From an optimization exercise on the open Yosys and OpenROAD flow, aimed at small area, a short achievable clock period and few clock cycles; shortcuts taken in it are not production practice. RTL that was checked went through simulation tests only; none was proved equivalent to the original. Some runs may be left out. An edit can pass the tests and still lose a function that they never use. Only the layout flow was run in runs 2 to 9; the RTL was not checked for function there.

**flow/config.mk**
```make
export PLATFORM = sky130hd
export DESIGN_NAME = alu_add
export DESIGN_NICKNAME = alu_add
export VERILOG_FILES = /design/flow/design.v
export SDC_FILE = /design/flow/constraint.sdc
export NUM_CORES = 4
export LEC_CHECK = 0
export CAP_MARGIN = 20
export CORE_MARGIN = 2
export CORE_UTILIZATION = 40
export SLEW_MARGIN = 20
```
**flow/constraint.sdc**
```tcl
create_clock -name core_clock -period 10.0 [get_ports {clk_i}]
set_input_delay 2.0000 -clock core_clock [delete_from_list [all_inputs] [get_ports {clk_i}]]
set_output_delay 2.0000 -clock core_clock [all_outputs]
set_load 0.01 [all_outputs]
```
**flow/design.v**
```verilog
package calc_pkg;
    typedef struct packed {
        logic on;
        logic off;
        logic mem_rc;
        logic mem_sub;
        logic mem_add;
        logic op_percent;
        logic op_sqrt;
        logic op_div;
        logic op_mul;
        logic op_sub;
        logic op_add;
        logic op_eq;
        logic dot;
        logic num_1;
        logic num_2;
        logic num_3;
        logic num_4;
        logic num_5;
        logic num_6;
        logic num_7;
        logic num_8;
        logic num_9;
        logic num_0;
    } buttons_t;
    typedef enum logic [4:0] {
        B_NONE,          
        B_ON,            
        B_OFF,           
        B_MEM_RC,        
        B_MEM_SUB,       
        B_MEM_ADD,       
        B_OP_PERCENT,    
        B_OP_SQRT,       
        B_OP_DIV,        
        B_OP_MUL,        
        B_OP_SUB,        
        B_OP_ADD,        
        B_OP_EQ,         
        B_DOT,           
        B_NUM_1,         
        B_NUM_2,         
        B_NUM_3,         
        B_NUM_4,         
        B_NUM_5,         
        B_NUM_6,         
        B_NUM_7,         
        B_NUM_8,         
        B_NUM_9,         
        B_NUM_0,         
        B_UNKNOWN        
    } active_button_t;
    function automatic logic isNumberButton(active_button_t active_button);
        isNumberButton = ((active_button >= calc_pkg::B_NUM_1) && (active_button <= calc_pkg::B_NUM_0));
    endfunction
    function automatic logic isOpButton(active_button_t active_button);
        isOpButton = ((active_button >= calc_pkg::B_OP_DIV) && (active_button <= calc_pkg::B_OP_ADD));
    endfunction
    function automatic logic isEqButton(active_button_t active_button);
        isEqButton = (active_button == calc_pkg::B_OP_EQ);
    endfunction
    function automatic logic isDotButton(active_button_t active_button);
        isDotButton = (active_button == calc_pkg::B_DOT);
    endfunction
    typedef logic [3:0] bcd_t;
    function automatic logic [6:0] bcd2segments(bcd_t bcd);
        unique case (bcd)
            4'd0: bcd2segments = 7'b1111110;
            4'd1: bcd2segments = 7'b0110000;
            4'd2: bcd2segments = 7'b1101101;
            4'd3: bcd2segments = 7'b1111001;
            4'd4: bcd2segments = 7'b0110011;
            4'd5: bcd2segments = 7'b1011011;
            4'd6: bcd2segments = 7'b1011111;
            4'd7: bcd2segments = 7'b1110000;
            4'd8: bcd2segments = 7'b1111111;
            4'd9: bcd2segments = 7'b1111011;
            default: bcd2segments = 7'bxxxxxxx;
        endcase
    endfunction
    typedef enum logic [1:0] {
        OP_NONE,
        OP_ADD,
        OP_MUL,
        OP_DIV
    } op_t;
    function automatic op_t button2op(active_button_t active_button);
        unique case (active_button)
            calc_pkg::B_OP_DIV: button2op = calc_pkg::OP_DIV;
            calc_pkg::B_OP_MUL: button2op = calc_pkg::OP_MUL;
            calc_pkg::B_OP_SUB: button2op = calc_pkg::OP_ADD;
            calc_pkg::B_OP_ADD: button2op = calc_pkg::OP_ADD;
            default: button2op = calc_pkg::OP_NONE;
        endcase
    endfunction
    function automatic bcd_t button2bcd(active_button_t active_button);
        unique case (active_button)
            calc_pkg::B_NUM_1: button2bcd = 1;
            calc_pkg::B_NUM_2: button2bcd = 2;
            calc_pkg::B_NUM_3: button2bcd = 3;
            calc_pkg::B_NUM_4: button2bcd = 4;
            calc_pkg::B_NUM_5: button2bcd = 5;
            calc_pkg::B_NUM_6: button2bcd = 6;
            calc_pkg::B_NUM_7: button2bcd = 7;
            calc_pkg::B_NUM_8: button2bcd = 8;
            calc_pkg::B_NUM_9: button2bcd = 9;
            calc_pkg::B_NUM_0: button2bcd = 0;
            default: button2bcd = 0;
        endcase
    endfunction
    parameter NumDigits = 8;
    typedef logic unsigned [$clog2(NumDigits)-1:0] exponent_t;
    typedef struct packed {
        logic error;
        logic sign;
        exponent_t exponent;
        bcd_t [NumDigits-1:0] significand;
    } num_t;
    function automatic num_t neg(num_t num);
        neg = num;
        neg.sign = !num.sign;
    endfunction
endpackage
module alu_add (
    input   logic           clk_i,
    input   logic           rst_i,
    input   logic [36:0]    left_i,      
    input   logic [36:0]    right_i,     
    output  logic           in_ready_o,
    input   logic           in_valid_i,
    output  logic [36:0]    result_o,    
    input   logic           out_ready_i,
    output  logic           out_valid_o
);
typedef enum logic [1:0] {
    S_IDLE,
    S_NORMALIZE,
    S_ADD,
    S_RENORMALIZE
} state_t;
state_t state_d, state_q;
logic [$clog2(calc_pkg::NumDigits):0] counter_d, counter_q;
logic in_ready_d, in_ready_q;
logic out_valid_d, out_valid_q;
assign out_valid_o = out_valid_q;
assign in_ready_o = in_ready_q;
calc_pkg::num_t left_d, left_q;
calc_pkg::num_t right_d, right_q;
calc_pkg::num_t result_d, result_q;
calc_pkg::bcd_t result_extra_d, result_extra_q;
logic carryborrow_d, carryborrow_q;
assign result_o = out_valid_q ? result_q : '0;
logic [4:0] nibble_sum;
always_comb begin
    nibble_sum = 'x;
    carryborrow_d = carryborrow_q;
    if (state_q != S_ADD) begin
        carryborrow_d = 0;
    end else if (left_q.sign == right_q.sign) begin
        nibble_sum =
            left_q.significand[counter_q]
            + right_q.significand[counter_q]
            + 4'(carryborrow_q);
        if (nibble_sum >= 10) begin
            nibble_sum += 6;
        end
        carryborrow_d = nibble_sum[4];
    end else begin
        if (left_q.significand > right_q.significand) begin
            nibble_sum =
                6'(left_q.significand[counter_q])
                - 6'(right_q.significand[counter_q])
                - 6'(carryborrow_q);
        end else begin
            nibble_sum =
                6'(right_q.significand[counter_q])
                - 6'(left_q.significand[counter_q])
                - 6'(carryborrow_q);
        end
        carryborrow_d = nibble_sum[4];
        if ($signed(nibble_sum) < 0) begin
            nibble_sum += 10;
        end
    end
end
always_comb begin
    state_d = state_q;
    out_valid_d = out_valid_q;
    in_ready_d = in_ready_q;
    counter_d = counter_q;
    left_d = left_q;
    right_d = right_q;
    result_d = result_q;
    result_extra_d = result_extra_q;
    unique case (state_q)
        S_IDLE: begin
            result_d = '0;
            if (in_valid_i) begin
                left_d = left_i;
                right_d = right_i;
                state_d = S_NORMALIZE;
                in_ready_d = 0;
            end
        end
        S_NORMALIZE: begin
            if (left_q.exponent < right_q.exponent) begin
                left_d.significand = (left_q.significand >> 4);
                left_d.exponent++;
            end else if (left_q.exponent > right_q.exponent) begin
                right_d.significand = (right_q.significand >> 4);
                right_d.exponent++;
            end else begin
                state_d = S_ADD;
                counter_d = 0;
            end
        end
        S_ADD: begin
            result_d.exponent = left_q.exponent;
            if (left_q.sign == right_q.sign) begin
                result_extra_d = carryborrow_d;
            end
            if (left_q.significand > right_q.significand) begin
                result_d.sign = left_q.sign;
            end else begin
                result_d.sign = right_q.sign;
            end
            result_d.significand[counter_q] = 4'(nibble_sum);
            counter_d++;
            if (counter_d == calc_pkg::NumDigits) begin
                state_d = S_RENORMALIZE;
            end
        end
        S_RENORMALIZE: begin
            if (result_extra_q != '0) begin  
                result_extra_d = '0;
                result_d.significand = ({result_extra_q, result_q.significand} >> 4);
                result_d.exponent++;
                if (result_d.exponent == 0)
                    result_d.error = 1;
            end else if ((result_q.exponent != 0) && (result_q.significand[calc_pkg::NumDigits-1] == 0)) begin  
                result_d.significand = (result_q.significand << 4);
                result_d.exponent--;
            end else begin  
                out_valid_d = 1;
                if (result_d.significand == 0)
                    result_d.sign = 0;
                if (out_valid_q && out_ready_i) begin
                    state_d = S_IDLE;
                    out_valid_d = 0;
                    in_ready_d = 1;
                    result_d = '0;
                end
            end
        end
    endcase
end
always_ff @(posedge clk_i) begin
    if (rst_i) begin
        state_q <= S_IDLE;
        out_valid_q <= 0;
        in_ready_q <= 1;
        counter_q <= '0;
        left_q <= '0;
        right_q <= '0;
        result_q <= '0;
        result_extra_q <= '0;
        carryborrow_q <= 0;
    end else begin
        state_q <= state_d;
        out_valid_q <= out_valid_d;
        in_ready_q <= in_ready_d;
        counter_q <= counter_d;
        left_q <= left_d;
        right_q <= right_d;
        result_q <= result_d;
        result_extra_q <= result_extra_d;
        carryborrow_q <= carryborrow_d;
    end
end
endmodule
```
**flow/run.sh**
```bash
#!/bin/bash
# synth_recipe.tcl (not shown) runs the flow's synth.tcl, then flattens the netlist and writes it again
# the make line also repeats each setting of config.mk as NAME=value (left out here)
make -C /OpenROAD-flow-scripts/flow DESIGN_CONFIG=/design/flow/config.mk WORK_HOME=/design/flow/orfs CLKGATE_MAP_FILE= SYNTH_SCRIPT=/design/flow/synth_recipe.tcl finish
```
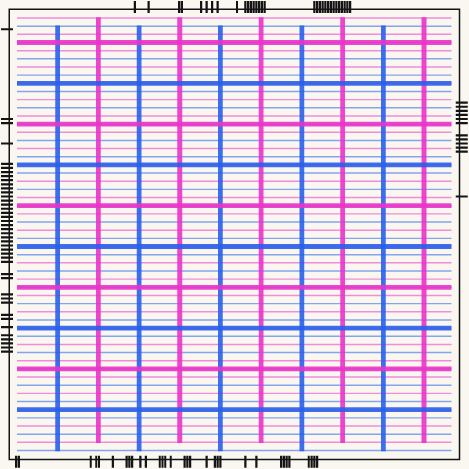
*Power grid, run 1*
Drawn at 3 px/um. Pins as bars on the die edge.
legend:
  VSS:
    color: blue
  VDD:
    color: magenta
met5 straps: 10
met1 rails: 54
signal pins: 117
met4 straps: 10
DIE HEIGHT: 150 um
Chip Width: 150 um
area of the core: 0.0209 sq mm

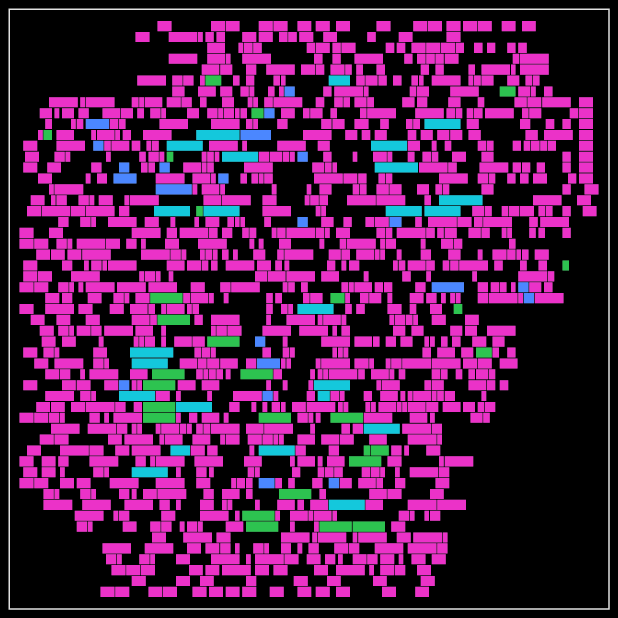
*Sizing map, run 1*
Drawn at 4 px/um.
legend:
  drive 1 or less:
    color: magenta
    cells: 1024
    share: 93%
  drive 6 and up:
    color: cyan
    cells: 24
    share: 2.2%
  drive 3 to 4:
    color: blue
    cells: 22
    share: 2.0%
  drive 2:
    color: green
    cells: 28
    share: 2.6%

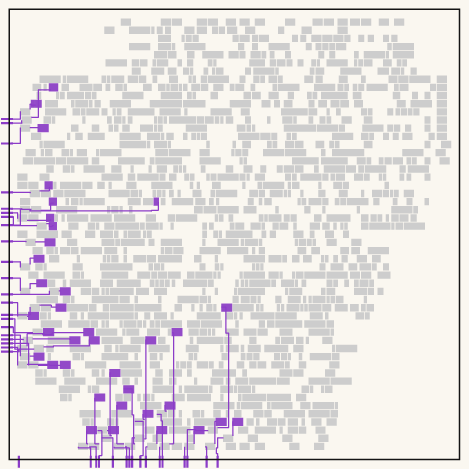
*I/O nets highlighted, run 1*
Drawn at 3 px/um.
legend:
  right_i:
    color: purple
    direction: input
    end_cells: 37
    buffers: 36
    wire: 700 um

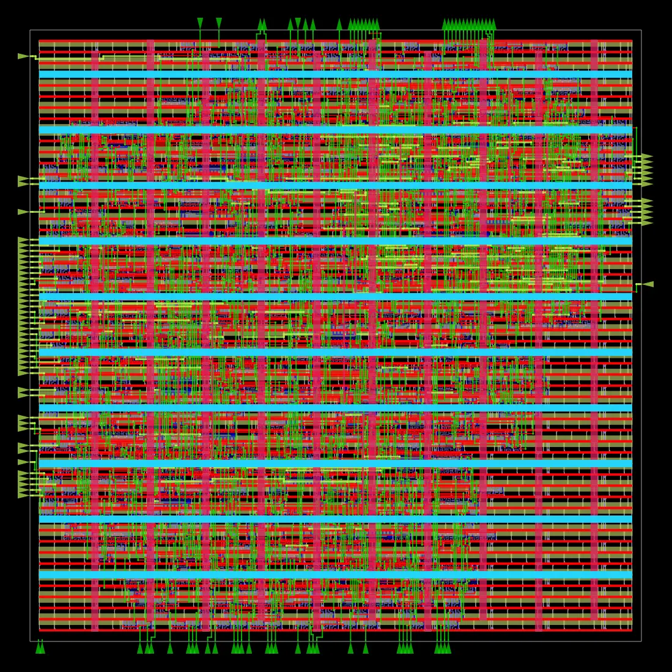
*Full-chip view from the flow's report step, run 1*
floorplan row count: 53
routed wire length: 24800 um
# IOs: 117
Finished Layout Cells: 1373

==> results.sh, run 1 <==
export IMPL_routabilityCongestion=0.864
export IMPL_inverters=65
export IMPL_worst_path_largest_cell_delay_ns=0.69
export IMPL_crit_path_cell_trace="buf_4 -> mux4_2 -> nand2_1 -> nand2_1 -> nand2_1 -> inv_1 -> fa_1 -> fa_1 -> mux2_2 -> ha_1 -> o31ai_1 -> xor2_1 -> a21o_1 -> o2111ai_1 -> a31oi_1"
export IMPL_fin_crit_sh_pct=47.2
export IMPL_worstPathMaxFanout=19
export IMPL_grt_use_met1_pct=31.0
export IMPL_regArea_sq_mm=0.00238
export IMPL_r2r_start="counter_q[0]"
export IMPL_cts_resized=0
export IMPL_end_kind="flop"
export IMPL_max_slew_margin_rel_pct=26.9
export IMPL_start_kind="flop"
export IMPL_tap_cell_count=275
export IMPL_cts_inserted_buffers=17
export IMPL_seq_share_pct=22.8
export IMPL_critical_path_required_ns=10.35
export IMPL_startpoint="counter_q[0]"
export IMPL_crit_family="adder cells"
export IMPL_postLayoutCellArea_sq_mm=0.0104
export IMPL_highest_layer="met4"
export IMPL_overflow=0
export IMPL_rsz0062_at_grt="no"
export IMPL_cts_htree_levels=4
export IMPL_ys_top_cells_by_area="dfxtp_1 28%, ha_1 9.4%, mux2i_1 7.9%"
export IMPL_regMostFlops="result_q"
export IMPL_wirelength_met1_um=11600
export IMPL_path_buf_inv=2
export IMPL_synthAdderAreaFrac_pct=10.9
export IMPL_syn_cell_area_sq_mm=0.00847
export IMPL_reg2reg_to="result_q[19]"
export IMPL_crit_end="result_q[19]"
export IMPL_place_detailed_hpwl_um=17700
export IMPL_ys_flop_type="dfxtp_1"
export IMPL_cap_violations=0
export IMPL_antenna_cells=0
export IMPL_drc=0
export IMPL_nNonClkBuffers=126
export IMPL_setup_slack_ns=5.28
export IMPL_post_drt_wl_per_cell_um=18.0
export IMPL_ys_ff_latch=119
export IMPL_finalSetupTns_ns=0
export IMPL_holdPathEnd="result_q[35]"
export IMPL_portBuffers=114
export IMPL_grtUsageMet3_pct=4.09
export IMPL_synth_compound_area_share_pct=23.5
export IMPL_ys_types=59
export IMPL_mostFrequentLayoutCell="dfxtp_1"
export IMPL_use_met2_pct=36.6
export IMPL_status="complete, no violations"
export IMPL_cpMostUsedCell="nand2_1"
export IMPL_cts_sinks=119
export IMPL_largest_register_ffs=37
export IMPL_gr_usage_all_layers_pct=22.7
export IMPL_netlist_instances=1010
export IMPL_antenna_found_initial=0
export IMPL_drt_pass1_iter_count=5
export IMPL_rrSetupSlack_ns=5.28
export IMPL_bufAreaShareNonClock_pct=11.8
export IMPL_wl_met3_um=1250
export IMPL_cts_tree="done"
export IMPL_ys_seq_area_share_pct=28.1
export IMPL_worstHoldStart="result_q[35]"
export IMPL_synth_top_area_share_pct=28.1
Testbench counts for the RTL of run 1, summed over its fixed seeds: cycles 50,936.
### Wiring by layer, run 1

Drawn at 4 px/um.
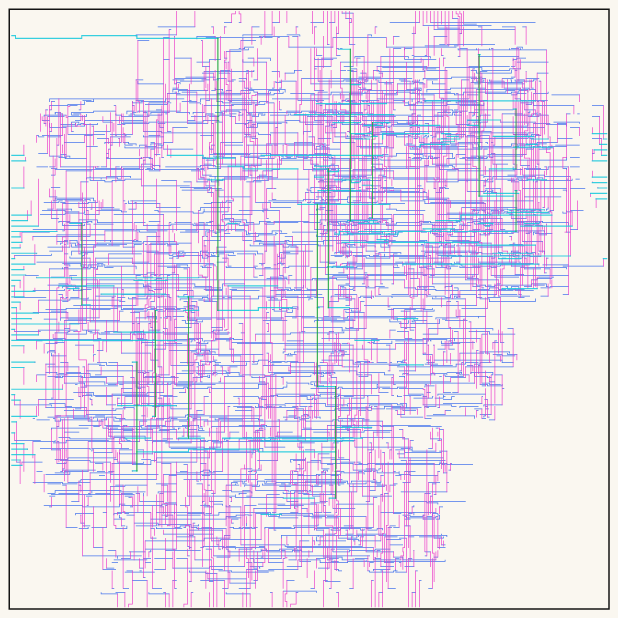

==> run 2: a larger rewrite; changed files in full <==
==> flow/design.v <==
package calc_pkg;
    typedef struct packed {
        logic on;
        logic off;
        logic mem_rc;
        logic mem_sub;
        logic mem_add;
        logic op_percent;
        logic op_sqrt;
        logic op_div;
        logic op_mul;
        logic op_sub;
        logic op_add;
        logic op_eq;
        logic dot;
        logic num_1;
        logic num_2;
        logic num_3;
        logic num_4;
        logic num_5;
        logic num_6;
        logic num_7;
        logic num_8;
        logic num_9;
        logic num_0;
    } buttons_t;
    typedef enum logic [4:0] {
        B_NONE,          
        B_ON,            
        B_OFF,           
        B_MEM_RC,        
        B_MEM_SUB,       
        B_MEM_ADD,       
        B_OP_PERCENT,    
        B_OP_SQRT,       
        B_OP_DIV,        
        B_OP_MUL,        
        B_OP_SUB,        
        B_OP_ADD,        
        B_OP_EQ,         
        B_DOT,           
        B_NUM_1,         
        B_NUM_2,         
        B_NUM_3,         
        B_NUM_4,         
        B_NUM_5,         
        B_NUM_6,         
        B_NUM_7,         
        B_NUM_8,         
        B_NUM_9,         
        B_NUM_0,         
        B_UNKNOWN        
    } active_button_t;
    function automatic logic isNumberButton(active_button_t active_button);
        isNumberButton = ((active_button >= calc_pkg::B_NUM_1) && (active_button <= calc_pkg::B_NUM_0));
    endfunction
    function automatic logic isOpButton(active_button_t active_button);
        isOpButton = ((active_button >= calc_pkg::B_OP_DIV) && (active_button <= calc_pkg::B_OP_ADD));
    endfunction
    function automatic logic isEqButton(active_button_t active_button);
        isEqButton = (active_button == calc_pkg::B_OP_EQ);
    endfunction
    function automatic logic isDotButton(active_button_t active_button);
        isDotButton = (active_button == calc_pkg::B_DOT);
    endfunction
    typedef logic [3:0] bcd_t;
    function automatic logic [6:0] bcd2segments(bcd_t bcd);
        unique case (bcd)
            4'd0: bcd2segments = 7'b1111110;
            4'd1: bcd2segments = 7'b0110000;
            4'd2: bcd2segments = 7'b1101101;
            4'd3: bcd2segments = 7'b1111001;
            4'd4: bcd2segments = 7'b0110011;
            4'd5: bcd2segments = 7'b1011011;
            4'd6: bcd2segments = 7'b1011111;
            4'd7: bcd2segments = 7'b1110000;
            4'd8: bcd2segments = 7'b1111111;
            4'd9: bcd2segments = 7'b1111011;
            default: bcd2segments = 7'bxxxxxxx;
        endcase
    endfunction
    typedef enum logic [1:0] {
        OP_NONE,
        OP_ADD,
        OP_MUL,
        OP_DIV
    } op_t;
    function automatic op_t button2op(active_button_t active_button);
        unique case (active_button)
            calc_pkg::B_OP_DIV: button2op = calc_pkg::OP_DIV;
            calc_pkg::B_OP_MUL: button2op = calc_pkg::OP_MUL;
            calc_pkg::B_OP_SUB: button2op = calc_pkg::OP_ADD;
            calc_pkg::B_OP_ADD: button2op = calc_pkg::OP_ADD;
            default: button2op = calc_pkg::OP_NONE;
        endcase
    endfunction
    function automatic bcd_t button2bcd(active_button_t active_button);
        unique case (active_button)
            calc_pkg::B_NUM_1: button2bcd = 1;
            calc_pkg::B_NUM_2: button2bcd = 2;
            calc_pkg::B_NUM_3: button2bcd = 3;
            calc_pkg::B_NUM_4: button2bcd = 4;
            calc_pkg::B_NUM_5: button2bcd = 5;
            calc_pkg::B_NUM_6: button2bcd = 6;
            calc_pkg::B_NUM_7: button2bcd = 7;
            calc_pkg::B_NUM_8: button2bcd = 8;
            calc_pkg::B_NUM_9: button2bcd = 9;
            calc_pkg::B_NUM_0: button2bcd = 0;
            default: button2bcd = 0;
        endcase
    endfunction
    parameter NumDigits = 8;
    typedef logic unsigned [$clog2(NumDigits)-1:0] exponent_t;
    typedef struct packed {
        logic error;
        logic sign;
        exponent_t exponent;
        bcd_t [NumDigits-1:0] significand;
    } num_t;
    function automatic num_t neg(num_t num);
        neg = num;
        neg.sign = !num.sign;
    endfunction
endpackage
module alu_add (
    input   logic           clk_i,
    input   logic           rst_i,
    input   logic [36:0]    left_i,      
    input   logic [36:0]    right_i,     
    output  logic           in_ready_o,
    input   logic           in_valid_i,
    output  logic [36:0]    result_o,    
    input   logic           out_ready_i,
    output  logic           out_valid_o
);
logic [31:0] sa, sb, big, sml, sml_sh;
logic [2:0]  ea, eb, er, d;
logic        ga, gb, a_ge, g_big, g_sml, sub;
assign sa = left_i[31:0];
assign sb = right_i[31:0];
assign ea = left_i[34:32];
assign eb = right_i[34:32];
assign ga = left_i[35];
assign gb = right_i[35];
assign a_ge   = (ea >= eb);
assign d      = a_ge ? (ea - eb) : (eb - ea);
assign er     = a_ge ? ea : eb;
assign big    = a_ge ? sa : sb;
assign sml    = a_ge ? sb : sa;
assign g_big  = a_ge ? ga : gb;
assign g_sml  = a_ge ? gb : ga;
assign sub    = ga ^ gb;
assign sml_sh = sml >> {d, 2'b00};
logic [3:0] xd [8];
logic [3:0] yd [8];
logic [4:0] t  [8];
logic [3:0] r0 [8];
logic [3:0] r1 [8];
logic [7:0] g, p;
always_comb begin
    for (int i = 0; i < 8; i++) begin
        xd[i] = big[4*i +: 4];
        yd[i] = sub ? (4'd9 - sml_sh[4*i +: 4]) : sml_sh[4*i +: 4];
        t[i]  = 5'(xd[i]) + 5'(yd[i]);
        g[i]  = (t[i] >= 5'd10);
        p[i]  = (t[i] == 5'd9);
        r0[i] = g[i] ? 4'(t[i] - 5'd10) : t[i][3:0];
        r1[i] = (g[i] || p[i]) ? 4'(t[i] - 5'd9) : 4'(t[i] + 5'd1);
    end
end
logic [8:0] c0, c1;
logic [7:0] gg [4];
logic [7:0] pp [4];
always_comb begin
    gg[0] = g; pp[0] = p;
    for (int l = 0; l < 3; l++) begin
        for (int i = 0; i < 8; i++) begin
            if (i >= (1 << l)) begin
                gg[l+1][i] = gg[l][i] | (pp[l][i] & gg[l][i - (1 << l)]);
                pp[l+1][i] = pp[l][i] & pp[l][i - (1 << l)];
            end else begin
                gg[l+1][i] = gg[l][i];
                pp[l+1][i] = pp[l][i];
            end
        end
    end
    c0[0] = 1'b0;
    c1[0] = 1'b1;
    for (int i = 0; i < 8; i++) begin
        c0[i+1] = gg[3][i];
        c1[i+1] = gg[3][i] | pp[3][i];
    end
end
logic        cy, inc, neg;
logic [31:0] s;
assign cy  = c0[8];
assign inc = sub & cy;
assign neg = sub & ~cy;
always_comb begin
    for (int i = 0; i < 8; i++) begin
        s[4*i +: 4] = (inc ? c1[i] : c0[i]) ? r1[i] : r0[i];
        if (neg) s[4*i +: 4] = 4'd9 - s[4*i +: 4];
    end
end
logic        shr;
logic [31:0] sig1;
logic [2:0]  exp1;
logic        sgn1, err1;
assign shr  = ~sub & cy;
assign sig1 = shr ? {4'd1, s[31:4]} : s;
assign exp1 = er + 3'(shr);
assign err1 = shr & (er == 3'd7);
assign sgn1 = sub ? (cy ? g_big : g_sml) : ga;
logic        valid_q;
logic [31:0] sig_q;
logic [2:0]  exp_q;
logic        sgn_q, err_q;
assign in_ready_o  = !valid_q || out_ready_i;
assign out_valid_o = valid_q;
always_ff @(posedge clk_i) begin
    if (rst_i)
        valid_q <= 1'b0;
    else if (in_ready_o)
        valid_q <= in_valid_i;
end
always_ff @(posedge clk_i) begin
    if (in_ready_o) begin
        sig_q <= sig1;
        exp_q <= exp1;
        sgn_q <= sgn1;
        err_q <= err1;
    end
end
logic [31:0] n4, n2, n1;
logic [2:0]  e4, e2, e1;
always_comb begin
    n4 = sig_q; e4 = exp_q;
    if (exp_q[2] && sig_q[31:16] == 16'd0) begin
        n4 = {sig_q[15:0], 16'd0};
        e4 = {1'b0, exp_q[1:0]};
    end
    n2 = n4; e2 = e4;
    if (e4 >= 3'd2 && n4[31:24] == 8'd0) begin
        n2 = {n4[23:0], 8'd0};
        e2 = e4 - 3'd2;
    end
    n1 = n2; e1 = e2;
    if (e2 != 3'd0 && n2[31:28] == 4'd0) begin
        n1 = {n2[27:0], 4'd0};
        e1 = e2 - 3'd1;
    end
end
assign result_o = {err_q, sgn_q & (sig_q != 32'd0), e1, n1};
endmodule
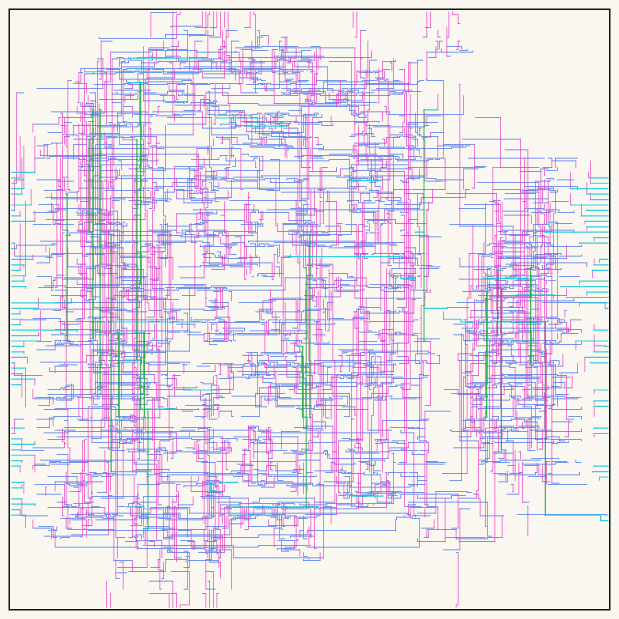
*Wiring by layer, run 2*
Drawn at 4 px/um.
legend:
  met3:
    color: cyan
    wire_length: 794 um
  met1:
    color: blue
    wire_length: 10800 um
  met4:
    color: green
    wire_length: 777 um
  met2:
    color: magenta
    wire_length: 9890 um

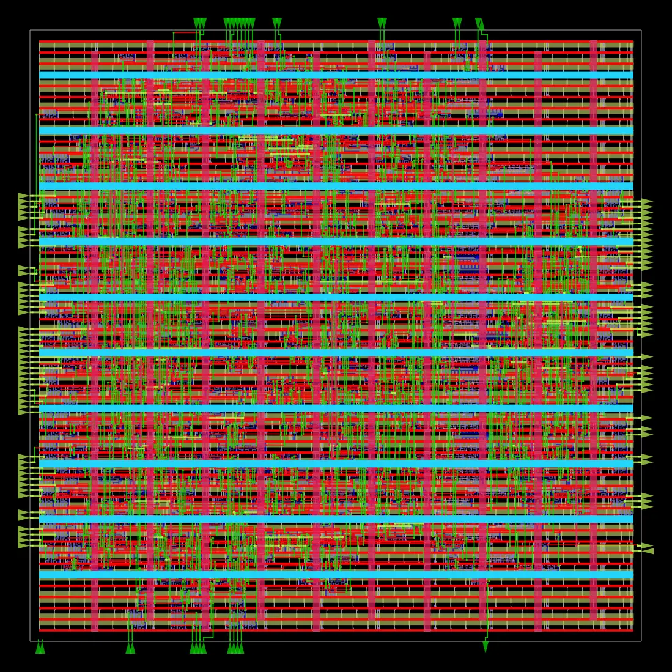
*Full-chip view from the flow's report step, run 2*
Chip Width: 150 um
Finished Layout Cells: 1414
Final Cell Area: 0.0101 sq mm
final design utilization: 48.4%

==> run 2 against run 1 <==
  * First-iteration DRC count fell by 31%
  * Non-clock buffer count rose by 4
  * Wire length fell by 10%
  * Count of clock-buffer cells in the layout fell by 14
  * Hold slack improved by 0.41 ns
  * Sequential share of layout area fell by 12 points
  * Clock skew fell by 0.0078 ns
  * Register-to-register slack improved by 3.6 ns
  * Largest cell class unchanged
==> results.sh, run 2 <==
export IMPL_rows=53
export IMPL_end_kind="flop"
export IMPL_start_kind="input pin"
export IMPL_clockBufferCount=5
export IMPL_clk_path_buf_depth=2
export IMPL_cts_htree_levels=2
export IMPL_synthMuxAreaShare_pct=21.0
export IMPL_ys_ff_latch=38
export IMPL_crit_end="exp_q[2]"
export IMPL_tap_cell_count=275
export IMPL_synth_most_common_cell="mux2i_1"
export IMPL_synth_compound_area_share_pct=20.9
export IMPL_cts_sinks=38
export IMPL_seq_share_pct=11.1
export IMPL_synth_xor_area_share_pct=6.27
export IMPL_fin_crit_sh_pct=93.5
export IMPL_ys_async_sr_fraction_pct=0
export IMPL_syn_area_per_cell_sq_um=8.08
export IMPL_worstPathMaxFanout=53
export IMPL_dpl_instance_area_sq_mm=0.00998
export IMPL_synthSimpleGateAreaFrac_pct=17.0
export IMPL_die_area_sq_mm=0.0224
export IMPL_drv_slew=0
export IMPL_ys_warn_count=8
export IMPL_top_usage_layer="met2"
export IMPL_holdPathEnd="valid_q"
export IMPL_crit_arrival_ns=9.37
export IMPL_antenna_cells=0
export IMPL_pre_cts_ws_ns=0.378
export IMPL_finalSetupTns_ns=0
export IMPL_post_drt_wl_per_cell_um=15.8
export IMPL_routabilityCongestion=0.931
export IMPL_max_slew_margin_rel_pct=47.6
export IMPL_post_place_cells=1406
export IMPL_grt_pass1_vias=7200
export IMPL_fillers=2140
export IMPL_cpMostUsedCell="ha_1"
export IMPL_start_util_pct=40.5
export IMPL_synthAdderAreaFrac_pct=16.3
export IMPL_multi_input_area_sq_mm=0.00699
export IMPL_synth_edf_count=37
export IMPL_overflow=0
export IMPL_critical_path_slowest_cell="mux4_2"
export IMPL_regArea_sq_mm=0.00113
export IMPL_grt_use_met1_pct=28.0
export IMPL_fin_crit_ns=9.35
export IMPL_cap_violations=0
export IMPL_wl_met3_um=794
export IMPL_ys_flop_type="edfxtp_1"
export IMPL_grtUsageMet3_pct=1.19
export IMPL_cts_resized=0
export IMPL_reg2regPathDepth=2
export IMPL_finalSetupViolCount=0
export IMPL_numSequentialCells=38
export IMPL_nNetsFinal=1316
export IMPL_bufAreaShareNonClock_pct=12.6
export IMPL_hold_viol_final=0
export IMPL_regMostFlops="sig_q"
export IMPL_layout_drive_gt1_share_pct=9.92
export IMPL_netlist_instances=1052
export IMPL_whs_ns=0.880
export IMPL_ant_nets=0
export IMPL_drt_pass1_iter_count=5
export IMPL_ys_top_cells_by_count="115 x mux2i_1, 114 x a21oi_1, 88 x nand2_1, 84 x nor2_1, 82 x ha_1"
export IMPL_cts_root_buf="clkbuf_16"
export IMPL_multi_input_area_share_pct=68.8
export IMPL_synth_top_cell_by_area="mux2i_1"
export IMPL_grt_pass1_wl_um=36600
export IMPL_routed_via_density=5.49
export IMPL_antenna_found_initial=0
export IMPL_synth_top_area_share_pct=13.5
export IMPL_rsz0062_at_grt="no"
export IMPL_worstHoldStart="valid_q"
export IMPL_coreArea_sq_mm=0.0210
export IMPL_place_detailed_hpwl_um=18700
export IMPL_setup_slack_ns=0.651
export IMPL_wl_um=22300
export IMPL_num_io_pins=117
export IMPL_highest_layer="met4"
export IMPL_clock_skew_ns=0.00405
export IMPL_inverters=66
export IMPL_r2r_start="valid_q"
export IMPL_wirelength_met1_um=10800
export IMPL_cts_inserted_buffers=5
export IMPL_gr_usage_all_layers_pct=20.1
export IMPL_largestRegisters="sig_q (32), exp_q (3)"
export IMPL_hold_path_class="reg -> reg"
export IMPL_critical_path_required_ns=10.02
export IMPL_via_count=7769
export IMPL_use_met2_pct=32.7
export IMPL_startpoint="left_i[32]"
export IMPL_cts_hold_buffers=0
export IMPL_critPathKind="in -> reg"
export IMPL_clk_latency_ns=0.28
export IMPL_synth_fp_nets=1230
export IMPL_rrSetupSlack_ns=8.86
export IMPL_post_cts_buffers=0
export IMPL_largest_register_ffs=32
export IMPL_worstMarginPinSlew_ns=0.785
export IMPL_synth_top_family_by_area="multiplexers"
export IMPL_reg2reg_to="sig_q[28]"
export IMPL_hold_depth=3
export IMPL_nNonClkBuffers=130
export IMPL_layout_common_cells="115 x mux2i_1, 114 x clkdlybuf4s50_1, 113 x a21oi_1"
export IMPL_grt_start_max_net_pins=54
export IMPL_worst_path_largest_cell_delay_ns=0.50
export IMPL_route_met2_wl_um=9890
export IMPL_syn_cell_area_sq_mm=0.00850
export IMPL_max_freq_mhz=107
export IMPL_multi_input_gates=897
export IMPL_clk_share_pct=1.63
export IMPL_ys_top_cells_by_area="mux2i_1 14%, edfxtp_1 13%, ha_1 12%"
export IMPL_status="complete, no violations"
export IMPL_crit_family="adder cells"
export IMPL_drt_iter0_markers=360
export IMPL_largestClassByArea="multi-input combinational cells"
export IMPL_cts_tree="done"
export IMPL_cp_depth=28
export IMPL_ys_types=81
export IMPL_mostFrequentLayoutCell="mux2i_1"
export IMPL_syn_to_final_growth_pct=19.5
export IMPL_clkSlewWorstSetupHoldPaths_ns=0.06
export IMPL_ys_seq_area_share_pct=13.3
export IMPL_drc=0
export IMPL_path_buf_inv=5
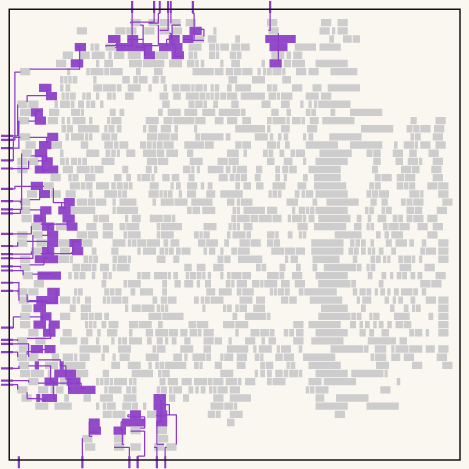
*I/O nets highlighted, run 2*
Drawn at 3 px/um.
legend:
  right_i:
    color: purple
    direction: input
    end_cells: 76
    buffers: 36
    wire: 735 um
PortBufs: 114

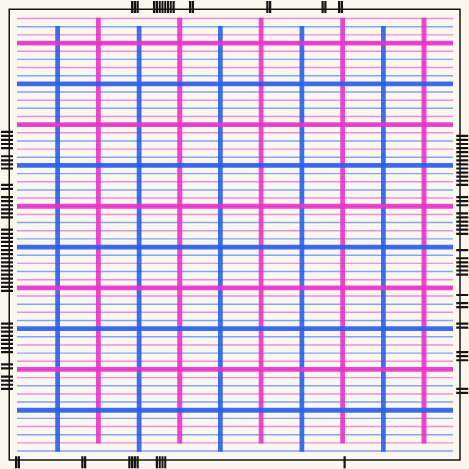
*Power grid, run 2*
Drawn at 3 px/um. Pins as bars on the die edge.
legend:
  VSS:
    color: blue
  VDD:
    color: magenta
met5 straps: 10
met1 rails: 54

### Clock routing, run 2

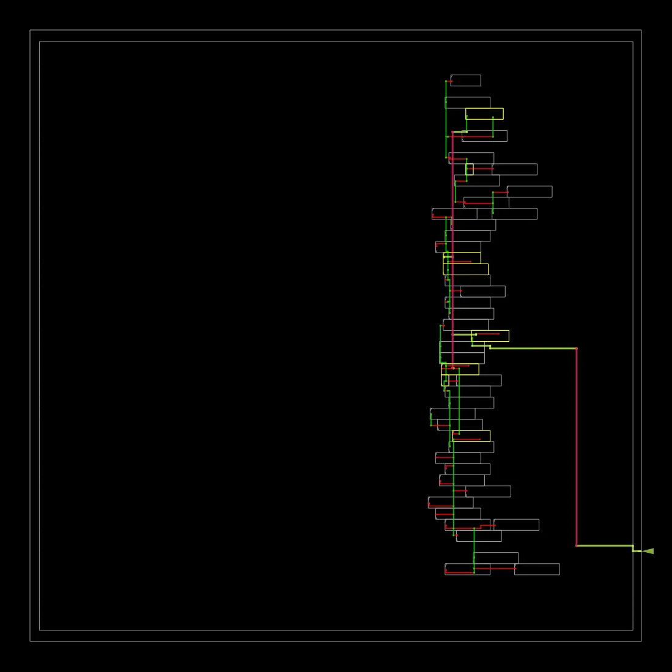

--- run 3 (diff from run 2) ---
--- a/flow/config.mk
+++ b/flow/config.mk
@@ -6,6 +6,8 @@
 export NUM_CORES = 4
 export LEC_CHECK = 0
+export ABC_CLOCK_PERIOD_IN_PS = 5000
 export CAP_MARGIN = 20
 export CORE_MARGIN = 2
 export CORE_UTILIZATION = 40
+export SETUP_SLACK_MARGIN = 3
 export SLEW_MARGIN = 20
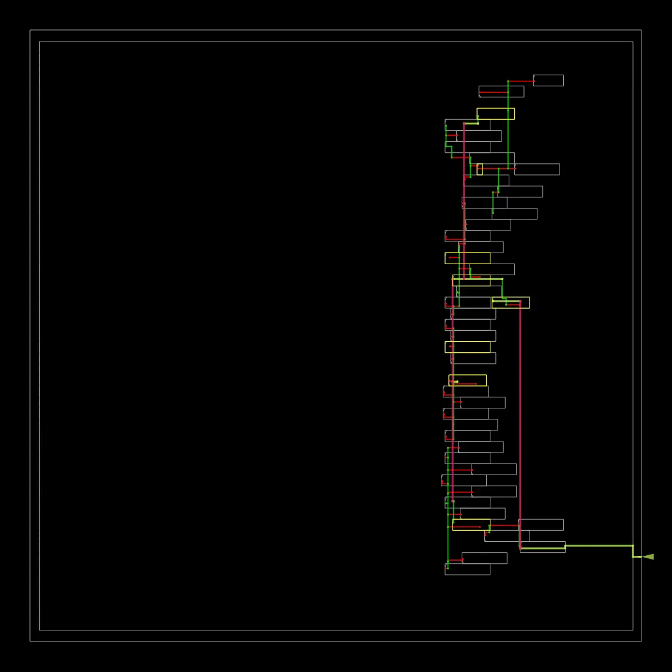
*Clock routing, run 3*
Inserted Clock Buffers: 5
worst skew pair latency: 0.28 ns
sequential cell count: 38

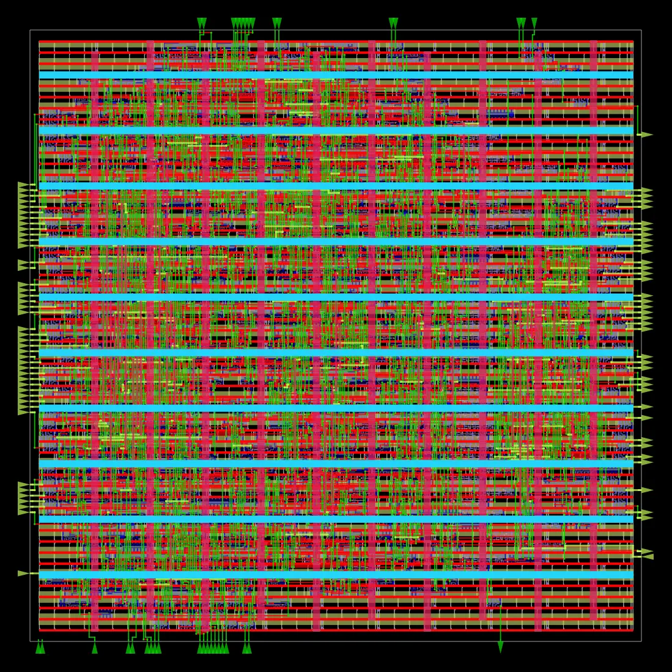
*Full-chip view from the flow's report step, run 3*
DIE HEIGHT: 150 um
Finished Layout Cells: 1574

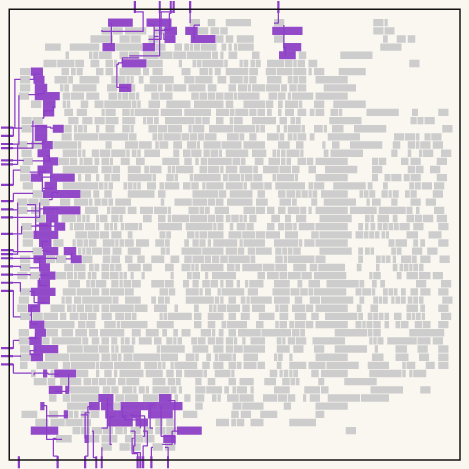
*I/O nets highlighted, run 3*
Drawn at 3 px/um.
legend:
  right_i:
    color: purple
    direction: input
    end_cells: 76
    buffers: 36
    wire: 757 um

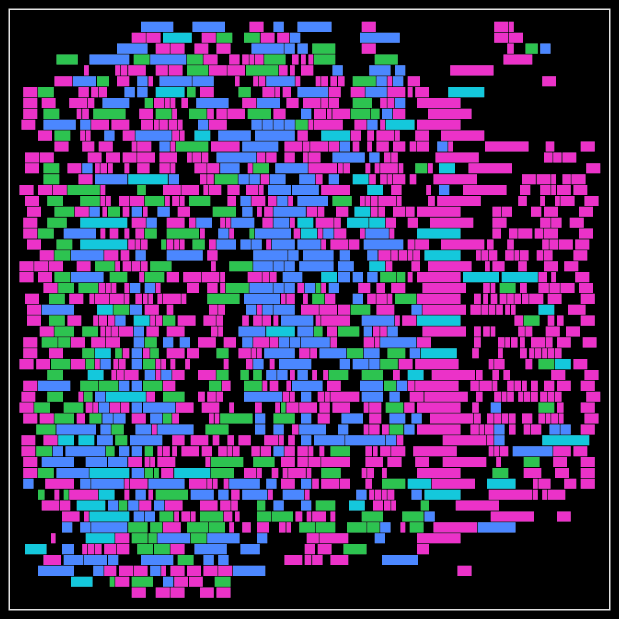
*Sizing map, run 3*
Drawn at 4 px/um.
legend:
  drive 3 to 4:
    color: blue
    cells: 253
    share: 19%
  drive 6 and up:
    color: cyan
    cells: 49
    share: 3.8%
  drive 2:
    color: green
    cells: 169
    share: 13%
  drive 1 or less:
    color: magenta
    cells: 828
    share: 64%
area grow syn2layout: 55.9%
final worst setup slack: 2.21 ns
Final Cell Area: 0.0132 sq mm

==> run 3 against run 2 <==
  * Design area rose by 30%
  * Critical path type unchanged
==> results.sh, run 3 <==
export IMPL_worstMarginPinSlew_ns=0.811
export IMPL_antenna_found_initial=0
export IMPL_nNonClkBuffers=289
export IMPL_whs_ns=0.878
export IMPL_reg2reg_to="sig_q[20]"
export IMPL_path_buf_inv=4
export IMPL_cap_violations=0
export IMPL_critical_path_slowest_cell="or4b_4"
export IMPL_regArea_sq_mm=0.00113
export IMPL_hold_depth=3
export IMPL_ys_types=81
export IMPL_synth_most_common_cell="mux2i_1"
export IMPL_ys_ff_latch=38
export IMPL_ys_warn_count=8
export IMPL_clock_skew_ns=0.00201
export IMPL_drc=0
export IMPL_post_cts_buffers=84
export IMPL_post_drt_wl_per_cell_um=17.5
export IMPL_ant_nets=0
export IMPL_synthMuxAreaShare_pct=21.0
export IMPL_clkSlewWorstSetupHoldPaths_ns=0.05
export IMPL_status="complete, no violations"
export IMPL_start_kind="input pin"
export IMPL_grt_pass1_wl_um=41000
export IMPL_clk_share_pct=1.43
export IMPL_dpl_instance_area_sq_mm=0.0103
export IMPL_top_usage_layer="met2"
export IMPL_fin_crit_sh_pct=77.9
export IMPL_wirelength_met1_um=12000
export IMPL_die_area_sq_mm=0.0224
export IMPL_rows=53
export IMPL_cts_root_buf="clkbuf_16"
export IMPL_grt_pass1_vias=7839
export IMPL_cp_depth=29
export IMPL_netlist_instances=1052
export IMPL_crit_arrival_ns=7.83
export IMPL_route_met2_wl_um=13400
export IMPL_gr_usage_all_layers_pct=22.8
export IMPL_ys_async_sr_fraction_pct=0
export IMPL_seq_share_pct=8.54
export IMPL_synth_top_family_by_area="multiplexers"
export IMPL_via_count=8719
export IMPL_inverters=66
export IMPL_worstHoldStart="valid_q"
export IMPL_mostFrequentLayoutCell="buf_4"
export IMPL_layout_drive_gt1_share_pct=36.3
export IMPL_fillers=1727
export IMPL_hold_path_class="reg -> reg"
export IMPL_synth_top_area_share_pct=13.5
export IMPL_synth_edf_count=37
export IMPL_cts_sinks=38
export IMPL_max_slew_margin_rel_pct=45.9
export IMPL_ys_top_cells_by_area="mux2i_1 14%, edfxtp_1 13%, ha_1 12%"
export IMPL_syn_area_per_cell_sq_um=8.08
export IMPL_bufAreaShareNonClock_pct=21.3
export IMPL_synth_xor_area_share_pct=6.27
export IMPL_crit_family="simple AND/OR/NAND/NOR gates"
export IMPL_synthSimpleGateAreaFrac_pct=17.0
export IMPL_synthAdderAreaFrac_pct=16.3
export IMPL_routabilityCongestion=0.900
export IMPL_largestRegisters="sig_q (32), exp_q (3)"
export IMPL_critical_path_required_ns=10.04
export IMPL_synth_top_cell_by_area="mux2i_1"
export IMPL_worst_path_largest_cell_delay_ns=0.49
export IMPL_ys_flop_type="edfxtp_1"
export IMPL_multi_input_area_sq_mm=0.00849
export IMPL_antenna_cells=0
export IMPL_end_kind="flop"
export IMPL_hold_viol_final=0
export IMPL_post_place_cells=1409
export IMPL_rrSetupSlack_ns=8.86
export IMPL_place_detailed_hpwl_um=19100
export IMPL_wl_met3_um=1040
export IMPL_fin_crit_ns=7.79
export IMPL_routed_via_density=5.54
export IMPL_tap_cell_count=275
export IMPL_fin_util_pct=63.2
export IMPL_ys_top_cells_by_count="115 x mux2i_1, 114 x a21oi_1, 88 x nand2_1, 84 x nor2_1, 82 x ha_1"
export IMPL_rsz0062_at_grt="yes"
export IMPL_crit_end="sig_q[27]"
export IMPL_die_w_um=150
export IMPL_worstPathMaxFanout=7
export IMPL_start_util_pct=40.5
export IMPL_portBuffers=114
export IMPL_multi_input_gates=898
export IMPL_cts_htree_levels=2
export IMPL_reg2regPathDepth=2
export IMPL_critPathKind="in -> reg"
export IMPL_synth_fp_nets=1230
export IMPL_grtUsageMet3_pct=1.31
export IMPL_num_io_pins=117
export IMPL_coreArea_sq_mm=0.0210
export IMPL_multi_input_area_share_pct=64.1
export IMPL_syn_cell_area_sq_mm=0.00850
export IMPL_highest_layer="met4"
export IMPL_finalSetupViolCount=0
export IMPL_r2r_start="valid_q"
export IMPL_drt_pass1_iter_count=5
export IMPL_ys_seq_area_share_pct=13.3
export IMPL_grt_start_max_net_pins=48
export IMPL_clk_path_buf_depth=2
export IMPL_regMostFlops="sig_q"
export IMPL_pre_cts_ws_ns=0.815
export IMPL_wl_um=27600
export IMPL_grt_use_met1_pct=30.6
export IMPL_drt_iter0_markers=472
export IMPL_max_freq_mhz=128
export IMPL_cts_resized=174
export IMPL_nNetsFinal=1476
export IMPL_drv_slew=0
export IMPL_synth_compound_area_share_pct=20.9
export IMPL_overflow=0
export IMPL_finalSetupTns_ns=0
export IMPL_cts_tree="done"
export IMPL_use_met2_pct=38.7
export IMPL_largestClassByArea="multi-input combinational cells"
export IMPL_largest_register_ffs=32
export IMPL_cts_hold_buffers=0
export IMPL_startpoint="right_i[32]"
export IMPL_layout_common_cells="136 x buf_4, 107 x clkdlybuf4s50_1, 95 x a21oi_1"
export IMPL_clockBufferCount=5
export IMPL_holdPathEnd="valid_q"
### Power grid, run 3

Drawn at 3 px/um. Pins as bars on the die edge.
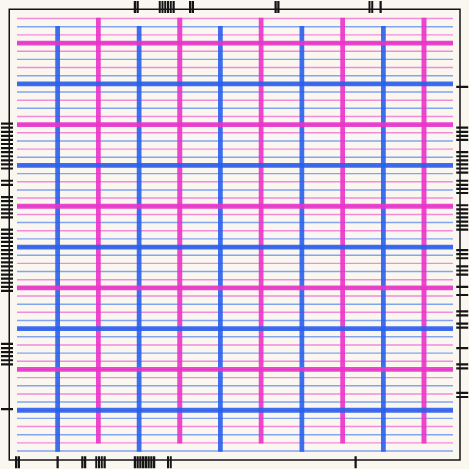

--- run 4 (diff from run 3) ---
--- a/flow/config.mk
+++ b/flow/config.mk
@@ -6,5 +6,5 @@
 export NUM_CORES = 4
 export LEC_CHECK = 0
-export ABC_CLOCK_PERIOD_IN_PS = 5000
+export ABC_AREA = 1
 export CAP_MARGIN = 20
 export CORE_MARGIN = 2
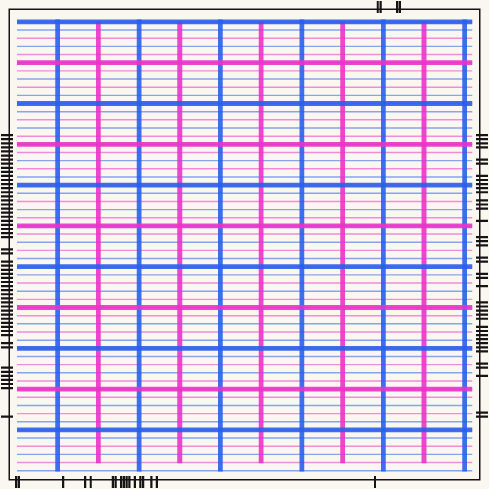
*Power grid, run 4*
Drawn at 3 px/um. Pins as bars on the die edge.
legend:
  VDD:
    color: magenta
  VSS:
    color: blue
met1 rails: 56
rows: 55
met4 straps: 11
met5 straps: 11
signal pins: 117

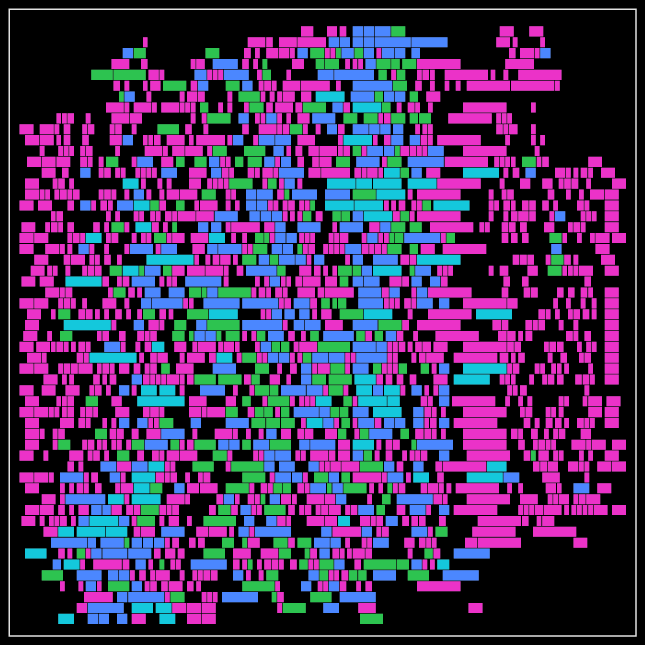
*Sizing map, run 4*
Drawn at 4 px/um.
legend:
  drive 6 and up:
    color: cyan
    cells: 65
    share: 3.7%
  drive 3 to 4:
    color: blue
    cells: 271
    share: 15%
  drive 2:
    color: green
    cells: 212
    share: 12%
  drive 1 or less:
    color: magenta
    cells: 1216
    share: 69%

==> run 4 against run 3 <==
  * Still clean on timing, DRC and antenna
  * Global-route usage up 1.0 points
  * Die area up 9.0%
  * Critical path depth up 13
  * Largest cell class unchanged
==> results.sh, run 4 <==
export IMPL_startpoint="right_i[34]"
export IMPL_synthAdderAreaFrac_pct=14.9
export IMPL_die_w_um=156
export IMPL_wl_met3_um=928
export IMPL_postLayoutCellArea_sq_mm=0.0140
export IMPL_largestRegisters="sig_q (32), exp_q (3)"
export IMPL_largestClassByArea="multi-input combinational cells"
export IMPL_synth_edf_count=37
export IMPL_clk_latency_ns=0.28
export IMPL_ant_nets=0
export IMPL_end_kind="flop"
export IMPL_syn_cell_area_sq_mm=0.00928
export IMPL_via_count=10600
export IMPL_cts_sinks=38
export IMPL_syn_to_final_growth_pct=50.8
export IMPL_holdPathEnd="valid_q"
export IMPL_post_drt_wl_per_cell_um=15.3
export IMPL_fin_util_pct=61.6
export IMPL_use_met2_pct=43.4
export IMPL_numSequentialCells=38
export IMPL_antenna_cells=0
export IMPL_critical_path_required_ns=10.02
export IMPL_post_place_cells=1864
export IMPL_finalSetupViolCount=0
export IMPL_clk_share_pct=1.42
export IMPL_ys_seq_area_share_pct=12.2
export IMPL_post_cts_buffers=119
export IMPL_largest_register_ffs=32
export IMPL_whs_ns=0.843
export IMPL_synth_compound_area_share_pct=15.2
export IMPL_tap_cell_count=285
export IMPL_multi_input_gates=1186
export IMPL_hold_path_class="reg -> reg"
export IMPL_finalSetupTns_ns=0
export IMPL_cp_depth=42
export IMPL_status="complete, no violations"
export IMPL_regMostFlops="sig_q"
export IMPL_grt_use_met1_pct=28.8
export IMPL_cts_htree_levels=2
export IMPL_drt_pass1_iter_count=5
export IMPL_worstHoldStart="valid_q"
export IMPL_critPathKind="in -> reg"
export IMPL_ys_types=56
export IMPL_grt_start_max_net_pins=52
export IMPL_worstPathMaxFanout=6
export IMPL_grtUsageMet3_pct=1.27
export IMPL_route_met2_wl_um=15800
export IMPL_worstMarginPinSlew_ns=0.900
export IMPL_routed_via_density=5.18
export IMPL_fin_crit_sh_pct=70.6
export IMPL_coreArea_sq_mm=0.0227
export IMPL_num_io_pins=117
export IMPL_drv_slew=0
export IMPL_start_kind="input pin"
export IMPL_highest_layer="met4"
export IMPL_mostFrequentLayoutCell="nand2_1"
export IMPL_overflow=0
export IMPL_fillers=2028
export IMPL_layout_common_cells="356 x nand2_1, 190 x inv_1, 154 x buf_4"
export IMPL_clk_path_buf_depth=2
export IMPL_routabilityCongestion=0.959
export IMPL_synth_top_cell_by_area="nand2_1"
export IMPL_synthSimpleGateAreaFrac_pct=37.9
export IMPL_setup_slack_ns=2.94
export IMPL_ys_top_cells_by_count="424 x nand2_1, 219 x inv_1, 155 x nand3_1, 146 x o21ai_0, 90 x nor2_1"
export IMPL_max_slew_margin_rel_pct=39.4
export IMPL_max_freq_mhz=142
export IMPL_clock_skew_ns=0.00614
export IMPL_synth_top_area_share_pct=17.2
export IMPL_top_usage_layer="met2"
export IMPL_crit_end="sig_q[31]"
export IMPL_hold_viol_final=0
export IMPL_ys_async_sr_fraction_pct=0
export IMPL_ys_warn_count=8
export IMPL_cts_inserted_buffers=5
export IMPL_ys_flop_type="edfxtp_1"
export IMPL_multi_input_area_sq_mm=0.00854
export IMPL_multi_input_area_share_pct=61.0
export IMPL_dpl_instance_area_sq_mm=0.0106
export IMPL_rows=55
export IMPL_grt_pass1_vias=9853
export IMPL_clockBufferCount=6
export IMPL_rrSetupSlack_ns=8.86
export IMPL_crit_arrival_ns=7.09
export IMPL_bufAreaShareNonClock_pct=20.4
export IMPL_crit_family="simple AND/OR/NAND/NOR gates"
export IMPL_reg2reg_to="sig_q[4]"
export IMPL_worst_path_largest_cell_delay_ns=0.41
export IMPL_critical_path_slowest_cell="fa_2"
export IMPL_grt_pass1_wl_um=47500
export IMPL_hold_depth=3
export IMPL_cts_tree="done"
export IMPL_inverters=230
export IMPL_place_detailed_hpwl_um=21800
export IMPL_nNonClkBuffers=302
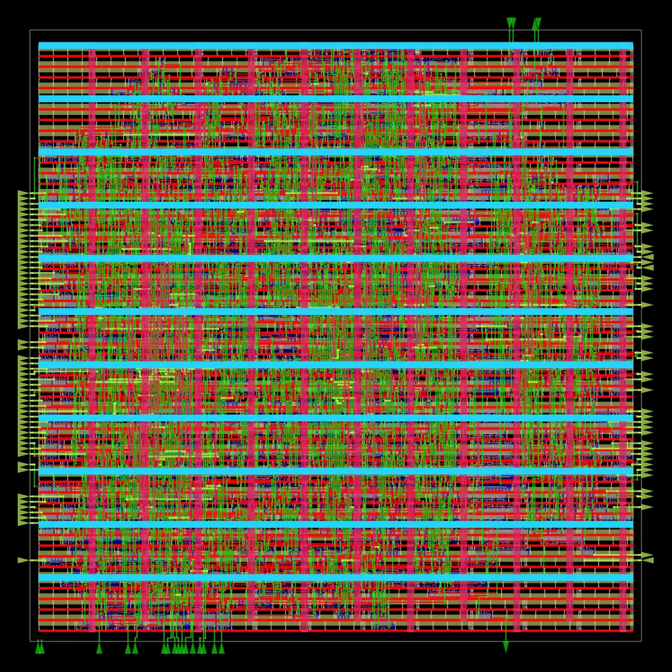
*Full-chip view from the flow's report step, run 4*
die area: 0.0244 sq mm
routed wire length: 31400 um
Finished Layout Cells: 2049

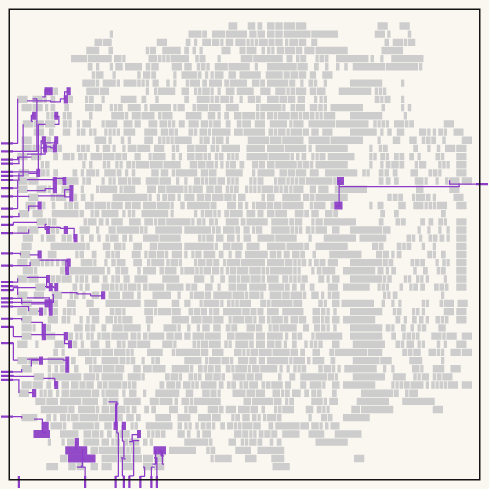
*I/O nets highlighted, run 4*
Drawn at 3 px/um.
legend:
  right_i:
    color: purple
    direction: input
    end_cells: 54
    buffers: 36
    wire: 679 um

### Wiring by layer, run 4

Drawn at 4 px/um.
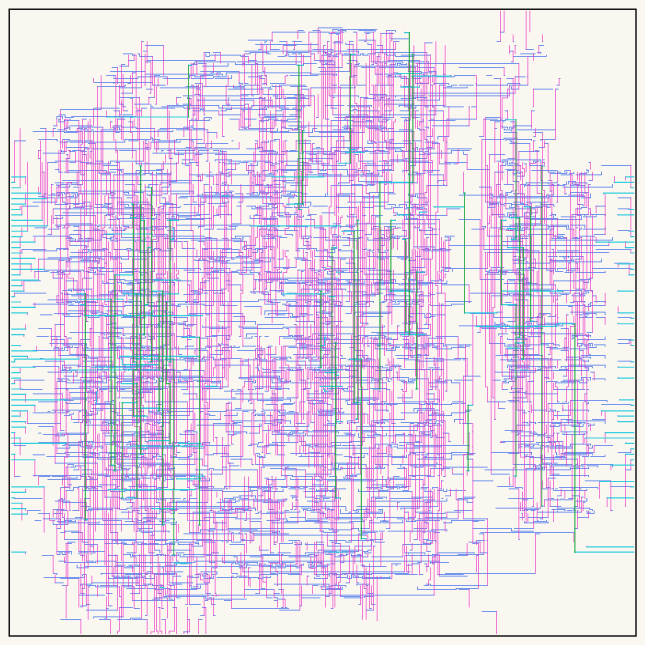

--- run 5 (diff from run 4) ---
--- a/flow/design.v
+++ b/flow/design.v
@@ -152,19 +152,21 @@
 assign sub    = ga ^ gb;
 assign sml_sh = sml >> {d, 2'b00};
-logic [3:0] xd [8];
-logic [3:0] yd [8];
-logic [4:0] t  [8];
+logic        cy;
+logic [31:0] s;
+function automatic logic [3:0] c9(input logic [3:0] y, input logic en);
+    c9 = {en ? ~(y[3] | y[2] | y[1]) : y[3], y[2] ^ (en & y[1]), y[1], y[0] ^ en};
+endfunction
+function automatic logic [3:0] dinc(input logic [3:0] r, input logic c);
+    dinc = c ? {(r[3] & ~r[0]) | (r[2] & r[1] & r[0]), r[2] ^ (r[1] & r[0]), (r[1] ^ r[0]) & ~r[3], ~r[0]} : r;
+endfunction
 logic [3:0] r0 [8];
-logic [3:0] r1 [8];
+logic [4:0] z  [8];
 logic [7:0] g, p;
 always_comb begin
     for (int i = 0; i < 8; i++) begin
-        xd[i] = big[4*i +: 4];
-        yd[i] = sub ? (4'd9 - sml_sh[4*i +: 4]) : sml_sh[4*i +: 4];
-        t[i]  = 5'(xd[i]) + 5'(yd[i]);
-        g[i]  = (t[i] >= 5'd10);
-        p[i]  = (t[i] == 5'd9);
-        r0[i] = g[i] ? 4'(t[i] - 5'd10) : t[i][3:0];
-        r1[i] = (g[i] || p[i]) ? 4'(t[i] - 5'd9) : 4'(t[i] + 5'd1);
+        z[i] = 5'(big[4*i +: 4]) + 5'(c9(sml_sh[4*i +: 4], sub));
+        g[i] = z[i][4] | (z[i][3] & (z[i][2] | z[i][1]));
+        p[i] = ~z[i][4] & z[i][3] & ~z[i][2] & ~z[i][1] & z[i][0];
+        r0[i] = g[i] ? {z[i][3] ^ (z[i][2] | z[i][1]), ~(z[i][2] ^ z[i][1]), ~z[i][1], z[i][0]} : z[i][3:0];
     end
 end
@@ -192,14 +194,11 @@
     end
 end
-logic        cy, inc, neg;
-logic [31:0] s;
+logic        inc, neg;
 assign cy  = c0[8];
 assign inc = sub & cy;
 assign neg = sub & ~cy;
 always_comb begin
-    for (int i = 0; i < 8; i++) begin
-        s[4*i +: 4] = (inc ? c1[i] : c0[i]) ? r1[i] : r0[i];
-        if (neg) s[4*i +: 4] = 4'd9 - s[4*i +: 4];
-    end
+    for (int i = 0; i < 8; i++)
+        s[4*i +: 4] = c9(dinc(r0[i], c0[i] | (inc & c1[i])), neg);
 end
 logic        shr;
--- a/flow/config.mk
+++ b/flow/config.mk
@@ -6,8 +6,6 @@
 export NUM_CORES = 4
 export LEC_CHECK = 0
-export ABC_AREA = 1
 export CAP_MARGIN = 20
 export CORE_MARGIN = 2
 export CORE_UTILIZATION = 40
-export SETUP_SLACK_MARGIN = 3
 export SLEW_MARGIN = 20
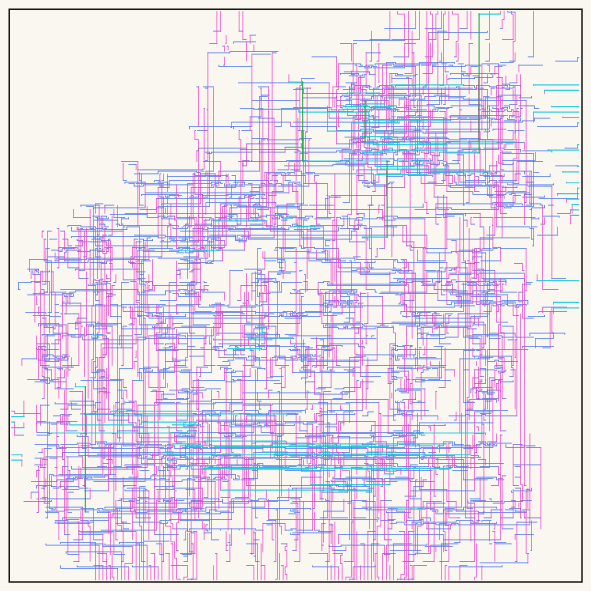
*Wiring by layer, run 5*
Drawn at 4 px/um.
legend:
  met1:
    color: blue
    wire_length: 10300 um
  met3:
    color: cyan
    wire_length: 1240 um
  met2:
    color: magenta
    wire_length: 10200 um
  met4:
    color: green
    wire_length: 115 um
vias: 7326
DR WL/cell: 16.7 um
total global-route track usage: 21.4%
routed wire length: 21900 um

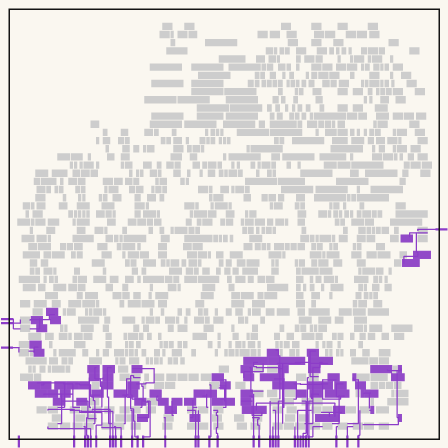
*I/O nets highlighted, run 5*
Drawn at 3 px/um.
legend:
  right_i:
    color: purple
    direction: input
    end_cells: 76
    buffers: 36
    wire: 1040 um

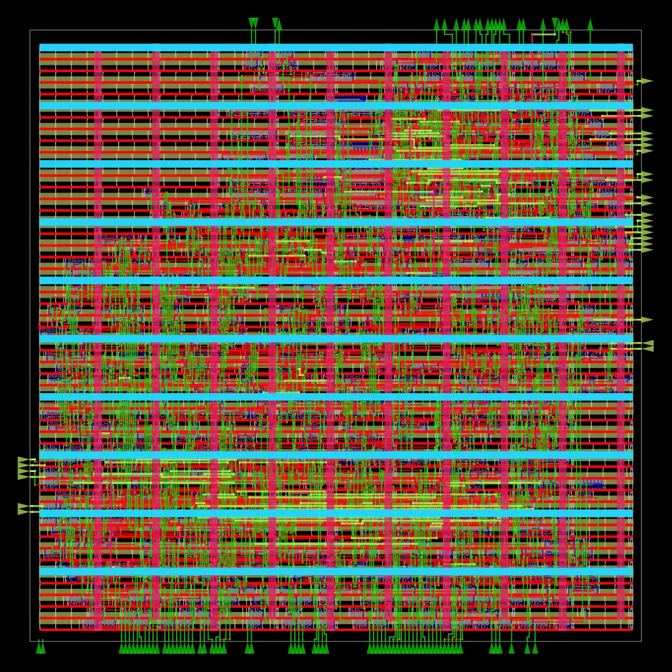
*Full-chip view from the flow's report step, run 5*
Chip Width: 143 um
Final Cell Area: 0.00936 sq mm
die area: 0.0204 sq mm
floorplan row count: 50

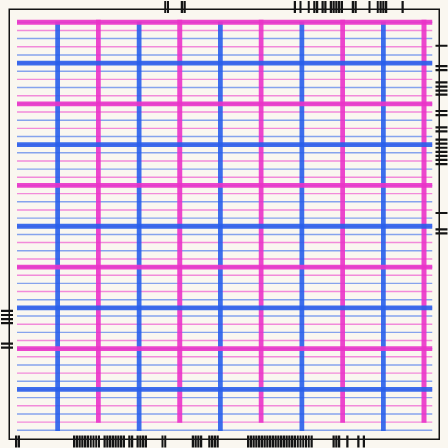
*Power grid, run 5*
Drawn at 3 px/um. Pins as bars on the die edge.
legend:
  VDD:
    color: magenta
  VSS:
    color: blue
rows: 50
met1 rails: 51
met4 straps: 10
met5 straps: 10
signal pins: 117
area of the core: 0.0188 sq mm
DIE HEIGHT: 143 um

==> run 5 against run 4 <==
  * Critical path type unchanged
  * Worst setup slack worse by 2.3 ns
  * Sequential share of layout area grew 4.0 points
  * Still clean on timing, DRC and antenna
  * Via count decreased by 31%
==> results.sh, run 5 <==
export IMPL_worstMarginPinSlew_ns=0.932
export IMPL_dpl_instance_area_sq_mm=0.00915
export IMPL_multi_input_area_sq_mm=0.00626
export IMPL_synth_compound_area_share_pct=20.8
export IMPL_grt_start_max_net_pins=50
export IMPL_largestClassByArea="multi-input combinational cells"
export IMPL_tap_cell_count=260
export IMPL_start_kind="input pin"
export IMPL_max_slew_margin_rel_pct=37.8
export IMPL_ys_seq_area_share_pct=14.7
export IMPL_crit_end="sig_q[30]"
export IMPL_mostFrequentLayoutCell="clkdlybuf4s50_1"
export IMPL_multi_input_gates=822
export IMPL_synth_top_area_share_pct=14.4
export IMPL_fin_crit_sh_pct=93.6
export IMPL_drt_pass1_iter_count=6
export IMPL_multi_input_area_share_pct=66.8
export IMPL_finalSetupViolCount=0
export IMPL_use_met2_pct=35.9
export IMPL_hold_viol_final=0
export IMPL_overflow=0
export IMPL_bufAreaShareNonClock_pct=13.6
export IMPL_whs_ns=1.15
export IMPL_ys_flop_type="edfxtp_1"
export IMPL_finalSetupTns_ns=0
export IMPL_critical_path_required_ns=10.02
export IMPL_inverters=48
export IMPL_synthAdderAreaFrac_pct=13.3
export IMPL_highest_layer="met4"
export IMPL_grt_pass1_wl_um=35200
export IMPL_fin_util_pct=49.7
export IMPL_routed_via_density=5.61
export IMPL_critPathKind="in -> reg"
export IMPL_drt_iter0_markers=547
export IMPL_hold_depth=2
export IMPL_largest_register_ffs=32
export IMPL_grt_use_met1_pct=30.0
export IMPL_synth_top_cell_by_area="edfxtp_1"
export IMPL_antenna_cells=0
export IMPL_holdPathEnd="valid_q"
export IMPL_ys_top_cells_by_count="99 x nor2_1, 93 x mux2i_1, 92 x a21oi_1, 78 x nand2_1, 66 x ha_1"
export IMPL_clk_share_pct=2.07
export IMPL_cts_tree="done"
export IMPL_nNonClkBuffers=130
export IMPL_synth_edf_count=37
export IMPL_wl_met3_um=1240
export IMPL_crit_arrival_ns=9.38
export IMPL_clockBufferCount=5
export IMPL_crit_family="compound AO/OA/AOI/OAI gates"
export IMPL_clk_latency_ns=0.28
export IMPL_cts_sinks=38
export IMPL_hold_path_class="reg -> reg"
export IMPL_setup_slack_ns=0.640
export IMPL_synthSimpleGateAreaFrac_pct=18.5
export IMPL_worst_path_largest_cell_delay_ns=0.54
export IMPL_clock_skew_ns=0.00302
export IMPL_cts_htree_levels=2
export IMPL_cp_depth=28
export IMPL_post_cts_buffers=0
export IMPL_ant_nets=0
export IMPL_syn_to_final_growth_pct=21.5
export IMPL_grtUsageMet3_pct=3.42
export IMPL_rrSetupSlack_ns=8.63
export IMPL_largestRegisters="sig_q (32), exp_q (3)"
export IMPL_layout_cells_non_filler=1306
export IMPL_fillers=1836
export IMPL_routabilityCongestion=0.925
export IMPL_numSequentialCells=38
export IMPL_route_met2_wl_um=10200
export IMPL_end_kind="flop"
export IMPL_worstPathMaxFanout=48
export IMPL_ys_ff_latch=38
export IMPL_ys_async_sr_fraction_pct=0
export IMPL_status="complete, no violations"
export IMPL_place_detailed_hpwl_um=18100
export IMPL_reg2reg_to="exp_q[0]"
export IMPL_startpoint="left_i[32]"
export IMPL_ys_warn_count=5
export IMPL_regMostFlops="sig_q"
export IMPL_grt_pass1_vias=6740
export IMPL_cts_inserted_buffers=5
export IMPL_num_io_pins=117
export IMPL_worstHoldStart="valid_q"
export IMPL_max_freq_mhz=107
export IMPL_post_place_cells=1298
export IMPL_syn_cell_area_sq_mm=0.00771
export IMPL_critical_path_slowest_cell="o41a_1"
export IMPL_clk_path_buf_depth=2
export IMPL_ys_types=77
export IMPL_top_usage_layer="met2"
### Clock routing, run 5

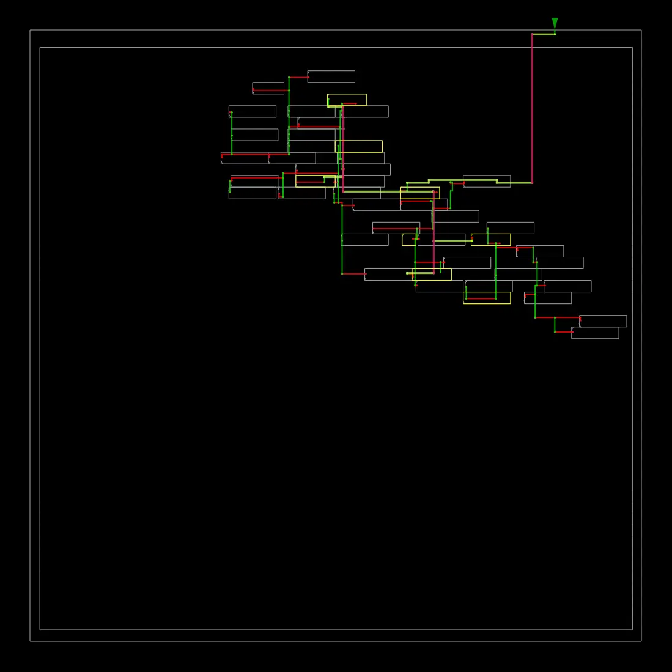

--- run 6 (diff from run 5) ---
==> flow/flow/run.sh (new file) <==
#!/bin/bash
# Standard ORFS layout, with ports buffered by buf_1 cells instead of clkdlybuf4s50_1.
set -euo pipefail
bash standard.sh 'BUFFER_PORTS_ARGS=-buffer_cell sky130_fd_sc_hd__buf_1' finish > standard.log 2>&1
==> flow/standard.sh (new file) <==
#!/bin/bash
# synth_recipe.tcl (not shown) runs the flow's synth.tcl, then flattens the netlist and writes it again
# the make line also repeats each setting of config.mk as NAME=value (left out here)
make -C /OpenROAD-flow-scripts/flow DESIGN_CONFIG=/design/flow/config.mk WORK_HOME=/design/flow/orfs CLKGATE_MAP_FILE= SYNTH_SCRIPT=/design/flow/synth_recipe.tcl "${@:-finish}"
removed: flow/run.sh
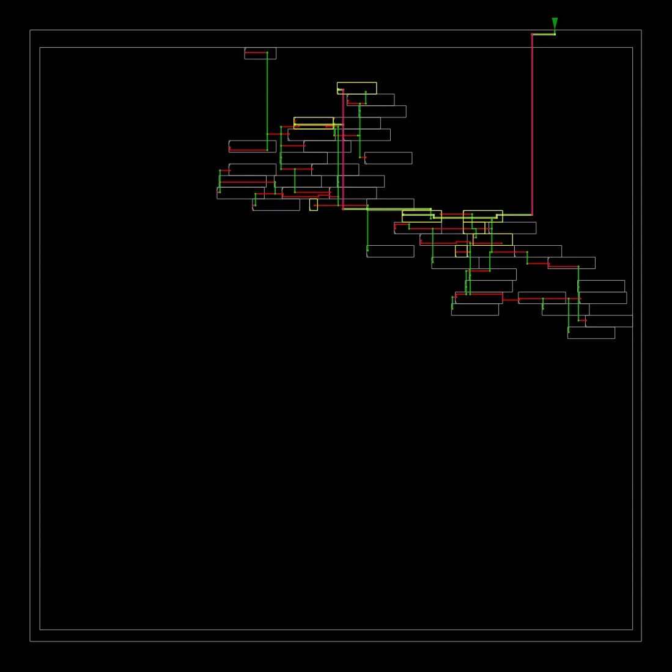
*Clock routing, run 6*
number of clock buffers in the layout: 6
Clock Sinks: 38

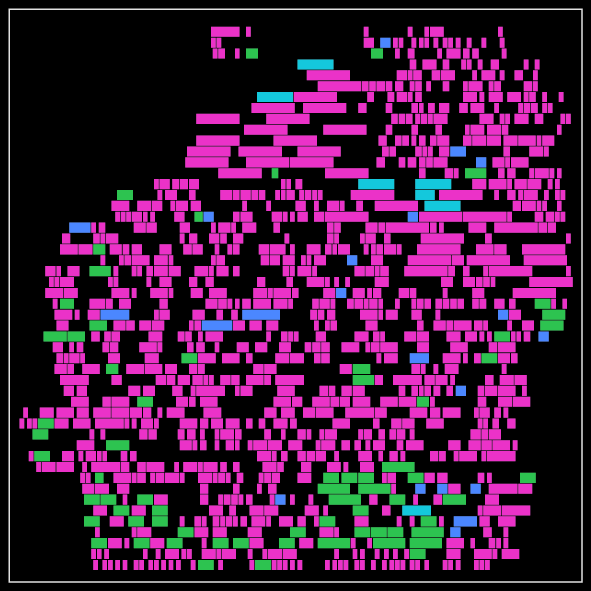
*Sizing map, run 6*
Drawn at 4 px/um.
legend:
  drive 6 and up:
    color: cyan
    cells: 7
    share: 0.67%
  drive 1 or less:
    color: magenta
    cells: 948
    share: 91%
  drive 3 to 4:
    color: blue
    cells: 21
    share: 2.0%
  drive 2:
    color: green
    cells: 68
    share: 6.5%
area grow syn2layout: 11.3%
Final Cell Area: 0.00858 sq mm
Buffers, non-clock: 128
final worst setup slack: 0.907 ns

==> run 6 against run 5 <==
  * Critical path type unchanged
  * Design area decreased by 8.4%
  * Flip-flop and latch count stayed put
  * Utilization fell by 4.2 points
  * Sequential share of layout area increased by 1.1 points
  * Wire length decreased by 2.9%
  * Critical path depth rose by 1
  * Register-to-register slack barely moved
==> results.sh, run 6 <==
export IMPL_die_w_um=143
export IMPL_multi_input_gates=822
export IMPL_end_kind="flop"
export IMPL_crit_family="compound AO/OA/AOI/OAI gates"
export IMPL_max_freq_mhz=110
export IMPL_syn_area_per_cell_sq_um=8.05
export IMPL_fin_util_pct=45.6
export IMPL_wl_um=21200
export IMPL_routabilityCongestion=0.933
export IMPL_multi_input_area_share_pct=72.8
export IMPL_start_kind="input pin"
export IMPL_ys_top_cells_by_count="99 x nor2_1, 93 x mux2i_1, 92 x a21oi_1, 78 x nand2_1, 66 x ha_1"
export IMPL_clock_skew_ns=0.00608
export IMPL_clk_share_pct=1.76
export IMPL_overflow=0
export IMPL_inverters=48
export IMPL_ant_nets=0
export IMPL_routed_via_density=5.64
export IMPL_highest_layer="met4"
export IMPL_worstPathMaxFanout=37
export IMPL_largestClassByArea="multi-input combinational cells"
export IMPL_ys_types=77
export IMPL_hold_depth=2
export IMPL_crit_arrival_ns=9.11
export IMPL_max_slew_margin_rel_pct=37.8
export IMPL_post_cts_buffers=0
export IMPL_grt_pass1_wl_um=34900
export IMPL_synth_top_cell_by_area="edfxtp_1"
export IMPL_post_place_cells=1296
export IMPL_largest_register_ffs=32
export IMPL_synth_compound_area_share_pct=20.8
export IMPL_critical_path_required_ns=10.01
export IMPL_finalSetupViolCount=0
export IMPL_coreArea_sq_mm=0.0188
export IMPL_drt_pass1_iter_count=5
export IMPL_antenna_cells=0
export IMPL_post_drt_wl_per_cell_um=16.3
export IMPL_grtUsageMet3_pct=1.61
export IMPL_dpl_instance_area_sq_mm=0.00842
export IMPL_grt_pass1_vias=6797
export IMPL_gr_usage_all_layers_pct=21.2
export IMPL_synth_top_area_share_pct=14.4
export IMPL_finalSetupTns_ns=0
export IMPL_num_io_pins=117
export IMPL_critPathKind="in -> reg"
export IMPL_clk_path_buf_depth=2
export IMPL_hold_path_class="reg -> reg"
export IMPL_status="complete, no violations"
export IMPL_ys_seq_area_share_pct=14.7
export IMPL_drt_iter0_markers=603
export IMPL_synth_edf_count=37
export IMPL_route_met2_wl_um=9800
export IMPL_critical_path_slowest_cell="a211oi_1"
export IMPL_top_usage_layer="met2"
export IMPL_rows=50
export IMPL_cts_htree_levels=2
export IMPL_die_area_sq_mm=0.0204
export IMPL_worstMarginPinSlew_ns=0.933
export IMPL_cts_tree="done"
export IMPL_tap_cell_count=260
export IMPL_grt_use_met1_pct=29.9
export IMPL_multi_input_area_sq_mm=0.00625
export IMPL_startpoint="left_i[32]"
export IMPL_worstHoldStart="valid_q"
export IMPL_layout_cells_non_filler=1304
export IMPL_fin_crit_sh_pct=90.9
export IMPL_regMostFlops="sig_q"
export IMPL_place_detailed_hpwl_um=17400
export IMPL_crit_end="sig_q[30]"
export IMPL_worst_path_largest_cell_delay_ns=0.64
export IMPL_ys_async_sr_fraction_pct=0
export IMPL_numSequentialCells=38
export IMPL_whs_ns=1.17
export IMPL_dieHeight_um=143
export IMPL_ys_ff_latch=38
export IMPL_syn_cell_area_sq_mm=0.00771
export IMPL_mostFrequentLayoutCell="buf_1"
export IMPL_wl_met3_um=945
export IMPL_fillers=1958
export IMPL_holdPathEnd="valid_q"
export IMPL_use_met2_pct=35.6
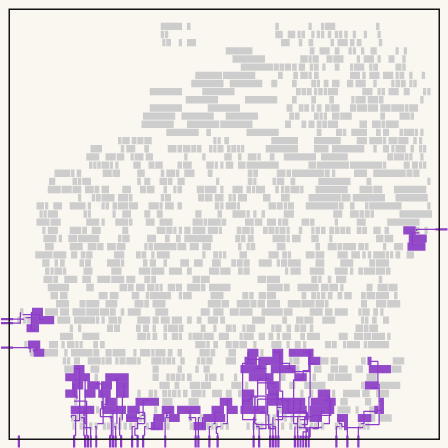
*I/O nets highlighted, run 6*
Drawn at 3 px/um.
legend:
  right_i:
    color: purple
    direction: input
    end_cells: 76
    buffers: 36
    wire: 810 um

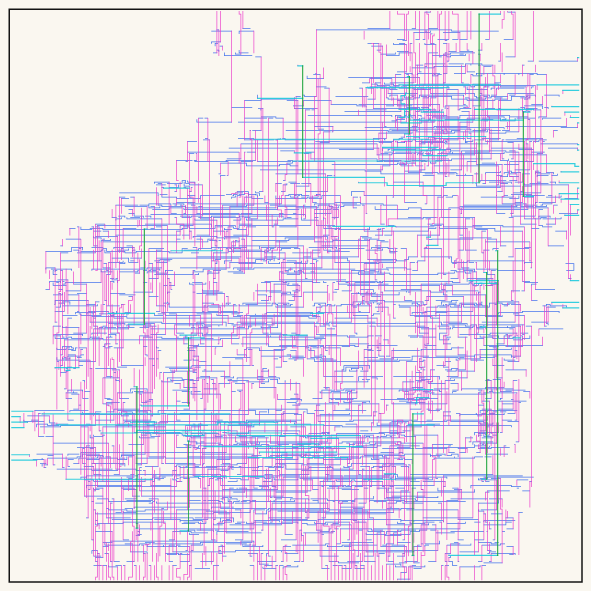
*Wiring by layer, run 6*
Drawn at 4 px/um.
legend:
  met3:
    color: cyan
    wire_length: 946 um
  met4:
    color: green
    wire_length: 367 um
  met2:
    color: magenta
    wire_length: 9800 um
  met1:
    color: blue
    wire_length: 10100 um

### Full-chip view from the flow's report step, run 6

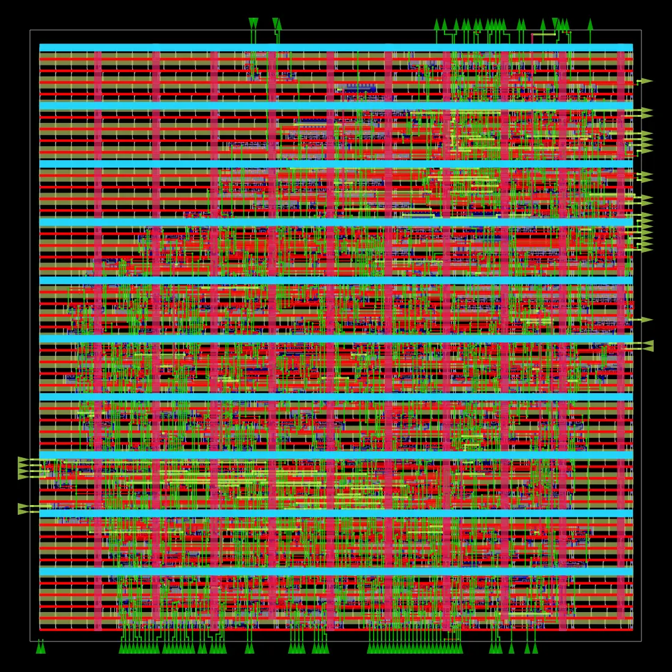

--- run 7 (diff from run 6) ---
==> flow/flow/run.sh (replaced) <==
#!/bin/bash
# Standard ORFS layout, with two changes: adders are left to abc as plain gates
# (no half/full adder cells), and ports are buffered with buf_1 cells.
set -euo pipefail
bash standard.sh ADDER_MAP_FILE= 'BUFFER_PORTS_ARGS=-buffer_cell sky130_fd_sc_hd__buf_1' finish > standard.log 2>&1
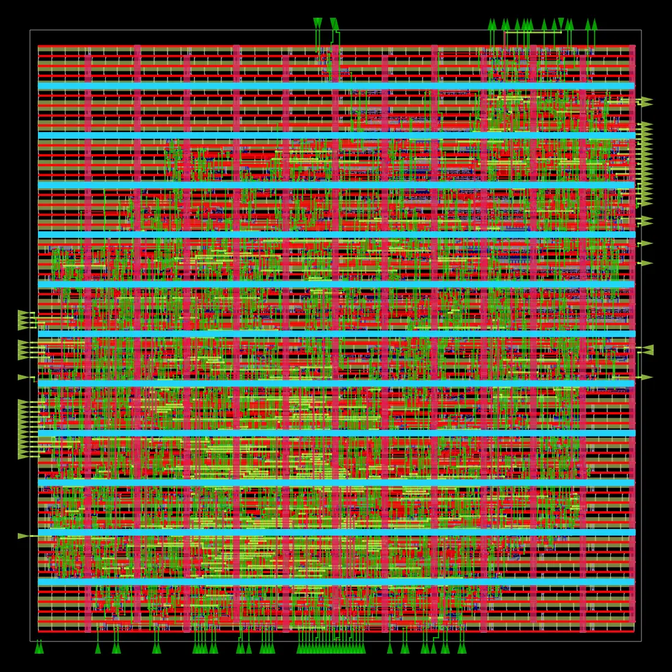
*Full-chip view from the flow's report step, run 7*
Finished Layout Cells: 1900
floorplan row count: 59

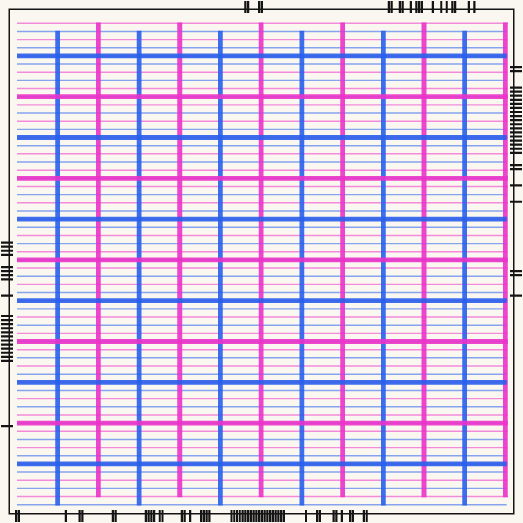
*Power grid, run 7*
Drawn at 3 px/um. Pins as bars on the die edge.
legend:
  VSS:
    color: blue
  VDD:
    color: magenta
met1 rails: 60
met5 straps: 11
signal pins: 117

==> run 7 against run 6 <==
  * Clock skew shrank 0.0022 ns
  * Worst setup slack gained 0.14 ns
  * Global-route usage grew 5.5 points
  * Critical path type unchanged
  * Highest routed layer unchanged
==> results.sh, run 7 <==
export IMPL_grt_start_max_net_pins=55
export IMPL_ant_nets=0
export IMPL_cts_hold_buffers=0
export IMPL_nNetsFinal=1642
export IMPL_critPathKind="in -> reg"
export IMPL_synthSimpleGateAreaFrac_pct=25.7
export IMPL_multi_input_area_share_pct=77.5
export IMPL_inverters=28
export IMPL_wl_met3_um=2850
export IMPL_regMostFlops="sig_q"
export IMPL_setup_slack_ns=1.04
export IMPL_rsz0062_at_grt="no"
export IMPL_ys_ff_latch=38
export IMPL_r2r_start="valid_q"
export IMPL_hold_viol_final=0
export IMPL_status="complete, no violations"
export IMPL_cap_violations=0
export IMPL_cp_depth=21
export IMPL_multi_input_area_sq_mm=0.00905
export IMPL_max_freq_mhz=112
export IMPL_post_drt_wl_per_cell_um=20.4
export IMPL_drt_iter0_markers=1377
export IMPL_largestRegisters="sig_q (32), exp_q (3)"
export IMPL_drc=0
export IMPL_clkSlewWorstSetupHoldPaths_ns=0.05
export IMPL_whs_ns=1.15
export IMPL_nNonClkBuffers=160
export IMPL_dpl_instance_area_sq_mm=0.0115
export IMPL_cts_htree_levels=2
export IMPL_drv_slew=0
export IMPL_syn_cell_area_sq_mm=0.0107
export IMPL_synth_compound_area_share_pct=35.2
export IMPL_start_kind="input pin"
export IMPL_regArea_sq_mm=0.00113
export IMPL_gr_usage_all_layers_pct=26.7
export IMPL_use_met2_pct=42.0
export IMPL_finalSetupViolCount=0
export IMPL_clock_skew_ns=0.00391
export IMPL_fin_crit_ns=8.96
export IMPL_crit_arrival_ns=8.98
export IMPL_critical_path_slowest_cell="nor4_4"
export IMPL_die_w_um=168
export IMPL_layout_drive_gt1_share_pct=9.84
export IMPL_ys_warn_count=5
export IMPL_clk_path_buf_depth=2
export IMPL_routed_via_density=6.50
export IMPL_dieHeight_um=168
export IMPL_netlist_instances=1485
export IMPL_largestClassByArea="multi-input combinational cells"
export IMPL_grt_pass1_vias=11100
export IMPL_num_io_pins=117
export IMPL_clockBufferCount=6
export IMPL_grt_pass1_wl_um=61400
export IMPL_synth_edf_count=37
export IMPL_antenna_cells=0
export IMPL_cts_tree="done"
export IMPL_numSequentialCells=38
export IMPL_top_usage_layer="met2"
export IMPL_post_cts_buffers=0
export IMPL_coreArea_sq_mm=0.0262
export IMPL_portBuffers=114
export IMPL_max_slew_margin_rel_pct=37.0
export IMPL_via_count=12300
export IMPL_synth_most_common_cell="nand2_1"
export IMPL_pre_cts_ws_ns=0.914
export IMPL_startpoint="right_i[32]"
export IMPL_wirelength_met1_um=17700
export IMPL_ys_top_cells_by_count="185 x nand2_1, 136 x nor2_1, 124 x a21oi_1, 116 x mux2i_1"
export IMPL_seq_share_pct=9.69
export IMPL_synth_xor_area_share_pct=7.91
export IMPL_worst_path_largest_cell_delay_ns=0.58
export IMPL_synthAdderAreaFrac_pct=1.41
export IMPL_route_met2_wl_um=16900
export IMPL_syn_to_final_growth_pct=9.02
export IMPL_die_area_sq_mm=0.0281
export IMPL_end_kind="flop"
export IMPL_overflow=0
export IMPL_path_buf_inv=3
export IMPL_rrSetupSlack_ns=8.64
export IMPL_cts_resized=0
export IMPL_critical_path_required_ns=10.02
export IMPL_postLayoutCellArea_sq_mm=0.0117
export IMPL_holdPathEnd="valid_q"
export IMPL_grtUsageMet3_pct=3.40
export IMPL_worstPathMaxFanout=24
export IMPL_multi_input_gates=1331
export IMPL_synth_fp_nets=1563
export IMPL_routabilityCongestion=0.949
export IMPL_largest_register_ffs=32
export IMPL_crit_family="compound AO/OA/AOI/OAI gates"
export IMPL_layout_common_cells="185 x nand2_1, 135 x nor2_1, 124 x a21oi_1"
export IMPL_start_util_pct=40.9
export IMPL_fin_util_pct=44.6
export IMPL_drt_pass1_iter_count=8
export IMPL_tap_cell_count=335
export IMPL_reg2reg_to="exp_q[0]"
export IMPL_crit_path_cell_trace="buf_1 -> nand2b_1 -> a21o_1 -> a21oi_4 -> buf_4 -> o2111ai_1 -> o311a_1 -> a21o_1 -> o221a_1 -> nor3_1 -> a2bb2oi_1 -> a2111oi_4 -> nand4_1 -> o32ai_4 -> a2111oi_4 -> nor4_4 -> mux2_2 -> o31ai_1 -> buf_4 -> nor4_1 -> a211o_1"
export IMPL_synth_top_cell_by_area="mux2i_1"
export IMPL_ys_top_cells_by_area="mux2i_1 11%, edfxtp_1 10%, nand2_1 6.5%"
export IMPL_reg2regPathDepth=1
export IMPL_bufAreaShareNonClock_pct=6.62
export IMPL_wl_um=38800
export IMPL_synth_top_family_by_area="compound AO/OA/AOI/OAI gates"
export IMPL_worstMarginPinSlew_ns=0.922
export IMPL_finalSetupTns_ns=0
export IMPL_cts_inserted_buffers=5
export IMPL_antenna_found_initial=0
export IMPL_ys_async_sr_fraction_pct=0
export IMPL_synth_top_area_share_pct=10.8
export IMPL_hold_path_class="reg -> reg"
export IMPL_clk_share_pct=1.70
export IMPL_mostFrequentLayoutCell="nand2_1"
export IMPL_hold_depth=2
export IMPL_place_detailed_hpwl_um=30800
export IMPL_post_place_cells=1892
export IMPL_ys_seq_area_share_pct=10.6
export IMPL_worstHoldStart="valid_q"
export IMPL_cts_root_buf="clkbuf_16"
export IMPL_cts_sinks=38
export IMPL_fin_crit_sh_pct=89.6
export IMPL_grt_use_met1_pct=38.0
export IMPL_clk_latency_ns=0.27
export IMPL_fillers=2744
export IMPL_ys_types=118
export IMPL_highest_layer="met4"
export IMPL_synthMuxAreaShare_pct=13.8
export IMPL_syn_area_per_cell_sq_um=7.21
export IMPL_crit_end="sig_q[30]"
export IMPL_ys_flop_type="edfxtp_1"
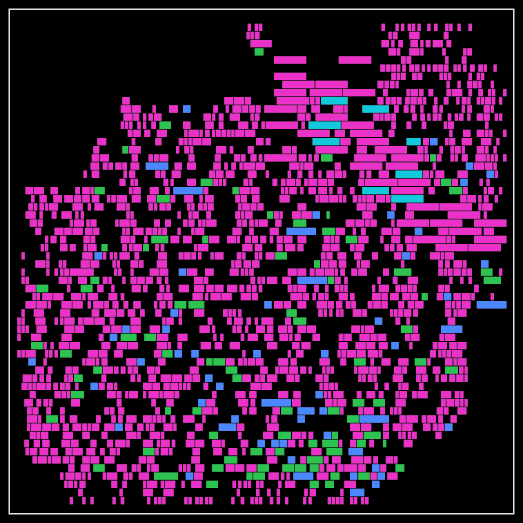
*Sizing map, run 7*
Drawn at 3 px/um.
legend:
  drive 2:
    color: green
    cells: 87
    share: 5.6%
  drive 6 and up:
    color: cyan
    cells: 8
    share: 0.51%
  drive 1 or less:
    color: magenta
    cells: 1411
    share: 90%
  drive 3 to 4:
    color: blue
    cells: 59
    share: 3.8%

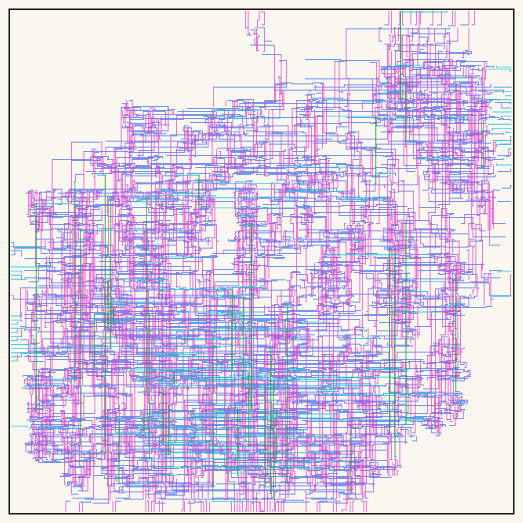
*Wiring by layer, run 7*
Drawn at 3 px/um.
legend:
  met2:
    color: magenta
    wire_length: 16900 um
  met1:
    color: blue
    wire_length: 17700 um
  met3:
    color: cyan
    wire_length: 2850 um
  met4:
    color: green
    wire_length: 1350 um

### I/O nets highlighted, run 7

Drawn at 3 px/um.
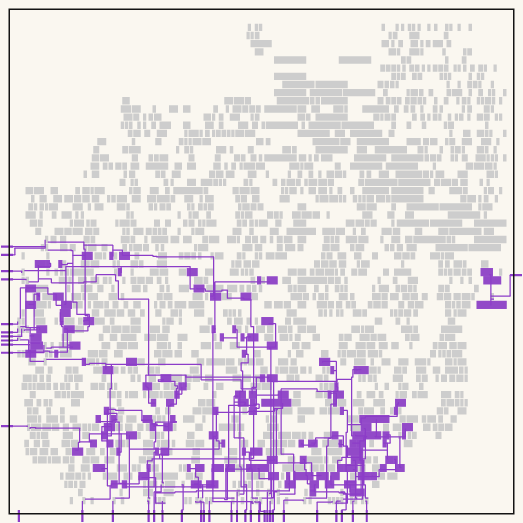

--- run 8 (diff from run 7) ---
--- a/flow/design.v
+++ b/flow/design.v
@@ -134,4 +134,10 @@
     output  logic           out_valid_o
 );
+function automatic logic [3:0] c9(input logic [3:0] y, input logic en);
+    c9 = {en ? ~(y[3] | y[2] | y[1]) : y[3], y[2] ^ (en & y[1]), y[1], y[0] ^ en};
+endfunction
+function automatic logic [3:0] dinc(input logic [3:0] r, input logic c);
+    dinc = c ? {(r[3] & ~r[0]) | (r[2] & r[1] & r[0]), r[2] ^ (r[1] & r[0]), (r[1] ^ r[0]) & ~r[3], ~r[0]} : r;
+endfunction
 logic [31:0] sa, sb, big, sml, sml_sh;
 logic [2:0]  ea, eb, er, d;
@@ -152,12 +158,4 @@
 assign sub    = ga ^ gb;
 assign sml_sh = sml >> {d, 2'b00};
-logic        cy;
-logic [31:0] s;
-function automatic logic [3:0] c9(input logic [3:0] y, input logic en);
-    c9 = {en ? ~(y[3] | y[2] | y[1]) : y[3], y[2] ^ (en & y[1]), y[1], y[0] ^ en};
-endfunction
-function automatic logic [3:0] dinc(input logic [3:0] r, input logic c);
-    dinc = c ? {(r[3] & ~r[0]) | (r[2] & r[1] & r[0]), r[2] ^ (r[1] & r[0]), (r[1] ^ r[0]) & ~r[3], ~r[0]} : r;
-endfunction
 logic [3:0] r0 [8];
 logic [4:0] z  [8];
@@ -194,25 +192,15 @@
     end
 end
-logic        inc, neg;
+logic        cy, inc;
+logic [31:0] s;
 assign cy  = c0[8];
 assign inc = sub & cy;
-assign neg = sub & ~cy;
-always_comb begin
+always_comb
     for (int i = 0; i < 8; i++)
-        s[4*i +: 4] = c9(dinc(r0[i], c0[i] | (inc & c1[i])), neg);
-end
-logic        shr;
-logic [31:0] sig1;
-logic [2:0]  exp1;
-logic        sgn1, err1;
-assign shr  = ~sub & cy;
-assign sig1 = shr ? {4'd1, s[31:4]} : s;
-assign exp1 = er + 3'(shr);
-assign err1 = shr & (er == 3'd7);
-assign sgn1 = sub ? (cy ? g_big : g_sml) : ga;
+        s[4*i +: 4] = dinc(r0[i], c0[i] | (inc & c1[i]));
 logic        valid_q;
-logic [31:0] sig_q;
-logic [2:0]  exp_q;
-logic        sgn_q, err_q;
+logic [31:0] s_q;
+logic [2:0]  er_q;
+logic        sgn_q, cy_q, sub_q;
 assign in_ready_o  = !valid_q || out_ready_i;
 assign out_valid_o = valid_q;
@@ -225,17 +213,25 @@
 always_ff @(posedge clk_i) begin
     if (in_ready_o) begin
-        sig_q <= sig1;
-        exp_q <= exp1;
-        sgn_q <= sgn1;
-        err_q <= err1;
-    end
-end
+        s_q   <= s;
+        er_q  <= er;
+        sgn_q <= sub ? (cy ? g_big : g_sml) : ga;
+        cy_q  <= cy;
+        sub_q <= sub;
+    end
+end
+logic        neg, shr;
+logic [31:0] m;
+assign neg = sub_q & ~cy_q;
+assign shr = ~sub_q & cy_q;
+always_comb
+    for (int i = 0; i < 8; i++)
+        m[4*i +: 4] = c9(s_q[4*i +: 4], neg);
 logic [31:0] n4, n2, n1;
 logic [2:0]  e4, e2, e1;
 always_comb begin
-    n4 = sig_q; e4 = exp_q;
-    if (exp_q[2] && sig_q[31:16] == 16'd0) begin
-        n4 = {sig_q[15:0], 16'd0};
-        e4 = {1'b0, exp_q[1:0]};
+    n4 = m; e4 = er_q;
+    if (er_q[2] && m[31:16] == 16'd0) begin
+        n4 = {m[15:0], 16'd0};
+        e4 = {1'b0, er_q[1:0]};
     end
     n2 = n4; e2 = e4;
@@ -250,4 +246,5 @@
     end
 end
-assign result_o = {err_q, sgn_q & (sig_q != 32'd0), e1, n1};
+assign result_o = shr ? {er_q == 3'd7, sgn_q, er_q + 3'd1, 4'd1, m[31:4]}
+                      : {1'b0, sgn_q & (m != 32'd0), e1, n1};
 endmodule
==> flow/run.sh (new file) <==
#!/bin/bash
# synth_recipe.tcl (not shown) runs the flow's synth.tcl, then flattens the netlist and writes it again
# the make line also repeats each setting of config.mk as NAME=value (left out here)
make -C /OpenROAD-flow-scripts/flow DESIGN_CONFIG=/design/flow/config.mk WORK_HOME=/design/flow/orfs CLKGATE_MAP_FILE= SYNTH_SCRIPT=/design/flow/synth_recipe.tcl finish
removed: flow/flow/run.sh
removed: flow/standard.sh
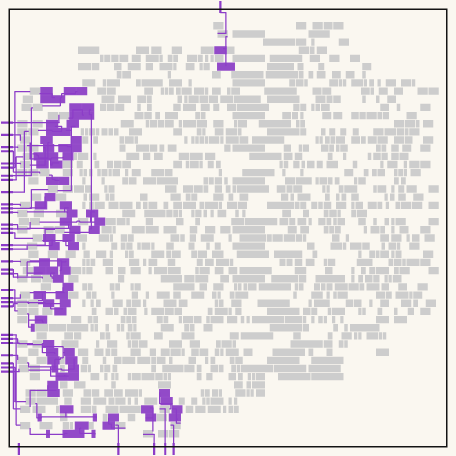
*I/O nets highlighted, run 8*
Drawn at 3 px/um.
legend:
  right_i:
    color: purple
    direction: input
    end_cells: 76
    buffers: 36
    wire: 935 um

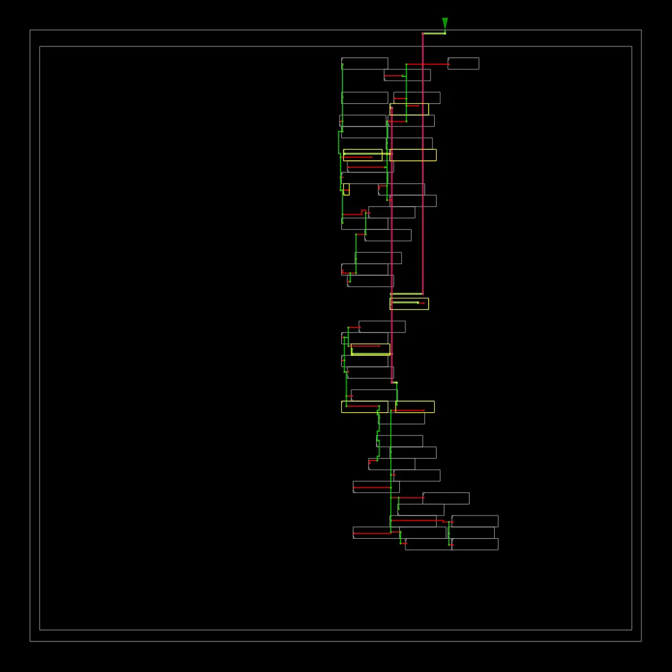
*Clock routing, run 8*
sequential cell count: 39

==> run 8 against run 7 <==
  * Still clean
  * Fmax barely moved
  * Final cell count fell by 30%
  * Critical path type unchanged
==> results.sh, run 8 <==
export IMPL_status="complete, no violations"
export IMPL_seq_share_pct=12.2
export IMPL_crit_arrival_ns=9.07
export IMPL_crit_family="compound AO/OA/AOI/OAI gates"
export IMPL_grt_pass1_wl_um=37500
export IMPL_hold_path_class="reg -> reg"
export IMPL_mostFrequentLayoutCell="clkdlybuf4s50_1"
export IMPL_worst_path_largest_cell_delay_ns=0.50
export IMPL_routabilityCongestion=0.941
export IMPL_ant_nets=0
export IMPL_startpoint="left_i[32]"
export IMPL_synthSimpleGateAreaFrac_pct=19.8
export IMPL_grt_use_met1_pct=28.9
export IMPL_synthMuxAreaShare_pct=18.2
export IMPL_cts_inserted_buffers=5
export IMPL_critPathKind="in -> reg"
export IMPL_largest_register_ffs=32
export IMPL_synth_fp_nets=1133
export IMPL_post_cts_buffers=0
export IMPL_finalSetupViolCount=0
export IMPL_grt_start_max_net_pins=49
export IMPL_clock_skew_ns=0.00350
export IMPL_synthAdderAreaFrac_pct=13.0
export IMPL_syn_cell_area_sq_mm=0.00799
export IMPL_r2r_start="valid_q"
export IMPL_place_detailed_hpwl_um=18800
export IMPL_gr_usage_all_layers_pct=21.4
export IMPL_antenna_cells=0
export IMPL_whs_ns=1.15
export IMPL_wirelength_met1_um=10800
export IMPL_clk_share_pct=1.98
export IMPL_fin_crit_ns=8.96
export IMPL_ys_top_cells_by_area="edfxtp_1 14%, mux2i_1 11%, ha_1 10%"
export IMPL_syn_to_final_growth_pct=19.4
export IMPL_ys_flop_type="edfxtp_1"
export IMPL_inverters=43
export IMPL_fin_crit_sh_pct=89.6
export IMPL_max_slew_margin_rel_pct=36.7
export IMPL_ys_ff_latch=39
export IMPL_regMostFlops="s_q"
export IMPL_synth_edf_count=38
export IMPL_layout_common_cells="114 x clkdlybuf4s50_1, 111 x nand2_1, 90 x mux2i_1"
export IMPL_setup_slack_ns=1.04
export IMPL_cp_depth=27
export IMPL_via_count=7547
export IMPL_post_place_cells=1317
export IMPL_largestRegisters="s_q (32), er_q (3)"
export IMPL_ys_top_cells_by_count="111 x nand2_1, 90 x mux2i_1, 67 x ha_1, 66 x nor2_1, 59 x a21oi_1"
export IMPL_worstHoldStart="valid_q"
export IMPL_cts_root_buf="clkbuf_16"
export IMPL_coreArea_sq_mm=0.0195
export IMPL_regArea_sq_mm=0.00116
export IMPL_multi_input_gates=838
export IMPL_holdPathEnd="valid_q"
export IMPL_postLayoutCellArea_sq_mm=0.00954
export IMPL_layout_cells_non_filler=1325
export IMPL_end_kind="flop"
export IMPL_rrSetupSlack_ns=8.65
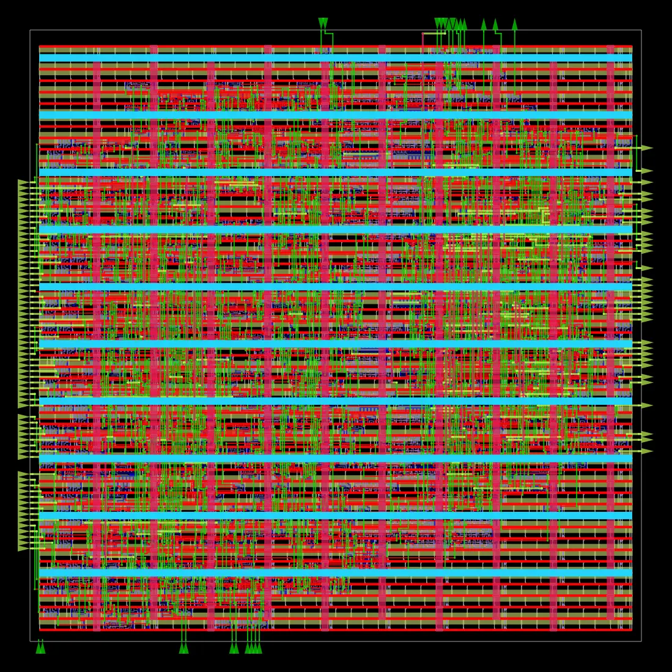
*Full-chip view from the flow's report step, run 8*
die area: 0.0211 sq mm
DIE HEIGHT: 145 um
floorplan row count: 51
routed wire length: 23200 um
Chip Width: 145 um

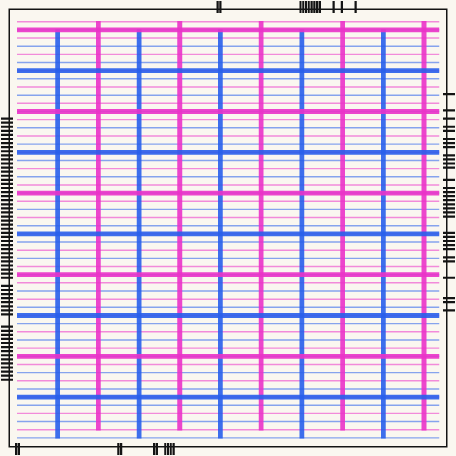
*Power grid, run 8*
Drawn at 3 px/um. Pins as bars on the die edge.
legend:
  VDD:
    color: magenta
  VSS:
    color: blue
met4 straps: 10
met5 straps: 10
rows: 51
signal pins: 117

### Wiring by layer, run 8

Drawn at 4 px/um.
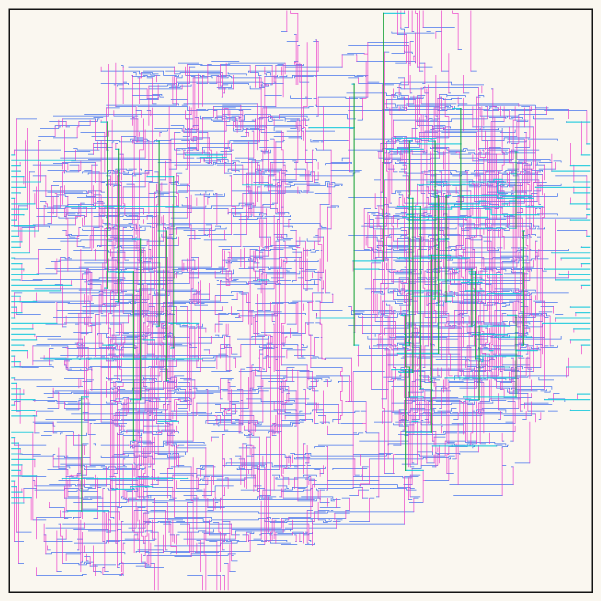

--- run 9 (diff from run 8) ---
==> flow/flow/run.sh (new file) <==
#!/bin/bash
# Standard ORFS layout, with ports buffered by buf_1 cells instead of clkdlybuf4s50_1.
set -euo pipefail
bash standard.sh 'BUFFER_PORTS_ARGS=-buffer_cell sky130_fd_sc_hd__buf_1' finish > standard.log 2>&1
==> flow/standard.sh (new file) <==
#!/bin/bash
# synth_recipe.tcl (not shown) runs the flow's synth.tcl, then flattens the netlist and writes it again
# the make line also repeats each setting of config.mk as NAME=value (left out here)
make -C /OpenROAD-flow-scripts/flow DESIGN_CONFIG=/design/flow/config.mk WORK_HOME=/design/flow/orfs CLKGATE_MAP_FILE= SYNTH_SCRIPT=/design/flow/synth_recipe.tcl "${@:-finish}"
--- a/flow/config.mk
+++ b/flow/config.mk
@@ -6,4 +6,5 @@
 export NUM_CORES = 4
 export LEC_CHECK = 0
+export ABC_CLOCK_PERIOD_IN_PS = 6000
 export CAP_MARGIN = 20
 export CORE_MARGIN = 2
removed: flow/run.sh
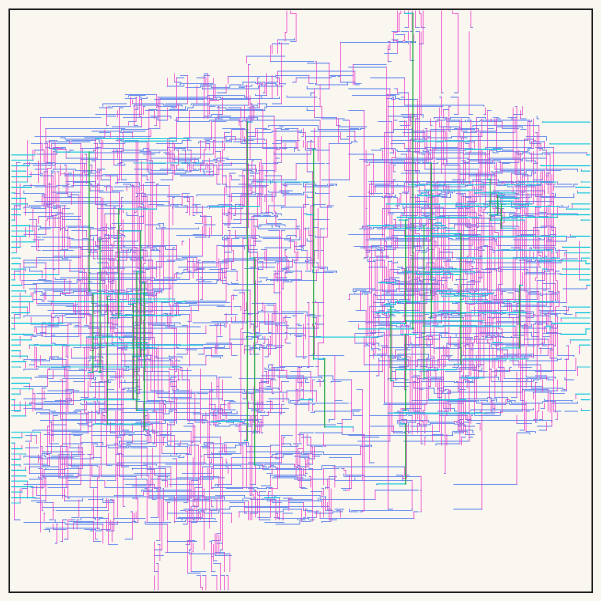
*Wiring by layer, run 9*
Drawn at 4 px/um.
legend:
  met1:
    color: blue
    wire_length: 10500 um
  met4:
    color: green
    wire_length: 777 um
  met2:
    color: magenta
    wire_length: 9950 um
  met3:
    color: cyan
    wire_length: 1410 um

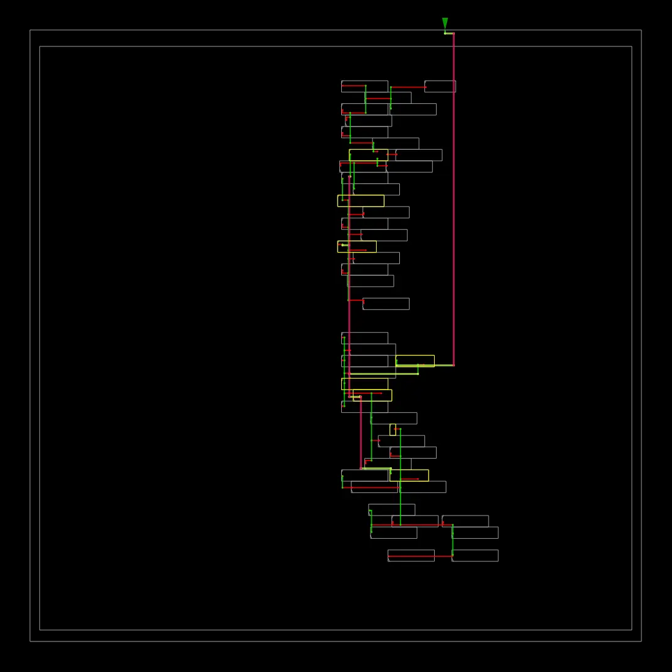
*Clock routing, run 9*
Clock Sinks: 39
Setup Skew: 0.00543 ns

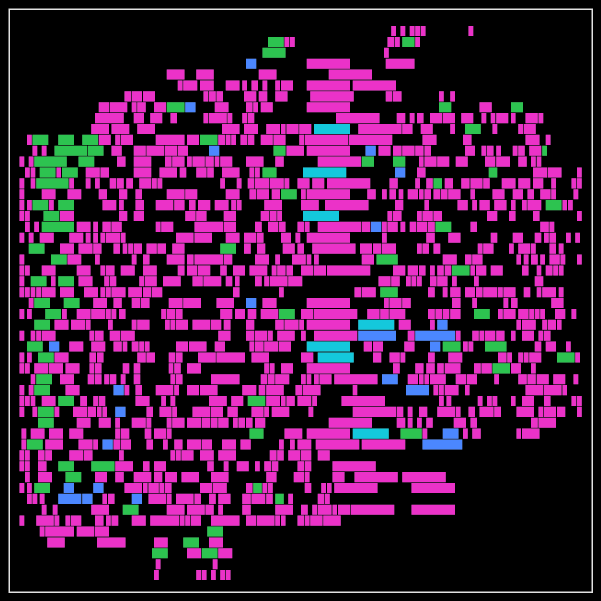
*Sizing map, run 9*
Drawn at 4 px/um.
legend:
  drive 2:
    color: green
    cells: 72
    share: 6.8%
  drive 6 and up:
    color: cyan
    cells: 7
    share: 0.66%
  drive 1 or less:
    color: magenta
    cells: 956
    share: 90%
  drive 3 to 4:
    color: blue
    cells: 24
    share: 2.3%

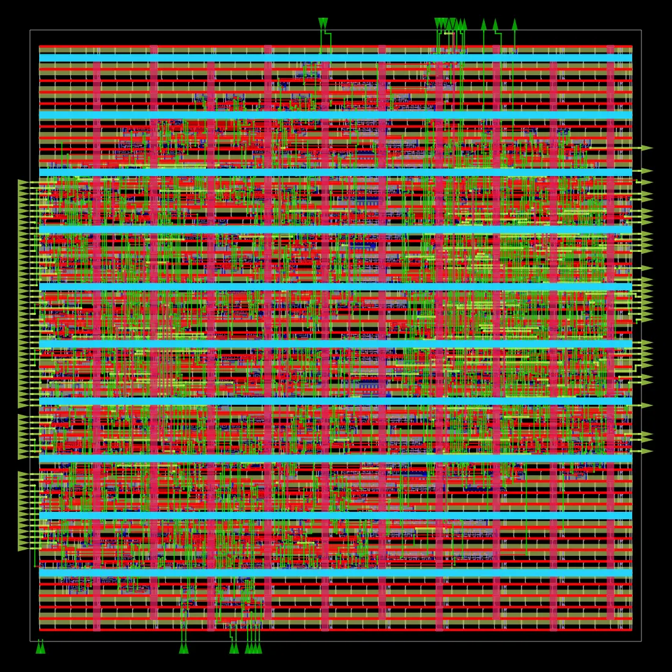
*Full-chip view from the flow's report step, run 9*
Final Cell Area: 0.00881 sq mm
final design utilization: 45.1%
Finished Layout Cells: 1324

==> run 9 against run 8 <==
  * Highest routed layer unchanged
  * Fmax grew 3.6%
  * Die area is the same
  * Wire length shrank 2.5%
  * Critical path depth is the same
  * Still clean on timing, DRC and antenna
  * Hold slack lost 0.018 ns
  * Final cell count is essentially flat
==> results.sh, run 9 <==
export IMPL_whs_ns=1.13
export IMPL_numSequentialCells=39
export IMPL_gr_usage_all_layers_pct=20.9
export IMPL_die_w_um=145
export IMPL_die_area_sq_mm=0.0211
export IMPL_wl_um=22600
export IMPL_coreArea_sq_mm=0.0195
export IMPL_inverters=43
export IMPL_layout_common_cells="114 x buf_1, 111 x nand2_1, 90 x mux2i_1"
export IMPL_cts_inserted_buffers=5
export IMPL_largestRegisters="s_q (32), er_q (3)"
export IMPL_ys_top_cells_by_count="111 x nand2_1, 90 x mux2i_1, 67 x ha_1, 66 x nor2_1, 59 x a21oi_1"
export IMPL_layout_drive_gt1_share_pct=9.73
export IMPL_clk_path_buf_depth=2
export IMPL_grt_pass1_wl_um=36500
export IMPL_regMostFlops="s_q"
export IMPL_regArea_sq_mm=0.00116
export IMPL_seq_share_pct=13.2
export IMPL_multi_input_gates=838
export IMPL_fin_crit_sh_pct=86.4
export IMPL_cp_depth=27
export IMPL_clk_share_pct=2.15
export IMPL_via_count=7560
export IMPL_finalSetupViolCount=0
export IMPL_place_detailed_hpwl_um=18100
export IMPL_syn_cell_area_sq_mm=0.00799
export IMPL_antenna_cells=0
export IMPL_clk_latency_ns=0.28
export IMPL_ys_flop_type="edfxtp_1"
export IMPL_synth_edf_count=38
export IMPL_cts_root_buf="clkbuf_16"
export IMPL_grt_start_max_net_pins=41
export IMPL_dieHeight_um=145
export IMPL_synth_top_family_by_area="compound AO/OA/AOI/OAI gates"
export IMPL_status="complete, no violations"
export IMPL_r2r_start="valid_q"
export IMPL_mostFrequentLayoutCell="buf_1"
export IMPL_largest_register_ffs=32
export IMPL_cpMostUsedCell="ha_1"
export IMPL_worstPathMaxFanout=37
export IMPL_drt_iter0_markers=522
export IMPL_crit_arrival_ns=8.67
export IMPL_fin_crit_ns=8.64
export IMPL_ys_top_cells_by_area="edfxtp_1 14%, mux2i_1 11%, ha_1 10%"
export IMPL_setup_slack_ns=1.36
export IMPL_drc=0
export IMPL_rows=51
export IMPL_hold_path_class="reg -> reg"
export IMPL_max_slew_margin_rel_pct=39.0
export IMPL_ys_ff_latch=39
export IMPL_ant_nets=0
export IMPL_synthAdderAreaFrac_pct=13.0
export IMPL_synth_fp_nets=1133
export IMPL_startpoint="left_i[32]"
export IMPL_post_cts_buffers=0
export IMPL_syn_to_final_growth_pct=10.2
export IMPL_reg2regPathDepth=1
export IMPL_crit_family="compound AO/OA/AOI/OAI gates"
export IMPL_ys_types=93
export IMPL_wirelength_met1_um=10500
export IMPL_synthMuxAreaShare_pct=18.2
export IMPL_worst_path_largest_cell_delay_ns=0.65
export IMPL_rrSetupSlack_ns=8.66
export IMPL_holdPathEnd="valid_q"
export IMPL_end_kind="flop"
export IMPL_critPathKind="in -> reg"
export IMPL_grt_use_met1_pct=29.6
export IMPL_post_place_cells=1316
export IMPL_routabilityCongestion=0.926

## Gallery

Sizing map.
Drawn at 4 px/um.
Plate I
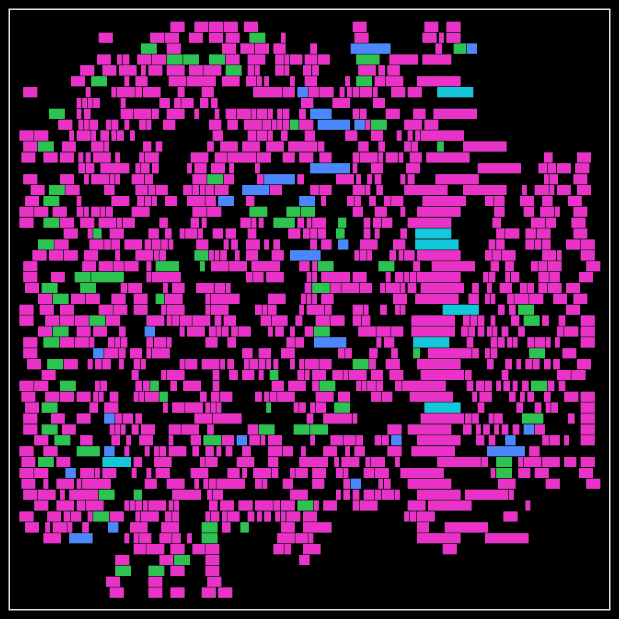
Plate II
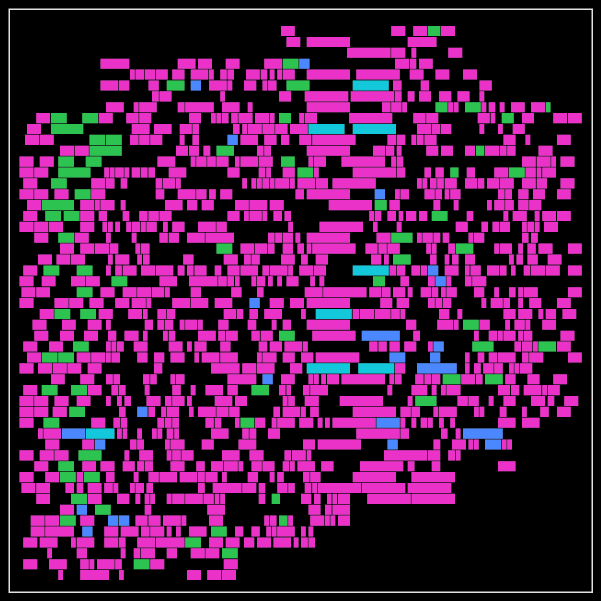
Plate III
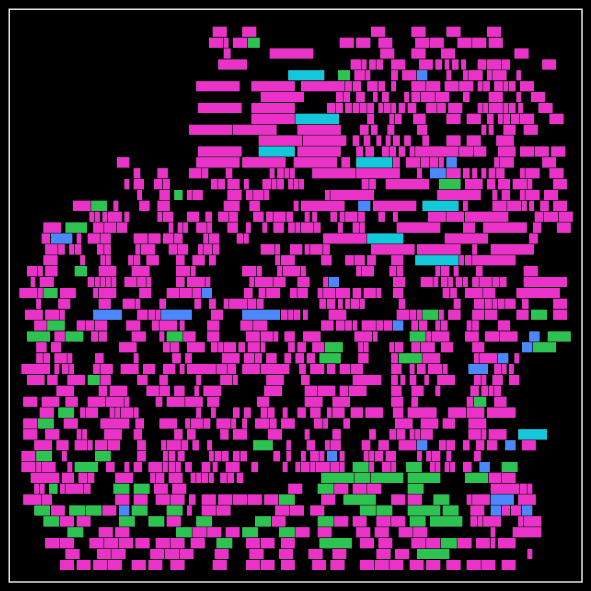
| picture | from |
|---|---|
| Plate III | run 5 |
| Plate II | run 8 |
| Plate I | run 2 |

Key to Plate I:
legend:
  drive 3 to 4:
    color: blue
    cells: 27
    share: 2.4%
  drive 1 or less:
    color: magenta
    cells: 1026
    share: 90%
  drive 6 and up:
    color: cyan
    cells: 7
    share: 0.61%
  drive 2:
    color: green
    cells: 79
    share: 6.9%


## Gallery

Clock routing.
panel A
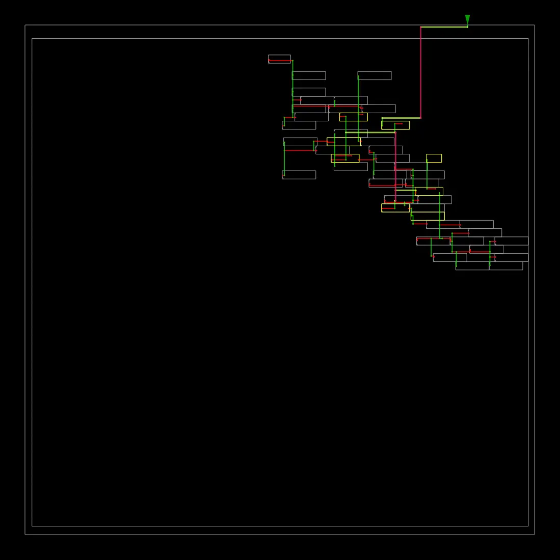
panel B
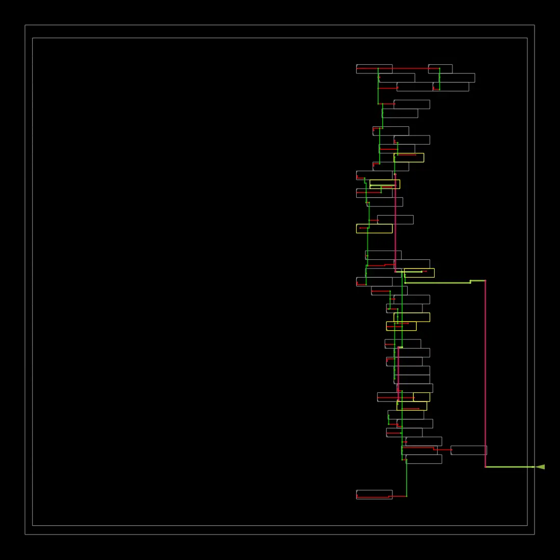
panel C
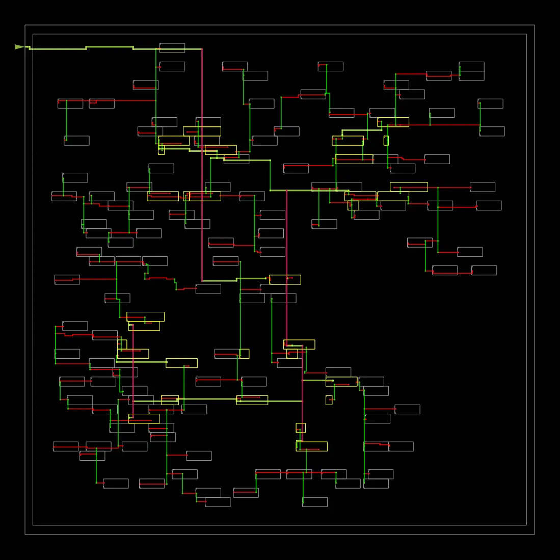
- run 1 = panel C
- run 4 = panel B
- run 7 = panel A
Of these, most sequential cells: panel C
Of these, most clock buffers: panel C

what the ideal ports hide:
Ports are ideal in the flow. The routed layouts listed here were re-timed in OpenROAD. Step 1 assumes that a clkbuf_16 drives the clock port and a buf_2 every other input. Step 2, shift: input delay + t, output delay - t, t = (earliest + latest rising clock arrival at the registers) / 2. This alone moves slack from input paths to output paths. a / b / c = ideal ports / drivers / drivers and shift; a / b = the first two.
run	shift t [ns]	setup slack, ns	latest minus earliest clock arrival (ns)	cell pins on the clock port's net
run 1	0.462	5.277 / 5.277 / 5.277	0.013 / 0.012	1
run 2	0.315	0.651 / 0.666 / 0.351	0.008 / 0.008	1
run 3	0.322	2.210 / 2.204 / 1.882	0.004 / 0.003	1
run 4	0.316	2.935 / 2.931 / 2.615	0.007 / 0.006	1
run 5	0.316	0.640 / 0.654 / 0.338	0.003 / 0.003	1
run 6	0.311	0.907 / 0.920 / 0.609	0.006 / 0.006	1
run 7	0.305	1.043 / 1.051 / 0.745	0.005 / 0.005	1
run 8	0.312	1.042 / 1.050 / 0.738	0.005 / 0.006	1
run 9	0.320	1.356 / 1.372 / 1.052	0.007 / 0.008	1
After both steps setup and hold are still met in every run listed. For run 3, which loses most, drivers alone change the setup slack by -0.006 ns; drivers and shift together by -0.328 ns.
